What follows belongs to an exercise in optimizing a design on an open flow for small area; a production flow would make more cautious choices.
RTL that was checked went through simulation tests only; none was proved equivalent to the original.
The series may have gaps, and a smaller design here may also do less where the tests do not look.
For run 5, only the layout was checked, not whether the RTL still works.

==> flow/design.v <==
module down_sampler_2_1(input clk,
	input reset,
	input clk_en,
	input signed [17:0] x_in,
	output reg signed [17:0] y
);
reg sampler;
reg [1:0] counter;
always @ (posedge clk)
if(clk_en)
    y <= x_in;
endmodule
module down_sampler_2_2(input clk,
	input reset,
	input clk_en,
	input signed [17:0] x_in,
	output reg signed [17:0] y
);
reg sampler;
reg [1:0] counter;
always @ (posedge clk)
if(clk_en)
    y <= x_in;
endmodule
module down_sampler_4(input clk,
	input reset,
	input clk_en,
	input signed [17:0] x_in,
	output reg signed [17:0] y
);
reg sampler;
reg [1:0] counter;
always @ (posedge clk)
if(clk_en)
    y <= x_in;
endmodule
module half_band_filter_1(
        input clk,
        input clk_en,
		input reset,
		input signed [17:0] x_in,
		output reg signed [17:0] y 
);
wire signed [17:0] b = -18'sd16941;
wire signed [17:0] b1 = 18'sd105834;
reg signed [17:0] x[8:0];
reg signed [35:0] mult_out,mult_acc;
reg signed [17:0] sum_1, sum_2,mult_in,mult_val;
reg count;
integer i;
always @ (posedge clk)
if(reset||clk_en)
count <= 1'b1;
else
count <= count + 1'b1;
always @ (posedge clk)
if(clk_en)
x[0] <= {x_in[17],x_in[17:1]};
always @ (posedge clk)
if(clk_en)
for(i = 1; i < 9; i = i +1)
x[i]<= x[i-1];
always @ *
sum_1 <= x[1]+x[7];
always @ *
sum_2 <= x[3]+x[5];
always @ *
case(count)
1'b0: mult_in <= sum_1;
1'b1: mult_in <= sum_2;
endcase
always @ *
case(count)
1'b0: mult_val <= b;
1'b1: mult_val <= b1;
endcase
always @ (posedge clk)
mult_out <= mult_in*mult_val;
always @ (posedge clk)
if(clk_en)
mult_acc <= mult_out;
else
mult_acc <= mult_acc + mult_out;
reg signed [17:0] peak_delay;
always @ (posedge clk)
peak_delay <= x[5];
always @ (posedge clk)
if(clk_en)
y <= mult_acc[35:18] + $signed({peak_delay[17],peak_delay[17:1]})+$signed({{3{peak_delay[17]}},peak_delay[17:3]})+$signed({{4{peak_delay[17]}},peak_delay[17:4]})+$signed({{5{peak_delay[17]}},peak_delay[17:5]});
endmodule
module half_band_filter_2(
        input clk,
		input reset,
		input signed [17:0] x_in,
		output reg signed [17:0] y 
);
wire signed [17:0] b = -18'sd16941;
wire signed [17:0] b1 = 18'sd105834;
reg signed [17:0] x[8:0];
reg signed [35:0] mult_out[1:0];
reg signed [17:0] sum_1, sum_2;
integer i;
always @ (posedge clk)
x[0] <= {x_in[17],x_in[17:1]};
always @ (posedge clk)
for(i = 1; i < 9; i = i +1)
x[i]<= x[i-1];
always @ *
sum_1 <= x[1]+x[7];
always @ *
sum_2 <= x[3]+x[5];
always @ *
mult_out[0] <= sum_2*b1;
always @ *
mult_out[1] <= sum_1*b;
always @ (posedge clk)
y <= mult_out[1][35:18] + mult_out[0][35:18] + $signed({x[4][17],x[4][17:1]})+$signed({{3{x[4][17]}},x[4][17:3]})+$signed({{4{x[4][17]}},x[4][17:4]});
endmodule
module rx_red2(
          input clk,
          input clk_en,
          input sym_clk,
		input reset,
		   input signed [17:0] x_in,
		   output reg signed [17:0] y   );
integer i;
localparam signed [17:0] B_0 = -18'sd91;
localparam signed [17:0] B_1 = -18'sd35;
localparam signed [17:0] B_2 = 18'sd53;
localparam signed [17:0] B_3 = 18'sd110;
localparam signed [17:0] B_4 = 18'sd92;
localparam signed [17:0] B_5 = 18'sd6;
localparam signed [17:0] B_6 = -18'sd92;
localparam signed [17:0] B_7 = -18'sd130;
localparam signed [17:0] B_8 = -18'sd79;
localparam signed [17:0] B_9 = 18'sd32;
localparam signed [17:0] B_10 = 18'sd126;
localparam signed [17:0] B_11 = 18'sd135;
localparam signed [17:0] B_12 = 18'sd48;
localparam signed [17:0] B_13 = -18'sd77;
localparam signed [17:0] B_14 = -18'sd150;
localparam signed [17:0] B_15 = -18'sd117;
localparam signed [17:0] B_16 = 18'sd3;
localparam signed [17:0] B_17 = 18'sd123;
localparam signed [17:0] B_18 = 18'sd154;
localparam signed [17:0] B_19 = 18'sd68;
localparam signed [17:0] B_20 = -18'sd73;
localparam signed [17:0] B_21 = -18'sd164;
localparam signed [17:0] B_22 = -18'sd128;
localparam signed [17:0] B_23 = 18'sd17;
localparam signed [17:0] B_24 = 18'sd164;
localparam signed [17:0] B_25 = 18'sd191;
localparam signed [17:0] B_26 = 18'sd60;
localparam signed [17:0] B_27 = -18'sd146;
localparam signed [17:0] B_28 = -18'sd271;
localparam signed [17:0] B_29 = -18'sd194;
localparam signed [17:0] B_30 = 18'sd61;
localparam signed [17:0] B_31 = 18'sd327;
localparam signed [17:0] B_32 = 18'sd391;
localparam signed [17:0] B_33 = 18'sd160;
localparam signed [17:0] B_34 = -18'sd252;
localparam signed [17:0] B_35 = -18'sd566;
localparam signed [17:0] B_36 = -18'sd520;
localparam signed [17:0] B_37 = -18'sd72;
localparam signed [17:0] B_38 = 18'sd532;
localparam signed [17:0] B_39 = 18'sd875;
localparam signed [17:0] B_40 = 18'sd651;
localparam signed [17:0] B_41 = -18'sd95;
localparam signed [17:0] B_42 = -18'sd931;
localparam signed [17:0] B_43 = -18'sd1274;
localparam signed [17:0] B_44 = -18'sd778;
localparam signed [17:0] B_45 = 18'sd376;
localparam signed [17:0] B_46 = 18'sd1504;
localparam signed [17:0] B_47 = 18'sd1804;
localparam signed [17:0] B_48 = 18'sd893;
localparam signed [17:0] B_49 = -18'sd843;
localparam signed [17:0] B_50 = -18'sd2364;
localparam signed [17:0] B_51 = -18'sd2559;
localparam signed [17:0] B_52 = -18'sd991;
localparam signed [17:0] B_53 = 18'sd1661;
localparam signed [17:0] B_54 = 18'sd3809;
localparam signed [17:0] B_55 = 18'sd3816;
localparam signed [17:0] B_56 = 18'sd1065;
localparam signed [17:0] B_57 = -18'sd3370;
localparam signed [17:0] B_58 = -18'sd6943;
localparam signed [17:0] B_59 = -18'sd6760;
localparam signed [17:0] B_60 = -18'sd1111;
localparam signed [17:0] B_61 = 18'sd9397;
localparam signed [17:0] B_62 = 18'sd21758;
localparam signed [17:0] B_63 = 18'sd31692;
localparam signed [17:0] B_64 = 18'sd35490;
reg signed [17:0]	x[128:0];	
reg signed [35:0] mult_out;
reg signed [17:0] sum_level_0[64:0];
reg signed [17:0] sum_level_1[64:0];
reg signed [35:0] sum_level_5;
always @ (posedge clk)
if(clk_en)
x[0] <= {x_in[17],x_in[17:1]};
else
x[0] <= x[0];
always @ (posedge clk)
if(clk_en)
for(i=1; i<129;i=i+1)
x[i] <= x[i-1];
else
for(i=1; i<129;i=i+1)
x[i] <= x[i];
always @ *
for(i=0;i<=63;i=i+1)
sum_level_0[i] <= x[i]+x[128-i];
always @ *
sum_level_0[64] <= x[64];
always @ (posedge clk)
for(i=0;i<65;i=i+1)
sum_level_1[i] <= sum_level_0[i];
reg [1:0] sam_mult_count,sys_mult_count;
always @ (posedge clk)
if(reset)
sys_mult_count <= 2'b0;
else
sys_mult_count <= sys_mult_count +1'b1;
always @ (posedge clk)
if(reset)
sam_mult_count <= 2'b0;
else  
sam_mult_count <= sam_mult_count +1'b1;
reg signed [35:0] mult_1,mult_2,mult_3,mult_4,mult_5,mult_6,mult_7,mult_8,mult_9,mult_10,mult_11,mult_12,mult_13,mult_14,mult_15,mult_16;
reg signed [17:0] sam_out0,sam_out1,sam_out2,sam_out3,sam_out4,sam_out5,sam_out6,sam_out7,sam_out8,sam_out9,sam_out10,sam_out11,sam_out12,sam_out13,sam_out14,sam_out15;
reg signed [17:0] sam_out0a,sam_out1a,sam_out2a,sam_out3a,sam_out4a,sam_out5a,sam_out6a,sam_out7a,sam_out8a,sam_out9a,sam_out10a,sam_out11a,sam_out12a,sam_out13a,sam_out14a,sam_out15a;
reg signed [17:0] b_out0a,b_out1a,b_out2a,b_out3a,b_out4a,b_out5a,b_out6a,b_out7a,b_out8a,b_out9a,b_out10a,b_out11a,b_out12a,b_out13a,b_out14a,b_out15a;
reg signed [17:0] b_out0,b_out1,b_out2,b_out3,b_out4,b_out5,b_out6,b_out7,b_out8,b_out9,b_out10,b_out11,b_out12,b_out13,b_out14,b_out15;
reg signed [17:0] sys_out0,sys_out1,sys_out2,sys_out3;
reg signed [17:0] b_sys_out0,b_sys_out1,b_sys_out2,b_sys_out3;
always @ (*)
begin
case(sam_mult_count)
2'b00: sam_out0<= sum_level_1[0];
2'b01: sam_out0<= sum_level_1[1];
2'b10: sam_out0<= sum_level_1[2];
2'b11: sam_out0<= sum_level_1[3];
endcase
end
always @ (*)
begin
case(sam_mult_count)
2'b00: sam_out1<= sum_level_1[4];
2'b01: sam_out1<= sum_level_1[5];
2'b10: sam_out1<= sum_level_1[6];
2'b11: sam_out1<= sum_level_1[7];
endcase
end
always @ (*)
begin
case(sam_mult_count)
2'b00: sam_out2<= sum_level_1[8];
2'b01: sam_out2<= sum_level_1[9];
2'b10: sam_out2<= sum_level_1[10];
2'b11: sam_out2<= sum_level_1[11];
endcase
end
always @ (*)
begin
case(sam_mult_count)
2'b00: sam_out3<= sum_level_1[12];
2'b01: sam_out3<= sum_level_1[13];
2'b10: sam_out3<= sum_level_1[14];
2'b11: sam_out3<= sum_level_1[15];
endcase
end
always @ (*)
begin
case(sam_mult_count)
2'b00: sam_out4<= sum_level_1[16];
2'b01: sam_out4<= sum_level_1[17];
2'b10: sam_out4<= sum_level_1[18];
2'b11: sam_out4<= sum_level_1[19];
endcase
end
always @ (*)
begin
case(sam_mult_count)
2'b00: sam_out5<= sum_level_1[20];
2'b01: sam_out5<= sum_level_1[21];
2'b10: sam_out5<= sum_level_1[22];
2'b11: sam_out5<= sum_level_1[23];
endcase
end
always @ (*)
begin
case(sam_mult_count)
2'b00: sam_out6<= sum_level_1[24];
2'b01: sam_out6<= sum_level_1[25];
2'b10: sam_out6<= sum_level_1[26];
2'b11: sam_out6<= sum_level_1[27];
endcase
end
always @ (*)
begin
case(sam_mult_count)
2'b00: sam_out7<= sum_level_1[28];
2'b01: sam_out7<= sum_level_1[29];
2'b10: sam_out7<= sum_level_1[30];
2'b11: sam_out7<= sum_level_1[31];
endcase
end
always @ (*)
begin
case(sam_mult_count)
2'b00: sam_out8<= sum_level_1[32];
2'b01: sam_out8<= sum_level_1[33];
2'b10: sam_out8<= sum_level_1[34];
2'b11: sam_out8<= sum_level_1[35];
endcase
end
always @ (*)
begin
case(sam_mult_count)
2'b00: sam_out9<= sum_level_1[36];
2'b01: sam_out9<= sum_level_1[37];
2'b10: sam_out9<= sum_level_1[38];
2'b11: sam_out9<= sum_level_1[39];
endcase
end
always @ (*)
begin
case(sam_mult_count)
2'b00: sam_out10<= sum_level_1[40];
2'b01: sam_out10<= sum_level_1[41];
2'b10: sam_out10<= sum_level_1[42];
2'b11: sam_out10<= sum_level_1[43];
endcase
end
always @ (*)
begin
case(sam_mult_count)
2'b00: sam_out11<= sum_level_1[44];
2'b01: sam_out11<= sum_level_1[45];
2'b10: sam_out11<= sum_level_1[46];
2'b11: sam_out11<= sum_level_1[47];
endcase
end
always @ (*)
begin
case(sam_mult_count)
2'b00: sam_out12<= sum_level_1[48];
2'b01: sam_out12<= sum_level_1[49];
2'b10: sam_out12<= sum_level_1[50];
2'b11: sam_out12<= sum_level_1[51];
endcase
end
always @ (*)
begin
case(sam_mult_count)
2'b00: sam_out13<= sum_level_1[52];
2'b01: sam_out13<= sum_level_1[53];
2'b10: sam_out13<= sum_level_1[54];
2'b11: sam_out13<= sum_level_1[55];
endcase
end
always @ (*)
begin
case(sam_mult_count)
2'b00: sam_out14<= sum_level_1[56];
2'b01: sam_out14<= sum_level_1[57];
2'b10: sam_out14<= sum_level_1[58];
2'b11: sam_out14<= sum_level_1[59];
endcase
end
always @ (*)
begin
case(sam_mult_count)
2'b00: sam_out15<= sum_level_1[60];
2'b01: sam_out15<= sum_level_1[61];
2'b10: sam_out15<= sum_level_1[62];
2'b11: sam_out15<= sum_level_1[63];
endcase
end
always @ (posedge clk)
sam_out0a <= sam_out0;
always @ (posedge clk)
sam_out1a <= sam_out1;
always @ (posedge clk)
sam_out2a <= sam_out2;
always @ (posedge clk)
sam_out3a <= sam_out3;
always @ (posedge clk)
sam_out4a <= sam_out4;
always @ (posedge clk)
sam_out5a <= sam_out5;
always @ (posedge clk)
sam_out6a <= sam_out6;
always @ (posedge clk)
sam_out7a <= sam_out7;
always @ (posedge clk)
sam_out8a <= sam_out8;
always @ (posedge clk)
sam_out9a <= sam_out9;
always @ (posedge clk)
sam_out10a <= sam_out10;
always @ (posedge clk)
sam_out11a <= sam_out11;
always @ (posedge clk)
sam_out12a <= sam_out12;
always @ (posedge clk)
sam_out13a <= sam_out13;
always @ (posedge clk)
sam_out14a <= sam_out14;
always @ (posedge clk)
sam_out15a <= sam_out15;
always @ (*)
begin
case(sam_mult_count)
2'b00: b_out0<= B_0;
2'b01: b_out0<= B_1;
2'b10: b_out0<= B_2;
2'b11: b_out0<= B_3;
endcase
end
always @ (*)
begin
case(sam_mult_count)
2'b00: b_out1<= B_4;
2'b01: b_out1<= B_5;
2'b10: b_out1<= B_6;
2'b11: b_out1<= B_7;
endcase
end
always @ (*)
begin
case(sam_mult_count)
2'b00: b_out2<= B_8;
2'b01: b_out2<= B_9;
2'b10: b_out2<= B_10;
2'b11: b_out2<= B_11;
endcase
end
always @ (*)
begin
case(sam_mult_count)
2'b00: b_out3<= B_12;
2'b01: b_out3<= B_13;
2'b10: b_out3<= B_14;
2'b11: b_out3<= B_15;
endcase
end
always @ (*)
begin
case(sam_mult_count)
2'b00: b_out4<= B_16;
2'b01: b_out4<= B_17;
2'b10: b_out4<= B_18;
2'b11: b_out4<= B_19;
endcase
end
always @ (*)
begin
case(sam_mult_count)
2'b00: b_out5<= B_20;
2'b01: b_out5<= B_21;
2'b10: b_out5<= B_22;
2'b11: b_out5<= B_23;
endcase
end
always @ (*)
begin
case(sam_mult_count)
2'b00: b_out6<= B_24;
2'b01: b_out6<= B_25;
2'b10: b_out6<= B_26;
2'b11: b_out6<= B_27;
endcase
end
always @ (*)
begin
case(sam_mult_count)
2'b00: b_out7<= B_28;
2'b01: b_out7<= B_29;
2'b10: b_out7<= B_30;
2'b11: b_out7<= B_31;
endcase
end
always @ (*)
begin
case(sam_mult_count)
2'b00: b_out8<= B_32;
2'b01: b_out8<= B_33;
2'b10: b_out8<= B_34;
2'b11: b_out8<= B_35;
endcase
end
always @ (*)
begin
case(sam_mult_count)
2'b00: b_out9<= B_36;
2'b01: b_out9<= B_37;
2'b10: b_out9<= B_38;
2'b11: b_out9<= B_39;
endcase
end
always @ (*)
begin
case(sam_mult_count)
2'b00: b_out10<= B_40;
2'b01: b_out10<= B_41;
2'b10: b_out10<= B_42;
2'b11: b_out10<= B_43;
endcase
end
always @ (*)
begin
case(sam_mult_count)
2'b00: b_out11<= B_44;
2'b01: b_out11<= B_45;
2'b10: b_out11<= B_46;
2'b11: b_out11<= B_47;
endcase
end
always @ (*)
begin
case(sam_mult_count)
2'b00: b_out12<= B_48;
2'b01: b_out12<= B_49;
2'b10: b_out12<= B_50;
2'b11: b_out12<= B_51;
endcase
end
always @ (*)
begin
case(sam_mult_count)
2'b00: b_out13<= B_52;
2'b01: b_out13<= B_53;
2'b10: b_out13<= B_54;
2'b11: b_out13<= B_55;
endcase
end
always @ (*)
begin
case(sam_mult_count)
2'b00: b_out14<= B_56;
2'b01: b_out14<= B_57;
2'b10: b_out14<= B_58;
2'b11: b_out14<= B_59;
endcase
end
always @ (*)
begin
case(sam_mult_count)
2'b00: b_out15<= B_60;
2'b01: b_out15<= B_61;
2'b10: b_out15<= B_62;
2'b11: b_out15<= B_63;
endcase
end
always @ (posedge clk)
b_out0a <= b_out0;
always @ (posedge clk)
b_out1a <= b_out1;
always @ (posedge clk)
b_out2a <= b_out2;
always @ (posedge clk)
b_out3a <= b_out3;
always @ (posedge clk)
b_out4a <= b_out4;
always @ (posedge clk)
b_out5a <= b_out5;
always @ (posedge clk)
b_out6a <= b_out6;
always @ (posedge clk)
b_out7a <= b_out7;
always @ (posedge clk)
b_out8a <= b_out8;
always @ (posedge clk)
b_out9a <= b_out9;
always @ (posedge clk)
b_out10a <= b_out10;
always @ (posedge clk)
b_out11a <= b_out11;
always @ (posedge clk)
b_out12a <= b_out12;
always @ (posedge clk)
b_out13a <= b_out13;
always @ (posedge clk)
b_out14a <= b_out14;
always @ (posedge clk)
b_out15a <= b_out15;
reg signed [17:0] sys_out0a,sys_out1a,sys_out2a,sys_out3a,sys_out4a,sys_out5a,sys_out6a,sys_out7a;
reg signed [17:0] b_sys_out0a,b_sys_out1a,b_sys_out2a,b_sys_out3a,b_sys_out4a,b_sys_out5a,b_sys_out6a,b_sys_out7a;
always @ (posedge clk)
mult_1 <= sam_out0a*b_out0a;
always @ (posedge clk)
mult_2 <= sam_out1a*b_out1a;
always @ (posedge clk)
mult_3 <= sam_out2a*b_out2a;
always @ (posedge clk)
mult_4 <= sam_out3a*b_out3a;
always @ (posedge clk)
mult_5 <= sam_out4a*b_out4a;
always @ (posedge clk)
mult_6 <= sam_out5a*b_out5a;
always @ (posedge clk)
mult_7 <= sam_out6a*b_out6a;
always @ (posedge clk)
mult_8 <= sam_out7a*b_out7a;
always @ (posedge clk)
mult_9 <= sam_out8a*b_out8a;
always @ (posedge clk)
mult_10 <= sam_out9a*b_out9a;
always @ (posedge clk)
mult_11 <= sam_out10a*b_out10a;
always @ (posedge clk)
mult_12 <= sam_out11a*b_out11a;
always @ (posedge clk)
mult_13 <= sam_out12a*b_out12a;
always @ (posedge clk)
mult_14 <= sam_out13a*b_out13a;
always @ (posedge clk)
mult_15 <= sam_out14a*b_out14a;
always @ (posedge clk)
mult_16 <= sam_out15a*b_out15a;
reg signed [35:0] mult_acc1, mult_acc2, mult_acc3, mult_acc4,mult_acc5, mult_acc6, mult_acc7, mult_acc8,mult_acc9, mult_acc10, mult_acc11, mult_acc12,mult_acc13, mult_acc14, mult_acc15, mult_acc16;
reg signed [35:0] mult_acc1_delayed[2:0], mult_acc2_delayed[2:0], mult_acc3_delayed[2:0], mult_acc4_delayed[2:0],mult_out_delayed[2:0],mult_acc5_delayed[2:0], mult_acc6_delayed[2:0], mult_acc7_delayed[2:0], mult_acc8_delayed[2:0],mult_acc9_delayed[2:0], mult_acc10_delayed[2:0], mult_acc11_delayed[2:0], mult_acc12_delayed[2:0],mult_acc13_delayed[2:0], mult_acc14_delayed[2:0], mult_acc15_delayed[2:0], mult_acc16_delayed[2:0];
always @ (posedge clk)
if(clk_en)
mult_acc1 <= mult_1;
else
mult_acc1 <= mult_acc1 + mult_1;
always @ (posedge clk)
if(clk_en)
mult_acc2 <= mult_2;
else
mult_acc2 <= mult_acc2 + mult_2;
always @ (posedge clk)
if(clk_en)
mult_acc3 <= mult_3;
else
mult_acc3 <= mult_acc3 + mult_3;
always @ (posedge clk)
if(clk_en)
mult_acc4 <= mult_4;
else
mult_acc4 <= mult_acc4 + mult_4;
always @ (posedge clk)
if(clk_en)
mult_acc5 <= mult_5;
else
mult_acc5 <= mult_acc5 + mult_5;
always @ (posedge clk)
if(clk_en)
mult_acc6 <= mult_6;
else
mult_acc6 <= mult_acc6 + mult_6;
always @ (posedge clk)
if(clk_en)
mult_acc7 <= mult_7;
else
mult_acc7 <= mult_acc7 + mult_7;
always @ (posedge clk)
if(clk_en)
mult_acc8 <= mult_8;
else
mult_acc8 <= mult_acc8 + mult_8;
always @ (posedge clk)
if(clk_en)
mult_acc9 <= mult_9;
else
mult_acc9 <= mult_acc9 + mult_9;
always @ (posedge clk)
if(clk_en)
mult_acc10 <= mult_10;
else
mult_acc10 <= mult_acc10 + mult_10;
always @ (posedge clk)
if(clk_en)
mult_acc11 <= mult_11;
else
mult_acc11 <= mult_acc11 + mult_11;
always @ (posedge clk)
if(clk_en)
mult_acc12 <= mult_12;
else
mult_acc12 <= mult_acc12 + mult_12;
always @ (posedge clk)
if(clk_en)
mult_acc13 <= mult_13;
else
mult_acc13 <= mult_acc13 + mult_13;
always @ (posedge clk)
if(clk_en)
mult_acc14 <= mult_14;
else
mult_acc14 <= mult_acc14 + mult_14;
always @ (posedge clk)
if(clk_en)
mult_acc15 <= mult_15;
else
mult_acc15 <= mult_acc15 + mult_15;
always @ (posedge clk)
if(clk_en)
mult_acc16 <= mult_16;
else
mult_acc16 <= mult_acc16 + mult_16;
always @ (posedge clk)
if(clk_en)
mult_out <= sum_level_1[64] * B_64;
always @ (posedge clk)
if(clk_en)
mult_acc1_delayed[0] <= mult_acc1;
always @ (posedge clk)
if(clk_en)
mult_acc2_delayed[0] <= mult_acc2;
always @ (posedge clk)
if(clk_en)
mult_acc3_delayed[0] <= mult_acc3;
always @ (posedge clk)
if(clk_en)
mult_acc4_delayed[0] <= mult_acc4;
always @ (posedge clk)
if(clk_en)
mult_acc5_delayed[0] <= mult_acc5;
always @ (posedge clk)
if(clk_en)
mult_acc6_delayed[0] <= mult_acc6;
always @ (posedge clk)
if(clk_en)
mult_acc7_delayed[0] <= mult_acc7;
always @ (posedge clk)
if(clk_en)
mult_acc8_delayed[0] <= mult_acc8;
always @ (posedge clk)
if(clk_en)
mult_acc9_delayed[0] <= mult_acc9;
always @ (posedge clk)
if(clk_en)
mult_acc10_delayed[0] <= mult_acc10;
always @ (posedge clk)
if(clk_en)
mult_acc11_delayed[0] <= mult_acc11;
always @ (posedge clk)
if(clk_en)
mult_acc12_delayed[0] <= mult_acc12;
always @ (posedge clk)
if(clk_en)
mult_acc13_delayed[0] <= mult_acc13;
always @ (posedge clk)
if(clk_en)
mult_acc14_delayed[0] <= mult_acc14;
always @ (posedge clk)
if(clk_en)
mult_acc15_delayed[0] <= mult_acc15;
always @ (posedge clk)
if(clk_en)
mult_acc16_delayed[0] <= mult_acc16;
always @ (posedge clk)
if(clk_en)
mult_out_delayed[0] <= mult_out;
always @ (posedge clk)
for(i=1;i<3;i=i+1)
mult_acc1_delayed[i]<=mult_acc1_delayed[i-1];
always @ (posedge clk)
for(i=1;i<3;i=i+1)
mult_acc2_delayed[i]<=mult_acc2_delayed[i-1];
always @ (posedge clk)
for(i=1;i<3;i=i+1)
mult_acc3_delayed[i]<=mult_acc3_delayed[i-1];
always @ (posedge clk)
for(i=1;i<3;i=i+1)
mult_acc4_delayed[i]<=mult_acc4_delayed[i-1];
always @ (posedge clk)
for(i=1;i<3;i=i+1)
mult_out_delayed[i]<=mult_out_delayed[i-1];
always @ *
sum_level_5 <= mult_acc1_delayed[0]+mult_acc2_delayed[0]+mult_acc3_delayed[0]+mult_acc4_delayed[0]+mult_out_delayed[0]+mult_acc5_delayed[0]+mult_acc6_delayed[0]+mult_acc7_delayed[0]+mult_acc8_delayed[0]+mult_acc9_delayed[0]+mult_acc10_delayed[0]+mult_acc11_delayed[0]+mult_acc12_delayed[0]+mult_acc13_delayed[0]+mult_acc14_delayed[0]+mult_acc15_delayed[0]+mult_acc16_delayed[0];
always @ (posedge clk)
if(clk_en)
y <= sum_level_5[35:18];
   endmodule
module i_rx(
    input clk,
    input clk_50,
    input clear_accum,
	 input [3:0] sw,
    input sym_clk,
    input sam_clk,
    input clk_int,
    input signed [17:0] data_in,
    input reset,
    output reg signed [17:0] data_out
);
wire signed [17:0] data_up, tx_data, rx_data, data_down, tx_data1;
reg signed [17:0] delayed_rx1, delayed_rx2,delayed_rx3,delayed_rx4, rx, delayed_in;
always @ *
data_out <= data_down;
always @ (posedge clk)
if(sam_clk)
delayed_rx1 <= rx_data;
always @ (posedge clk)
if(sam_clk)
delayed_rx2 <= delayed_rx1;
always @ (posedge clk)
if(sam_clk)
delayed_rx3 <= delayed_rx2;
always @ (posedge clk)
if(sam_clk)
delayed_rx4 <= delayed_rx3;
always @ *
case(sw[2:0])
2'd0: rx <= delayed_rx1;
2'd1:rx <= delayed_rx2;
2'd2:rx <= delayed_rx3;
2'd3: rx <= delayed_rx4;
3'd4: rx <= rx_data;
default: rx <= rx_data;
endcase
wire signed [17:0] up1,half1,up2,half2,down1,half3,down2,half4;
always @ (posedge clk)
delayed_in <= data_in;
half_band_filter_2 HALF3(
    .clk(clk),
    .reset(reset),
    .x_in(delayed_in),
    .y(half3)
);
down_sampler_2_1 DOWN1(
    .clk(clk),
    .reset(reset),
    .clk_en(clk_int),
    .x_in(half3),
    .y(down1)
);
half_band_filter_1 HALF4(
    .clk(clk),
    .clk_en(clk_int),
    .reset(reset),
    .x_in(down1),
    .y(half4)
);
reg signed [17:0] half4_delay;
always @ (posedge clk)
if(clk_int)
half4_delay <= half4;
down_sampler_2_2 DOWN2(
    .clk(clk),
    .reset(reset),
    .clk_en(sam_clk),
    .x_in(half4),
    .y(down2)
);
rx_red2 RECEIVER(
    .clk(clk),
    .clk_en(sam_clk),
	 .sym_clk(sym_clk),
    .reset(reset),
    .x_in(down2),
    .y(rx_data)
);
down_sampler_4 DOWNER(
    .clk(clk),
    .clk_en(sym_clk),
    .x_in(rx),
    .y(data_down)
);
endmodule
module q_rx(
    input clk,
    input clk_50,
    input clear_accum,
	 input [3:0] sw,
    input sym_clk,
    input sam_clk,
    input clk_int,
    input signed [17:0] data_in,
    input reset,
    output reg signed [17:0] data_out
);
wire signed [17:0] data_up, tx_data, rx_data, data_down, tx_data1;
reg signed [17:0] delayed_rx1, delayed_rx2,delayed_rx3,delayed_rx4, rx;
always @ *
data_out <= data_down;
always @ (posedge clk)
if(sam_clk)
delayed_rx1 <= rx_data;
always @ (posedge clk)
if(sam_clk)
delayed_rx2 <= delayed_rx1;
always @ (posedge clk)
if(sam_clk)
delayed_rx3 <= delayed_rx2;
always @ (posedge clk)
if(sam_clk)
delayed_rx4 <= delayed_rx3;
always @ *
case(sw[2:0])
2'd0: rx <= delayed_rx1;
2'd1:rx <= delayed_rx2;
2'd2:rx <= delayed_rx3;
2'd3: rx <= delayed_rx4;
3'd4: rx <= rx_data;
default: rx <= rx_data;
endcase
wire signed [17:0] up1,half1,up2,half2,down1,half3,down2,half4;
half_band_filter_2 HALF3(
    .clk(clk),
    .reset(reset),
    .x_in(data_in),
    .y(half3)
);
down_sampler_2_1 DOWN1(
    .clk(clk),
    .reset(reset),
    .clk_en(clk_int),
    .x_in(half3),
    .y(down1)
);
half_band_filter_1 HALF4(
    .clk(clk),
    .clk_en(clk_int),
    .reset(reset),
    .x_in(down1),
    .y(half4)
);
reg signed [17:0] half4_delay;
always @ (posedge clk)
if(clk_int)
half4_delay <= half4;
down_sampler_2_2 DOWN2(
    .clk(clk),
    .reset(reset),
    .clk_en(sam_clk),
    .x_in(half4_delay),
    .y(down2)
);
rx_red2 RECEIVER(
    .clk(clk),
    .clk_en(sam_clk),
	 .sym_clk(sym_clk),
    .reset(reset),
    .x_in(down2),
    .y(rx_data)
);
down_sampler_4 DOWNER(
    .clk(clk),
    .clk_en(sym_clk),
    .x_in(rx),
    .y(data_down)
);
endmodule
module qam_rx(
    input clk,
    input reset,
    input [2:0] sw,
    input signed [17:0] rf_in,
    output signed [17:0] dec_var_i,
    output signed [17:0] dec_var_q
);
reg clk_smp, clk_sym, clk_int;
reg [3:0] clk_phase;
wire clear_accum_i = 1'b0;
always @ *
case(clk_phase[1:0])
2'b11: clk_smp <= 1'b1;
default: clk_smp <= 1'b0;
endcase
always @ *
case(clk_phase[0])
1'b1: clk_int <= 1'b1;
default: clk_int <= 1'b0;
endcase
always @ *
case(clk_phase)
4'b1111: clk_sym <= 1'b1;
default: clk_sym <= 1'b0;
endcase
always @ (posedge clk)
if(reset)
clk_phase <= 0;
else
clk_phase <= clk_phase +1'b1;
reg [1:0] up_counter;
always @ (posedge clk)
if(reset||clear_accum_i)
up_counter <= 1'b0;
else
up_counter <= up_counter + 1'b1;
wire signed [17:0] ch_out = rf_in;
reg signed [17:0] down_i,down_q;
always @ *
case(up_counter)
2'd0: down_i <= ch_out;
2'd2: down_i <= -ch_out;
default: down_i <= 18'sd0;
endcase
always @ *
case(up_counter)
2'd1: down_q <= -ch_out;
2'd3: down_q <= ch_out;
default: down_q <= 18'sd0;
endcase
i_rx RXI(
    .clk(clk),
    .clk_50(1'b0),
    .clk_int(clk_int),
    .clear_accum(clear_accum_i),
    .sw({1'b0,sw}),
    .sym_clk(clk_sym),
    .sam_clk(clk_smp),
    .reset(reset),
    .data_in(down_i),
    .data_out(dec_var_i)
);
q_rx RXQ(
    .clk(clk),
    .clk_50(1'b0),
    .clk_int(clk_int),
    .clear_accum(clear_accum_i),
    .sw({1'b0,sw}),
    .sym_clk(clk_sym),
    .sam_clk(clk_smp),
    .reset(reset),
    .data_in(down_q),
    .data_out(dec_var_q)
);
endmodule
==> flow/run.sh <==
#!/bin/bash
# synth_recipe.tcl (not shown) runs the flow's synth.tcl, then flattens the netlist and writes it again
# the make line also repeats each setting of config.mk as NAME=value (left out here)
make -C /OpenROAD-flow-scripts/flow DESIGN_CONFIG=/design/flow/config.mk WORK_HOME=/design/flow/orfs CLKGATE_MAP_FILE= SYNTH_SCRIPT=/design/flow/synth_recipe.tcl finish
==> flow/config.mk <==
export PLATFORM = sky130hd
export DESIGN_NAME = qam_rx
export DESIGN_NICKNAME = qam_rx
export VERILOG_FILES = /design/flow/design.v
export SDC_FILE = /design/flow/constraint.sdc
export NUM_CORES = 8
export LEC_CHECK = 0
export CAP_MARGIN = 20
export CORE_MARGIN = 2
export CORE_UTILIZATION = 40
export SLEW_MARGIN = 20
==> flow/constraint.sdc <==
create_clock -name core_clock -period 12.0 [get_ports {clk}]
set_input_delay 2.4000 -clock core_clock [delete_from_list [all_inputs] [get_ports {clk}]]
set_output_delay 2.4000 -clock core_clock [all_outputs]
set_load 0.01 [all_outputs]
==> results_dict.tcl, run 1 <==
set metrics [dict create \
    run_status "complete, no violations" \
    dieHeight_um 1490 \
    path_class "reg2reg" \
    n_all_inverters 16220 \
    clock.fmax_mhz 88.2 \
    max_stage_delay_ps 540 \
    cp.required_ps 13400 \
    ys_seq_elements 12022 \
    syn_area_per_cell_um2 11.0 \
    cts_root_buf "clkbuf_16" \
    cp-endpoint "RXQ.HALF3.y[17]" \
    dp_slack_ps -21.9 \
    cp_max_fo 4 \
    maxSlewHeadroom_pct 17.9 \
    seq_cells 12022 \
    seq_share_pct 31.2 \
    worst_pin_slew_ps 1230 \
    slowest_stage "fa_1" \
    ys_seq_area_share_pct 34.2 \
    die_area_um2 2230000 \
    whs_path_depth 0 \
    setup_viol 0 \
    slew_violations 0 \
    start_util_pct 40.0 \
    worst_path_most_repeated_cell "fa_1" \
    clock-skew-final_ps 144 \
    dp_hpwl_um 1910000 \
    synthArstFlopShare_pct 0 \
    antenna_found_initial 275 \
    grt_use_total_pct 21.0 \
    buf_share_pct 0.752 \
    reg2reg_from "RXQ.HALF3.x[1][0]" \
    clkTransAtPathRegs_ps 60 \
    finalCritPeriodShare_pct 94.5 \
    postCtsHoldBufs 0 \
    chipWidth_um 1490 \
    postCtsSetupRepairBufs 0 \
    n_all_buffers 861 \
    largest_cell_class "multi-input gates" \
    area_delta_synth_final_pct 9.68 \
    core_um2 2210000 \
    clkSinkCount 12022 \
    grt_max_degree 216 \
    numCtsBuffers 1374 \
    maxCapViolCount 0 \
    startpoint "RXQ.HALF3.x[1][0]" \
    cts_resized 3 \
    nets 100893 \
    final_antenna_net_count 0 \
    grt_pass1_vias 583941 \
    netlist_area_um2 887000 \
    end_kind "register" \
    grt_pass1_wl_um 3590000 \
    grt-ovfl-total 0 \
    final_cell_mix "inv_1, fa_1, ha_1" \
    cp.arrival_ps 12750 \
    fillCellCount 206979 \
    clockBufferDepth 6 \
    final_common_cell "inv_1" \
    viasPerCell 5.00 \
    startpoint_type "register" \
    drc 0 \
    ff2ff_setup_slack_ps 660 \
    io_pins 59 \
    h-tree-depth 7 \
    nWellTaps 29371 \
    first_pass_iters 9 \
    nMultiInputCombCells 50807 \
    multi_input_area_um2 517000 \
    gp_congestion 0.932 \
    nClkBuffers 1960 \
    netlist_instances 80526 \
    rr_endpoint "RXQ.HALF3.y[17]" \
    place_inst 109277 \
    wl_per_cell_um 21.0 \
    synth_edf_count 6273 \
    r2r_cells 52 \
    portBuffers 58 \
    clock_area_share_pct 4.77 \
    hp-class "reg2reg" \
    finalHoldViolCount 0 \
    register_area_um2 304000 \
    holdPathEnd "RXI.HALF3.x[1][5]" \
    multi_input_area_share_pct 53.2 \
    diodes 135 \
    drt_iter0_drc 43089 \
    fp-row-count 547 \
]
run 1: state kept, by name (all words and copies together), names as in the netlist, 136 cells and up:
signal and cells:
RXQ.RECEIVER.sum_level_1 1169, RXI.RECEIVER.x 2193, RXQ.HALF3.x 136, RXQ.HALF4.x 136, RXQ.RECEIVER.x 2193, RXI.HALF4.x 136
RXI.HALF3.x 136, RXI.RECEIVER.sum_level_1 1169
run 1: synthesized netlist by cell type, types with 86 or more instances:
cell	instances	share of area, %
edfxtp_1	6273	21
nand2b_1	915	0.65
o31ai_1	196	0.17
xnor2_1	2891	2.9
nor3_1	692	0.39
o21ai_0	3590	2.0
o21a_1	354	0.30
a211o_1	123	0.12
o21bai_1	404	0.34
a311o_1	86	0.097
nor2b_1	637	0.45
fa_1	11564	26
nand4_1	128	0.090
nor2_1	3296	1.4
nor4_1	138	0.097
a31oi_1	218	0.15
dfxtp_1	5749	13
a211oi_1	410	0.35
or3_1	202	0.14
o211ai_1	104	0.088
and3_1	289	0.20
a21o_1	1263	1.1
a222oi_1	578	0.65
mux2_2	121	0.15
a21oi_1	3510	2.0
buf_1	109	0.046
or2_2	122	0.086
clkbuf_1	1350	0.57
ha_1	8020	11
nand3_1	440	0.25
a21boi_0	559	0.47
xor2_1	1136	1.1
and2_1	2433	1.7
nand2_1	5213	2.2
inv_1	16214	6.9
run 1: critical path, delay by kind of cell, from the launching register on:
kind,cells,cell delay (ps)
simple gates,9,1240
compound gates,15,2640
flops,1,310
xor+xnor,5,930
fa+ha+maj,13,5150
buf+inv,10,1020
run 1: layer usage:
layer  global-route usage, %  wire, µm
met1                    30.4   1100000
met2                    32.7   1040000
met3                    4.02    161000
met4                    4.94     60800
met5                       0       380
run 1: kinds of logic (layout without fill, tap and decap cells):
kind of cell	after synthesis	count (layout)	share of synthesized area [%]
AOI/OAI and AO/OA	12244	12244	8.68
xor gates and xnor gates	4030	4030	3.98
adders and majority gates	19591	19591	37.4
buffers and inverters	17700	19650	7.50
DFF	12022	12022	34.2
muxes	233	233	0.331
other	1	139	0.000423
and+or+nand+nor	14705	14705	7.86
run 1: metrics by stage:
stage / hold WS (ps) / setup TNS, ps / area, µm²
3_5_place_dp: 312 / -24.0 / 926000
3_3_place_gp: 313 / -585 / 926000
6_report: 326 / 0 / 973000
5_1_grt: 331 / -75.5 / 972000
2_1_floorplan: 310 / - / 887000
4_1_cts: 324 / 0 / 972000
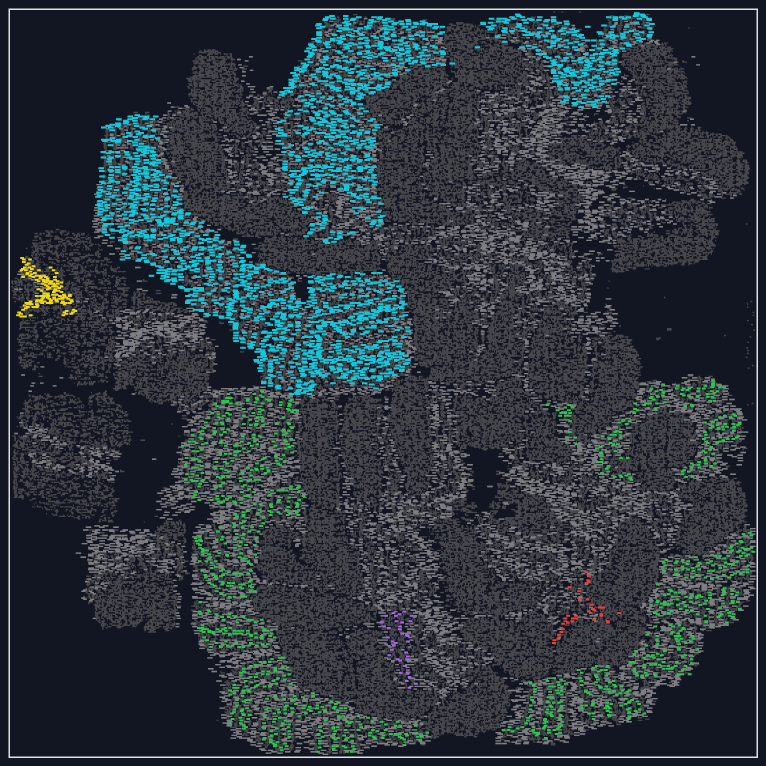
Run 1: sequential cells grouped by signal name
Scale: 0.5 px per µm. Other sequential cells in the stronger grey, the rest of the logic in the fainter grey.
legend:
  RXI.RECEIVER.x:
    colour: cyan
    flops: 2193
  RXQ.RECEIVER.mult_acc8:
    colour: purple
    flops: 36
    where: bottom middle
  RXQ.RECEIVER.sum_level_1:
    colour: green
    flops: 1169
  RXQ.RECEIVER.mult_12:
    colour: red
    flops: 35
    where: bottom right
  RXI.HALF3.x:
    colour: yellow
    flops: 136

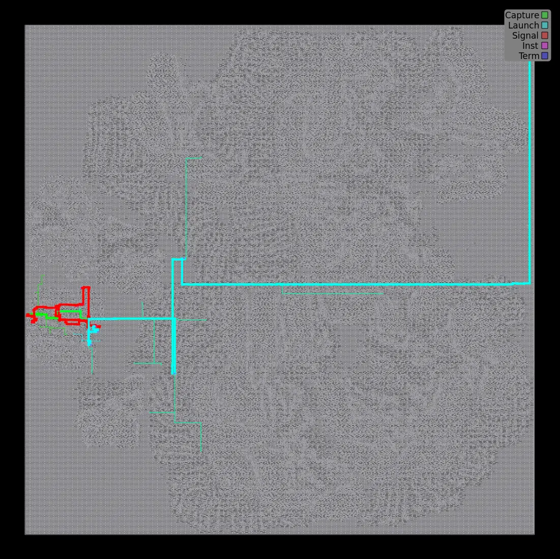
Run 1: worst path highlighted
min cycle time layout: 11340 ps
Finished Layout Cells: 111985
final core utilization: 43.9%
Final WS setup: 657 ps

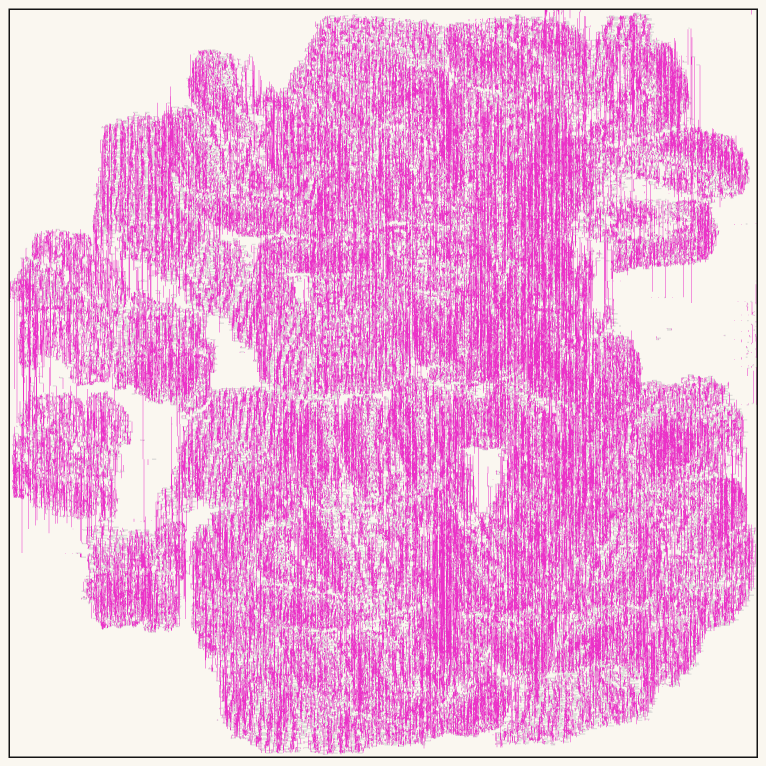
Run 1: metal 2
Scale: 0.5 px per µm.
main direction: vertical
nets with wire on the layer: 85477
wire length on this layer: 1040 mm
met2 GRT Util: 32.7%
drt total wl: 2360000 µm
Vias: 560265

Run 1, cell density map:
The die is cut into 37 by 37 equal tiles; white is low, dark blue is high, 0 to 100% covered.
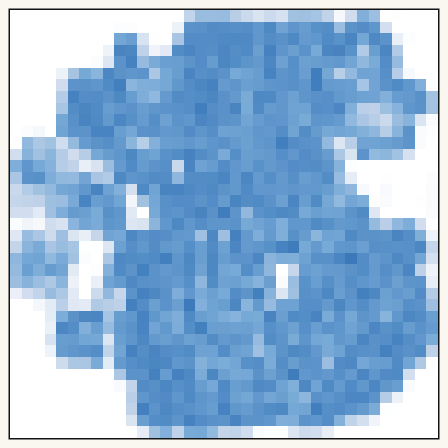

==> run 2: too many edits to list; what changed since run 1 <==
flow/design.v: 1023 -> 5188 lines; modules unchanged: 0
  qr_fa: new, 4 lines
  qr_ha: new, 4 lines
  qr_out: new, 19 lines
  qr_hbf: new, 582 lines
  qr_th: new, 604 lines
  qr_engine: new, 3911 lines
  qam_rx: edited, 76 -> 64 lines
  removed: down_sampler_2_1, down_sampler_2_2, down_sampler_4, half_band_filter_1, half_band_filter_2, rx_red2, i_rx, q_rx
==> module qr_ha as of run 2 <==
module qr_ha(input a, input b, output s, output k);
assign s = a ^ b;
assign k = a & b;
endmodule
==> module qr_out as of run 2 <==
module qr_out(
    input clk,
    input tick,
    input sym,
    input [2:0] sw,
    input signed [17:0] x,
    output reg signed [17:0] y
);
reg signed [17:0] r1, r2, r3, r4, rx;
always @(posedge clk) if (tick) begin r1 <= x; r2 <= r1; r3 <= r2; r4 <= r3; end
always @* case (sw)
    3'd0: rx = r1;
    3'd1: rx = r2;
    3'd2: rx = r3;
    3'd3: rx = r4;
    default: rx = x;
endcase
always @(posedge clk) if (sym) y <= rx;
endmodule
==> module qr_fa as of run 2 <==
module qr_fa(input a, input b, input c, output s, output k);
assign s = a ^ b ^ c;
assign k = (a & b) | (a & c) | (b & c);
endmodule
==> module qam_rx as of run 2 <==
module qam_rx(
    input clk,
    input reset,
    input [2:0] sw,
    input signed [17:0] rf_in,
    output signed [17:0] dec_var_i,
    output signed [17:0] dec_var_q
);
reg [3:0] p;
always @(posedge clk) p <= reset ? 4'd0 : p + 4'd1;
wire [1:0] q = p[1:0];
wire tick = &q;
wire sym = &p;
wire p0 = p[0];
reg pp0;
always @(posedge clk) pp0 <= p0;
wire neg = q[1] ^ q[0];
wire [17:0] val = neg ? -rf_in : rf_in;
reg [17:0] fl0, fl1, fl2, fl3, fl4, fl5, fl6, fl7, fl8;
always @(posedge clk) begin
    fl0 <= {q[0], val[17:1]};
    fl1 <= fl0; fl2 <= fl1; fl3 <= fl2; fl4 <= fl3;
    fl5 <= fl4; fl6 <= fl5; fl7 <= fl6; fl8 <= fl7;
end
function signed [17:0] g(input [17:0] f, input b);
    g = (f[17] == b) ? {f[16], f[16:0]} : 18'd0;
endfunction
wire signed [17:0] ta = g(fl2, p0), tc = g(fl4, p0), te = g(fl5, p0), td = g(fl6, p0), tb = g(fl8, p0);
wire [17:0] th;
qr_th TH (.a(ta), .b(tb), .c(tc), .d(td), .e(te), .y(th));
reg signed [17:0] d1i, d1q;
always @(posedge clk) begin
    if (!p0) d1i <= th;
    if (p0) d1q <= th;
end
wire signed [17:0] y4i, y4q;
qr_hbf #(.OFF(1)) HI (.clk(clk), .p0(p0), .pp0(pp0), .din(d1i), .y(y4i));
qr_hbf #(.OFF(0)) HQ (.clk(clk), .p0(p0), .pp0(pp0), .din(d1q), .y(y4q));
reg signed [16:0] h4d;
always @(posedge clk) if (p0) h4d <= y4q[17:1];
reg [1:0] ph;                  
always @(posedge clk) ph <= ph + 2'd1;
reg pend, win, ptk;
reg [3:0] tk;
reg [1:0] qd1, qd2, qd3;
wire act = (ph == 2'd0) ? pend : win;
wire wst = (ph == 2'd0) & pend;
always @(posedge clk) begin
    pend <= tick | (pend & ~wst);
    win <= act & (ph != 2'd3);
    ptk <= act & (ph != 2'd3) & (ptk | tick);
    tk <= {tk[2:0], tick};
    qd1 <= q; qd2 <= qd1; qd3 <= qd2;
end
wire init = tk[0];
wire itv = ~|tk;
wire signed [17:0] yi, yq;
qr_engine EI (.clk(clk), .tick(tick), .act(act), .ph(ph), .wst(wst), .ptk(ptk), .init(init),
              .itv(itv), .icl(qd3), .din(y4i[17:1]), .y(yi));
qr_engine EQ (.clk(clk), .tick(tick), .act(act), .ph(ph), .wst(wst), .ptk(ptk), .init(init),
              .itv(itv), .icl(qd3), .din(h4d), .y(yq));
qr_out OI (.clk(clk), .tick(tick), .sym(sym), .sw(sw), .x(yi), .y(dec_var_i));
qr_out OQ (.clk(clk), .tick(tick), .sym(sym), .sw(sw), .x(yq), .y(dec_var_q));
endmodule
--- a/flow/config.mk
+++ b/flow/config.mk
@@ -8,4 +8,8 @@
 export CAP_MARGIN = 20
 export CORE_MARGIN = 2
-export CORE_UTILIZATION = 40
+export CORE_UTILIZATION = 65
+export CTS_BUF_LIST = sky130_fd_sc_hd__clkbuf_8
+export CTS_CLUSTER_SIZE = 24
 export SLEW_MARGIN = 20
+export SYNTH_HIERARCHICAL = 1
+export SYNTH_MINIMUM_KEEP_SIZE = 0
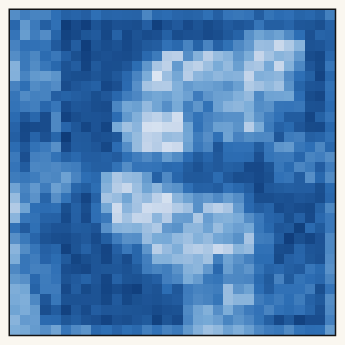
Run 2: cell density map
Scale: 0.5 px per µm. The die is cut into 32 by 32 equal tiles; white is low, dark blue is high, 0 to 100% covered.
mean over tiles: 69%
fullest tile: 95%
tiles over 75% full: 45%
emptiest ninth of the die: middle
Initial Util: 65.2%
CORE AREA: 416000 µm²
final core utilization: 71.4%

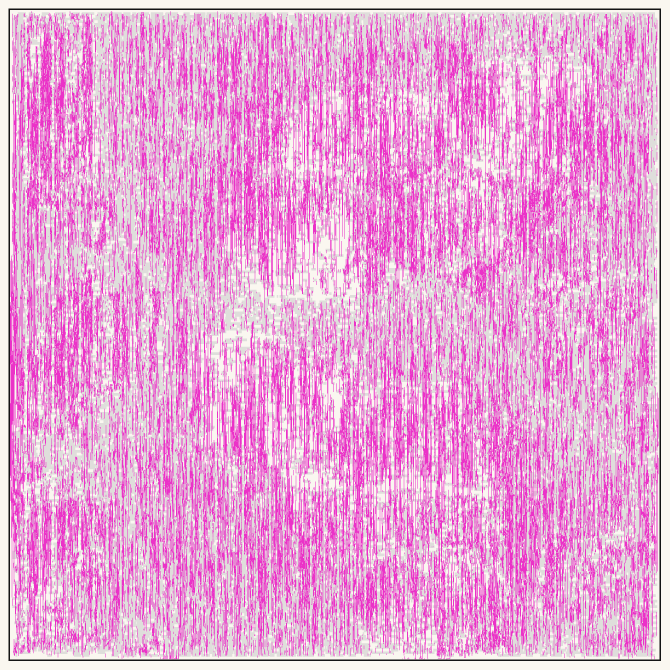
Run 2: metal 2
Scale: 1 px per µm.
longest straight run: 260 µm
nets with wire on the layer: 20869
wire length on this layer: 323 mm
share of all routed wire: 44%
main direction: vertical
met2 GRT Util: 52.2%
Vias: 144276
drt total wl: 731000 µm

==> run 2 against run 1 <==
  * Register-to-register slack gained 490 ps
  * Sequential share of layout area up 15 points
  * Synthesized cell count down 77%
  * Global-route usage increased by 14 points
  * Hold slack worse by 76 ps
  * Synthesized area shrank 69%
  * Via count down 74%
==> results_dict.tcl, run 2 <==
set metrics [dict create \
    die_area_um2 422000 \
    syn_area_per_cell_um2 14.9 \
    fp-row-count 237 \
    nets 23432 \
    wl_per_cell_um 29.1 \
    maxSlewHeadroom_pct 27.0 \
    postCtsHoldBufs 0 \
    path_class "reg2reg" \
    top_layer "met5" \
    io_pins 59 \
    cp.required_ps 13010 \
    fin_ws_ps 1150 \
    hp-class "reg2reg" \
    gp_congestion 1.02 \
    final_cell_mix "dfxtp_1, fa_1, inv_1" \
    cts_resized 0 \
    cp_max_fo 32 \
    reg_top3 "HI.xf x170, HQ.xf x153" \
    met2_length_um 323000 \
    maxCapViolCount 0 \
    largest_reg_flops 170 \
    clock-skew-final_ps 107 \
    clkSinkCount 6064 \
    wl_met1_um 316000 \
    end_kind "register" \
    setup_viol 0 \
    clkTransAtPathRegs_ps 70 \
    netlist_instances 18197 \
    worst_path_most_repeated_cell "fa_1" \
    numCtsBuffers 873 \
    finalCritPeriodShare_pct 90.4 \
    grt_pass1_wl_um 1060000 \
    register_area_um2 137000 \
    portBuffers 58 \
    clock.fmax_mhz 92.2 \
    run_status "complete, no violations" \
    final_common_cell "dfxtp_1" \
    area_delta_synth_final_pct 9.64 \
    cts_root_buf "clkbuf_8" \
    max_stage_delay_ps 890 \
    netlist_area_um2 271000 \
    fillCellCount 26298 \
    h-tree-depth 6 \
    period_needed_ps 10850 \
    worst_pin_slew_ps 1090 \
    final_antenna_net_count 0 \
    slew_violations 0 \
    chipWidth_um 650 \
    dp_slack_ps 1280 \
    postCtsSetupRepairBufs 0 \
    startpoint_type "register" \
    slowest_stage "fa_1" \
    met3_length_um 67200 \
    viasPerCell 5.75 \
    finalHoldViolCount 0 \
]
-- run 2: cell types whose count changed in the layout (fill, tap and decap cells not counted), sizes merged, moves of 871 or more --
| cell | before | now |
|---|---|---|
| o21ai | 3591 | 424 |
| a21o | 1263 | 392 |
| nor2 | 3296 | 323 |
| fa | 11564 | 3647 |
| xnor2 | 2891 | 307 |
| dfxtp | 5749 | 4474 |
| xor2 | 1136 | 147 |
| a21oi | 3511 | 421 |
| edfxtp | 6273 | 1590 |
| inv | 16303 | 1720 |
| ha | 8020 | 920 |
| nand2 | 5213 | 503 |
| mux2 | 121 | 1096 |
| and2 | 2434 | 383 |
-- run 2: layout make-up --
| cell class | count | area share [%] |
|---|---|---|
| sequential | 6064 | 46.2 |
| multi-input combinational | 10320 | 42.7 |
| clock buffer | 1090 | 5.05 |
| tap | 5497 | 2.32 |
| inverter | 1411 | 1.78 |
| clock inverter | 520 | 1.38 |
| timing repair buffer | 172 | 0.531 |
| antenna | 9 | 0.00758 |
-- run 2: metal layers --
layer | vias to the layer above | track usage [%]
met5 | - | 0
met4 | 14 | 10.7
met3 | 1071 | 9.25
met2 | 5853 | 52.2
met1 | 75292 | 51.6
li1 | 62046 | -
-- run 2: path summary, 6_finish.rpt --
kind,startpoint,slack [ps],cells after the start,endpoint
worst max register to register,ph[0],1150,27,EQ.A3[20]
worst min-delay path,EQ.rg112[8],250,0,EQ.rg112[12]
worst min register to register,EQ.rg112[8],250,0,EQ.rg112[12]
worst max-delay path,ph[0],1150,27,EQ.A3[20]
-- run 2: worst max-delay path, delay by kind of cell, from the launching register on --
kind                       cells  cell delay [ps]
adders and majority gates     15             7200
DFF                            1              460
buffers and inverters          2              590
AOI/OAI and AO/OA              4              950
xor gates and xnor gates       1              260
and+or+nand+nor                5             1040
-- run 2: per-stage QoR --
step / area (µm²) / instances / hold WS [ps]
after floorplan: 271000 / 18205 / 310
after global placement: 278000 / 23464 / 309
after detailed placement: 278000 / 23464 / 312
after CTS: 297000 / 25074 / 238
after global routing: 297000 / 25076 / 250
final: 297000 / 25083 / 249
Run 2, pin map:
Scale: 0.5 px per µm. Pins as bars across the die edge, other pins in grey.
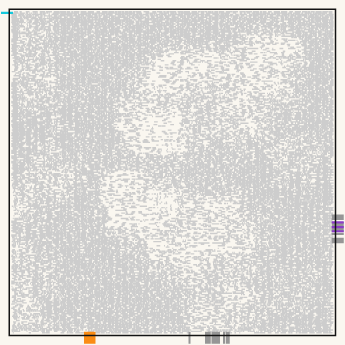

## Run 3: what changed since run 2
--- a/flow/config.mk
+++ b/flow/config.mk
@@ -8,8 +8,6 @@
 export CAP_MARGIN = 20
 export CORE_MARGIN = 2
 export CORE_UTILIZATION = 65
-export CTS_BUF_LIST = sky130_fd_sc_hd__clkbuf_8
-export CTS_CLUSTER_SIZE = 24
 export SLEW_MARGIN = 20
 export SYNTH_HIERARCHICAL = 1
 export SYNTH_MINIMUM_KEEP_SIZE = 0
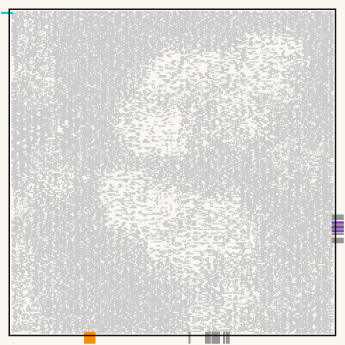
Run 3: pin map
Scale: 0.5 px per µm. Pins as bars across the die edge, other pins in grey.
legend:
    colour: purple
    pins: 3
    direction: input
    edge: right
  clk:
    colour: cyan
    pins: 1
    direction: input
    edge: left
  rf_in:
    colour: orange
    pins: 18
    direction: input
    edge: bottom
all pins by edge: 37 bottom, 21 right, 1 left

==> run 3 against run 2 <==
  * Flip-flop and latch count is the same
  * Register-to-register slack lost 40 ps
  * Hold slack gained 38 ps
  * Utilization grew 0.11 points
  * Critical path depth is the same
  * Clock skew shrank 53 ps
  * First-iteration DRC count shrank 2.7%
  * Die area is the same
==> results_dict.tcl, run 3 <==
set metrics [dict create \
    area_delta_synth_final_pct 9.81 \
    finalHoldViolCount 0 \
    max_stage_delay_ps 970 \
    final_antenna_net_count 0 \
    io_pins 59 \
    path_buf_inv 2 \
    wl_per_cell_um 30.2 \
    final_common_cell "dfxtp_1" \
    hp-class "reg2reg" \
    grt_pass1_wl_um 1070000 \
    first_pass_iters 9 \
    slew_violations 0 \
    vias 143626 \
    core_um2 416000 \
    clock-skew-final_ps 54.0 \
    largest_reg_flops 170 \
    die_area_um2 422000 \
    cp_max_fo 32 \
    clock.fmax_mhz 91.8 \
    gp_congestion 1.02 \
    numCtsBuffers 568 \
    drt-total-wl_um 741000 \
    grt_pass1_vias 152376 \
    chipWidth_um 650 \
    run_status "complete, no violations" \
    cp.arrival_ps 11680 \
    final_cell_mix "dfxtp_1, fa_1, edfxtp_1" \
    postCtsSetupRepairBufs 0 \
    reg_top3 "HI.xf x170, HQ.xf x153" \
    clkTransAtPathRegs_ps 70 \
    grt-ovfl-total 0 \
    netlist_instances 18197 \
    grt_use_total_pct 35.7 \
    end_kind "register" \
    finalCritPeriodShare_pct 90.7 \
    fin_util_pct 71.5 \
    fillCellCount 26118 \
    worst_path_most_repeated_cell "fa_1" \
    period_needed_ps 10890 \
    nets 23127 \
    drc 0 \
    slowest_stage "fa_1" \
    maxCapViolCount 0 \
    start_util_pct 65.2 \
    grt_max_degree 170 \
    syn_area_per_cell_um2 14.9 \
    portBuffers 58 \
]
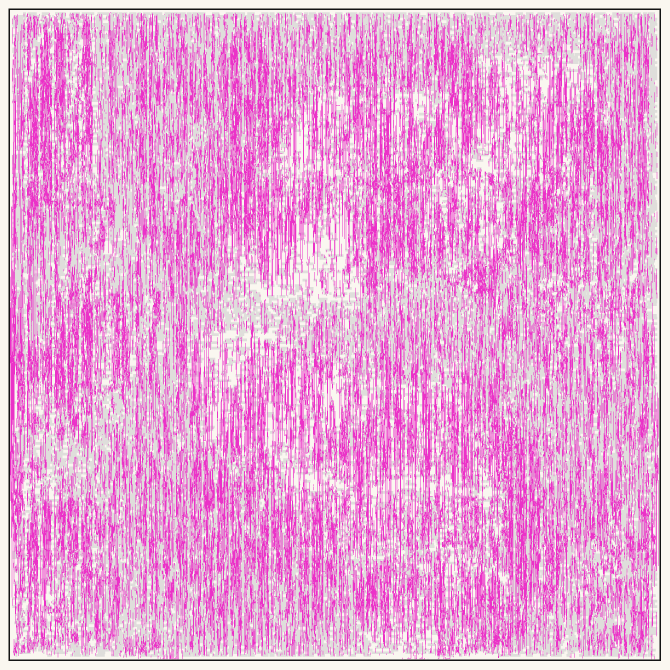
Run 3: metal 2
Scale: 1 px per µm.
share of all routed wire: 44%
main direction: vertical

==> run 3: changes by cell type in the layout (fill, tap and decap cells not counted), moves of 7 or more <==
cell / before / now
clkinvlp_4: 17 / 10
clkinv_16: 16 / 34
clkbuf_8: 1090 / 106
clkinv_8: 2 / 11
clkbuf_1: 0 / 122
inv_12: 13 / 0
clkinv_2: 105 / 75
inv_6: 9 / 20
bufinv_16: 40 / 19
inv_4: 2 / 11
inv_1: 1680 / 1409
clkbuf_16: 0 / 593
==> run 3: layout make-up <==
class / instances / area [µm²] / share of cell area [%]
timing repair buffer: 172 / 1580 / 0.530
multi-input combinational: 10320 / 127000 / 42.6
clock inverter: 217 / 2770 / 0.930
antenna: 14 / 35.0 / 0.0118
clock buffer: 823 / 16800 / 5.64
tap: 5497 / 6880 / 2.31
sequential: 6064 / 137000 / 46.2
inverter: 1411 / 5300 / 1.78
==> run 3: path summary, 6_finish.rpt <==
path | start | end | slack [ps] | cells past startpoint
worst max-delay path | ph[0] | EQ.A3[21] | 1110 | 27
worst min-delay path | EQ.rg110[11] | EQ.rg110[15] | 290 | 0
worst max register to register | ph[0] | EQ.A3[21] | 1110 | 27
worst min register to register | EQ.rg110[11] | EQ.rg110[15] | 290 | 0
==> run 3: per-layer routing <==
layer	routed length (µm)	vias up	GRT usage [%]	part of all wire, %
met1	314000	75262	51.7	42
met5	72	-	0	0.0097
li1	-	61265	-	-
met3	71100	1162	9.72	9.6
met4	27500	10	11.4	3.7
met2	329000	5927	53.1	44
==> run 3: metrics by stage <==
step | cells | setup WS [ps] | cell area (µm²) | hold slack, ps
floorplan | 18205 | 71.6 | 271000 | 310
global placement | 23464 | 1330 | 278000 | 309
detailed placement | 23464 | 1280 | 278000 | 312
CTS | 24504 | 1230 | 297000 | 279
global route | 24505 | 764 | 297000 | 288
finish | 24518 | 1110 | 297000 | 287
Run 3, cell density map:
Scale: 0.5 px per µm. The die is cut into 32 by 32 equal tiles; white is low, dark blue is high, 0 to 100% covered.
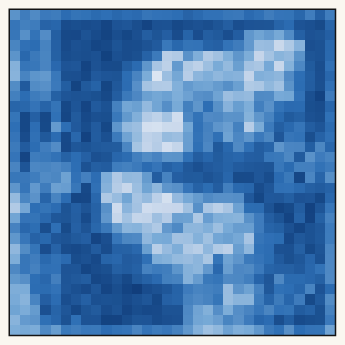

## Run 4: what changed since run 3
--- a/flow/config.mk
+++ b/flow/config.mk
@@ -7,7 +7,7 @@
 export LEC_CHECK = 0
 export CAP_MARGIN = 20
 export CORE_MARGIN = 2
-export CORE_UTILIZATION = 65
+export CORE_UTILIZATION = 40
 export SLEW_MARGIN = 20
 export SYNTH_HIERARCHICAL = 1
 export SYNTH_MINIMUM_KEEP_SIZE = 0
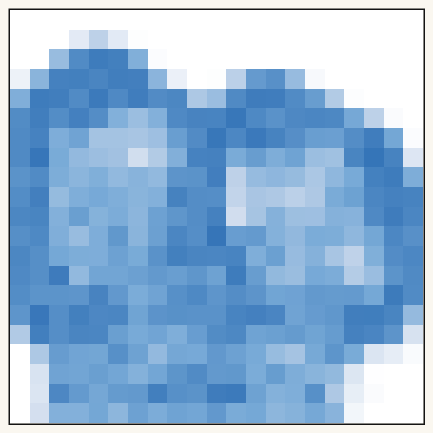
Run 4: cell density map
Scale: 0.5 px per µm. The die is cut into 21 by 21 equal tiles; white is low, dark blue is high, 0 to 100% covered.
fullest tile: 72%
emptiest ninth of the die: top right
nearly empty tiles: 18%
mean over tiles: 43%

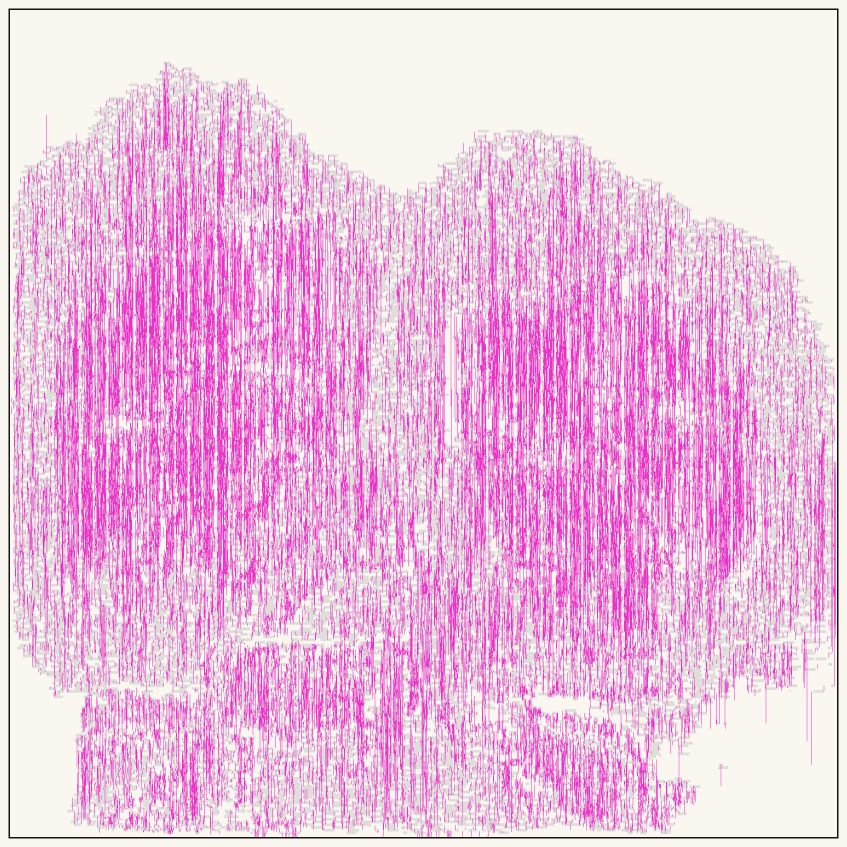
Run 4: metal 2
Scale: 1 px per µm.
nets with wire on the layer: 20478
longest straight run: 252 µm
share of all routed wire: 47%

==> run 4 against run 3 <==
  * Still clean
  * Clock-buffer cell count fell by 8
  * Non-clock buffer count up 31
  * Die area is 62% higher
  * Via count decreased by 3.1%
  * Fmax is 1.0% lower
  * Worst setup slack lost 110 ps
  * Hold slack got worse by 41 ps
  * First-iteration DRC count decreased by 26%
  * Synthesized area stayed put
  * Synthesized cell count stayed put
==> results_dict.tcl, run 4 <==
set metrics [dict create \
    path_buf_inv 3 \
    grt-ovfl-total 0 \
    startpoint_type "register" \
    multi_input_area_um2 127000 \
    dp_hpwl_um 601000 \
    cts_root_buf "clkbuf_16" \
    reg_top3 "HI.xf x170, HQ.xf x153" \
    largest_reg_flops 170 \
    hp-class "reg2reg" \
    viasPerCell 4.96 \
    worst_pin_slew_ps 1190 \
    fin_tns_setup_ps 0 \
    cp_max_fo 49 \
    antenna_found_initial 35 \
    die_area_um2 684000 \
    area_delta_synth_final_pct 12.0 \
    netlist_area_um2 271000 \
    finalCritPeriodShare_pct 91.7 \
    postCtsSetupRepairBufs 0 \
    finalHoldViolCount 0 \
    chipWidth_um 827 \
    clock-skew-final_ps 121 \
    path_class "reg2reg" \
    worst_path_most_repeated_cell "fa_1" \
    run_status "complete, no violations" \
    core_um2 676000 \
    placedInstanceArea_um2 282000 \
    h-tree-depth 6 \
    fp-row-count 302 \
    portBuffers 58 \
    maxSlewHeadroom_pct 20.3 \
    clkTransAtPathRegs_ps 60 \
    period_needed_ps 11000 \
    crit_family "adder cells" \
    fillCellCount 59875 \
    clockBufferDepth 4 \
    numCtsBuffers 600 \
    register_area_um2 137000 \
    max_stage_delay_ps 770 \
    drt_iter0_drc 10343 \
    slew_violations 0 \
    grt_pass1_wl_um 1070000 \
    clock.fmax_mhz 90.9 \
    postCtsHoldBufs 0 \
    cp.arrival_ps 11860 \
    final_common_cell "dfxtp_1" \
    r2r_cells 28 \
    setup_viol 0 \
    slowest_stage "nor2b_1" \
    drc 0 \
    clkSinkCount 6064 \
    grt_pass1_vias 149130 \
    cts_resized 0 \
    syn_area_per_cell_um2 14.9 \
    netlist_instances 18197 \
    start_util_pct 40.1 \
    dieHeight_um 827 \
    grt_max_degree 149 \
    end_kind "register" \
    top_register "HI.xf" \
    design_area_um2 303000 \
    drt-total-wl_um 739000 \
    final_antenna_net_count 0 \
    whs_path_depth 0 \
    crit_cells 28 \
    wl_per_cell_um 26.3 \
    cp.required_ps 12860 \
    io_pins 59 \
]
==> run 4: cell types whose count changed in the layout (fill, tap and decap cells not counted), sizes merged <==
cell and change:
clkbuf -7, buf +30, inv -9, bufinv +20
diode -5, clkinvlp +13, clkinv +39
==> run 4: layout make-up <==
cell class / count / share of cell area [%]
Antenna cell: 9 / 0.00743
Clock buffer: 815 / 5.67
Clock inverter: 280 / 1.22
Inverter: 1411 / 1.75
Multi-Input combinational cell: 10320 / 41.8
Sequential cell: 6064 / 45.3
Tap cell: 8968 / 3.70
Timing Repair Buffer: 203 / 0.588
==> run 4: final timing paths <==
check,from,to,slack (ps)
worst max register to register,ph[0],EI.A3[11],1000
worst min-delay path,EI.rg23[4],EI.rg23[8],250
worst max-delay path,ph[0],EI.A3[11],1000
worst min register to register,EI.rg23[4],EI.rg23[8],250
==> run 4: metrics by stage <==
stage / std cells / utilization (%) / hold WS [ps] / setup slack [ps]
after detailed placement: 26965 / 41.8 / 312 / 1100
after global routing: 28063 / 44.9 / 247 / 603
after floorplan: 18205 / - / 310 / 71.6
final: 28070 / 44.9 / 246 / 998
after global placement: 26965 / 41.8 / 310 / 1100
after CTS: 28060 / 44.9 / 238 / 1100
==> run 4: routing by layer <==
metal  part of all wire (%)  vias to the layer above  GRT usage [%]  wire length [µm]
li1                       -                    61375              -                 -
met1                     43                    73237           29.5            320000
met3                    5.0                     1021           3.25             36900
met5                 0.0091                        -              0                67
met2                     47                     3485           35.1            346000
met4                    4.7                       12           8.59             35000
Run 4, worst path highlighted:
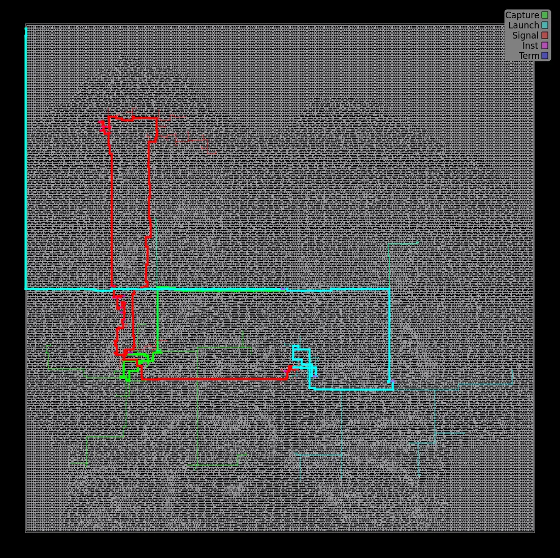

## Run 5: large edit since run 4, in outline
flow/design.v: 5188 -> 6269 lines; modules unchanged: 4
  qr_hbf: edited, 582 -> 832 lines
  qr_th: edited, 604 -> 902 lines
  qr_engine: edited, 3911 -> 4444 lines
--- a/flow/config.mk
+++ b/flow/config.mk
@@ -8,5 +8,6 @@
 export CAP_MARGIN = 20
 export CORE_MARGIN = 2
-export CORE_UTILIZATION = 40
+export CORE_UTILIZATION = 75
+export CTS_CLUSTER_SIZE = 30
 export SLEW_MARGIN = 20
 export SYNTH_HIERARCHICAL = 1
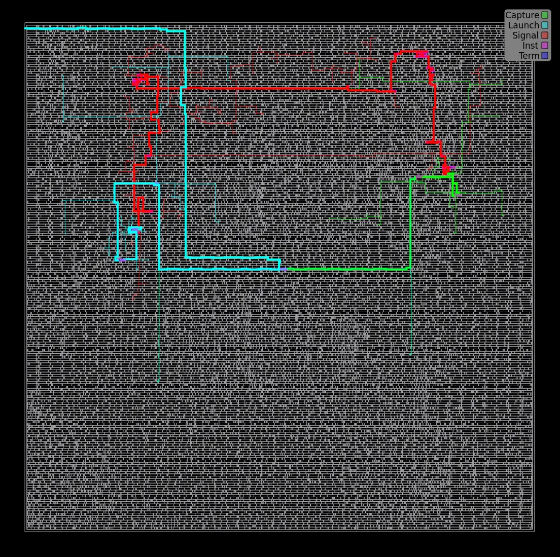
Run 5: worst path highlighted
Final WS setup: 842 ps
final core utilization: 82.5%
TNS Setup: 0 ps

==> run 5 against run 4 <==
  * Via count grew 2.9%
  * Synthesized cell count shrank 6.0%
  * Routed wire length grew 4.0%
  * Register-to-register slack lost 160 ps
  * Utilization grew 38 points
  * Sequential share of layout area grew 2.0 points
  * Die area shrank 48%
  * Critical path type unchanged
==> results_dict.tcl, run 5 <==
set metrics [dict create \
    run_status "complete, no violations" \
    final_common_cell "dfxtp_1" \
    clock-skew-final_ps 63.4 \
    syn_area_per_cell_um2 15.5 \
    postCtsSetupRepairBufs 0 \
    worst_pin_slew_ps 1180 \
    cts_tree "built" \
    rsz0062_at_grt "no" \
    finalHoldViolCount 0 \
    cp_max_fo 96 \
    wl_per_cell_um 33.8 \
    startpoint_type "register" \
    design_area_um2 291000 \
    fillCellCount 16007 \
    dieHeight_um 599 \
    first_pass_iters 10 \
    slew_violations 0 \
    core_um2 352000 \
    placedInstanceArea_um2 271000 \
    dp_slack_ps 1160 \
    clkSinkCount 6064 \
    gp_congestion 1.05 \
    numCtsBuffers 558 \
    grt_pass1_wl_um 1100000 \
    dp_hpwl_um 557000 \
    ff2ff_setup_slack_ps 840 \
    drt-total-wl_um 768000 \
    viasPerCell 6.30 \
    maxCapViolCount 0 \
    yosysWarningCount 11 \
    chipWidth_um 599 \
    drc 0 \
    cts_resized 0 \
    end_kind "register" \
    grt-ovfl-total 0 \
    postCtsHoldBufs 0 \
    setup_viol 0 \
    cts_root_buf "clkbuf_16" \
    cp.arrival_ps 11930 \
    grt_pass1_vias 156798 \
    clk_latency_ps 1080 \
    area_delta_synth_final_pct 9.56 \
    netlist_instances 17098 \
    fp-row-count 218 \
    largest_reg_flops 170 \
    clock.fmax_mhz 89.6 \
    slowest_stage "fa_1" \
    drt_iter0_drc 17884 \
    drive_above_1_share_pct 12.5 \
    nets 22335 \
    cp.required_ps 12770 \
    finalCritPeriodShare_pct 93.0 \
    final_antenna_net_count 0 \
    die_area_um2 358000 \
    clkTransAtPathRegs_ps 70 \
    vias 143136 \
    io_pins 59 \
    hp-class "reg2reg" \
    grt_max_degree 158 \
    netlist_area_um2 265000 \
    grt_use_total_pct 43.8 \
    maxSlewHeadroom_pct 21.5 \
    start_util_pct 75.3 \
    max_stage_delay_ps 880 \
    portBuffers 58 \
    path_class "reg2reg" \
    h-tree-depth 6 \
    period_needed_ps 11160 \
    antenna_found_initial 37 \
    final_cell_mix "dfxtp_1, fa_1, edfxtp_1" \
    worst_path_most_repeated_cell "fa_1" \
    reg_top3 "HI.xf x170, HQ.xf x153" \
    clockBufferDepth 4 \
    top_register "HI.xf" \
]
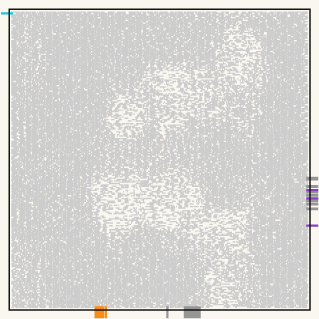
Run 5: pin map
Scale: 0.5 px per µm. Pins as bars across the die edge, other pins in grey.
legend:
  rf_in:
    colour: orange
    pins: 18
    direction: input
    edge: bottom
  clk:
    colour: cyan
    pins: 1
    direction: input
    edge: left
    colour: purple
    pins: 3
    direction: input
    edge: right

==> run 5: through the flow <==
stage | instances | util (%) | hold WS, ps
2_1_floorplan | 17115 | - | 310
3_3_place_gp | 21652 | 77.0 | 309
3_5_place_dp | 21652 | 77.0 | 312
4_1_cts | 22687 | 82.4 | 276
5_1_grt | 22689 | 82.4 | 275
6_report | 22716 | 82.5 | 289
==> run 5: area by class of cell <==
type	instances	area (µm²)	share of cell area [%]
diodes	29	72.6	0.0250
clock buffers	789	16200	5.58
clock inverters	246	2920	1.01
inverters	1320	4950	1.70
multi-input cells	9377	122000	41.9
flip-flops and latches	6064	137000	47.3
well taps	4730	5920	2.04
repair buffers	161	1440	0.497
==> run 5: final timing paths <==
| kind | start | to | depth (start not counted) |
|---|---|---|---|
| setup / recovery | ph[0] | EQ.A3[14] | 32 |
| hold / removal | EI.rg6[1] | EI.rg6[5] | 0 |
| setup reg to reg | ph[0] | EQ.A3[14] | 32 |
| hold reg to reg | EI.rg6[1] | EI.rg6[5] | 0 |
==> run 5: critical path: cells and delay by family (launching register included) <==
family	cells	cell delay [ps]
buf+inv	2	690
flops	1	500
simple gates	5	820
compound gates	8	1450
fa+ha+maj	16	7190
xor+xnor	1	120
==> run 5: layer usage <==
layer	track usage [%]	share of wire, %	vias up
met5	0	0.015	-
met4	21.6	6.0	18
met3	15.2	12	2222
met2	66.7	46	9092
met1	56.8	36	74649
li1	-	-	57155

afterwards: timing with drivers on the ports:
No port has a modelled driver above. Below, the same layouts with a new extraction and two added sets of constraints. Step 1 assumes that a clkbuf_16 drives the clock port and a buf_2 every other input. Step 2 moves the port delays by t, midway between the first and last clock arrival at a register: inputs arrive t later, outputs are due t later. That takes back most of the time a late clock gives input paths. a / b / c = ideal / step 1 / step 2; a / b = the first two.
| run | t, ns | setup WS [ns] | hold slack, ns |
|---|---|---|---|
| run 1 | 1.711 | 0.657 / 0.657 / 0.657 | 0.326 / 0.326 / 0.326 |
| run 2 | 1.393 | 1.151 / 1.151 / 1.151 | 0.249 / 0.249 / 0.249 |
| run 3 | 1.175 | 1.110 / 1.110 / 1.110 | 0.287 / 0.287 / 0.287 |
| run 4 | 1.244 | 0.998 / 0.998 / 0.998 | 0.246 / 0.246 / 0.246 |
| run 5 | 1.177 | 0.842 / 0.842 / 0.842 | 0.289 / 0.289 / 0.289 |
After both steps every run listed still meets setup and hold.
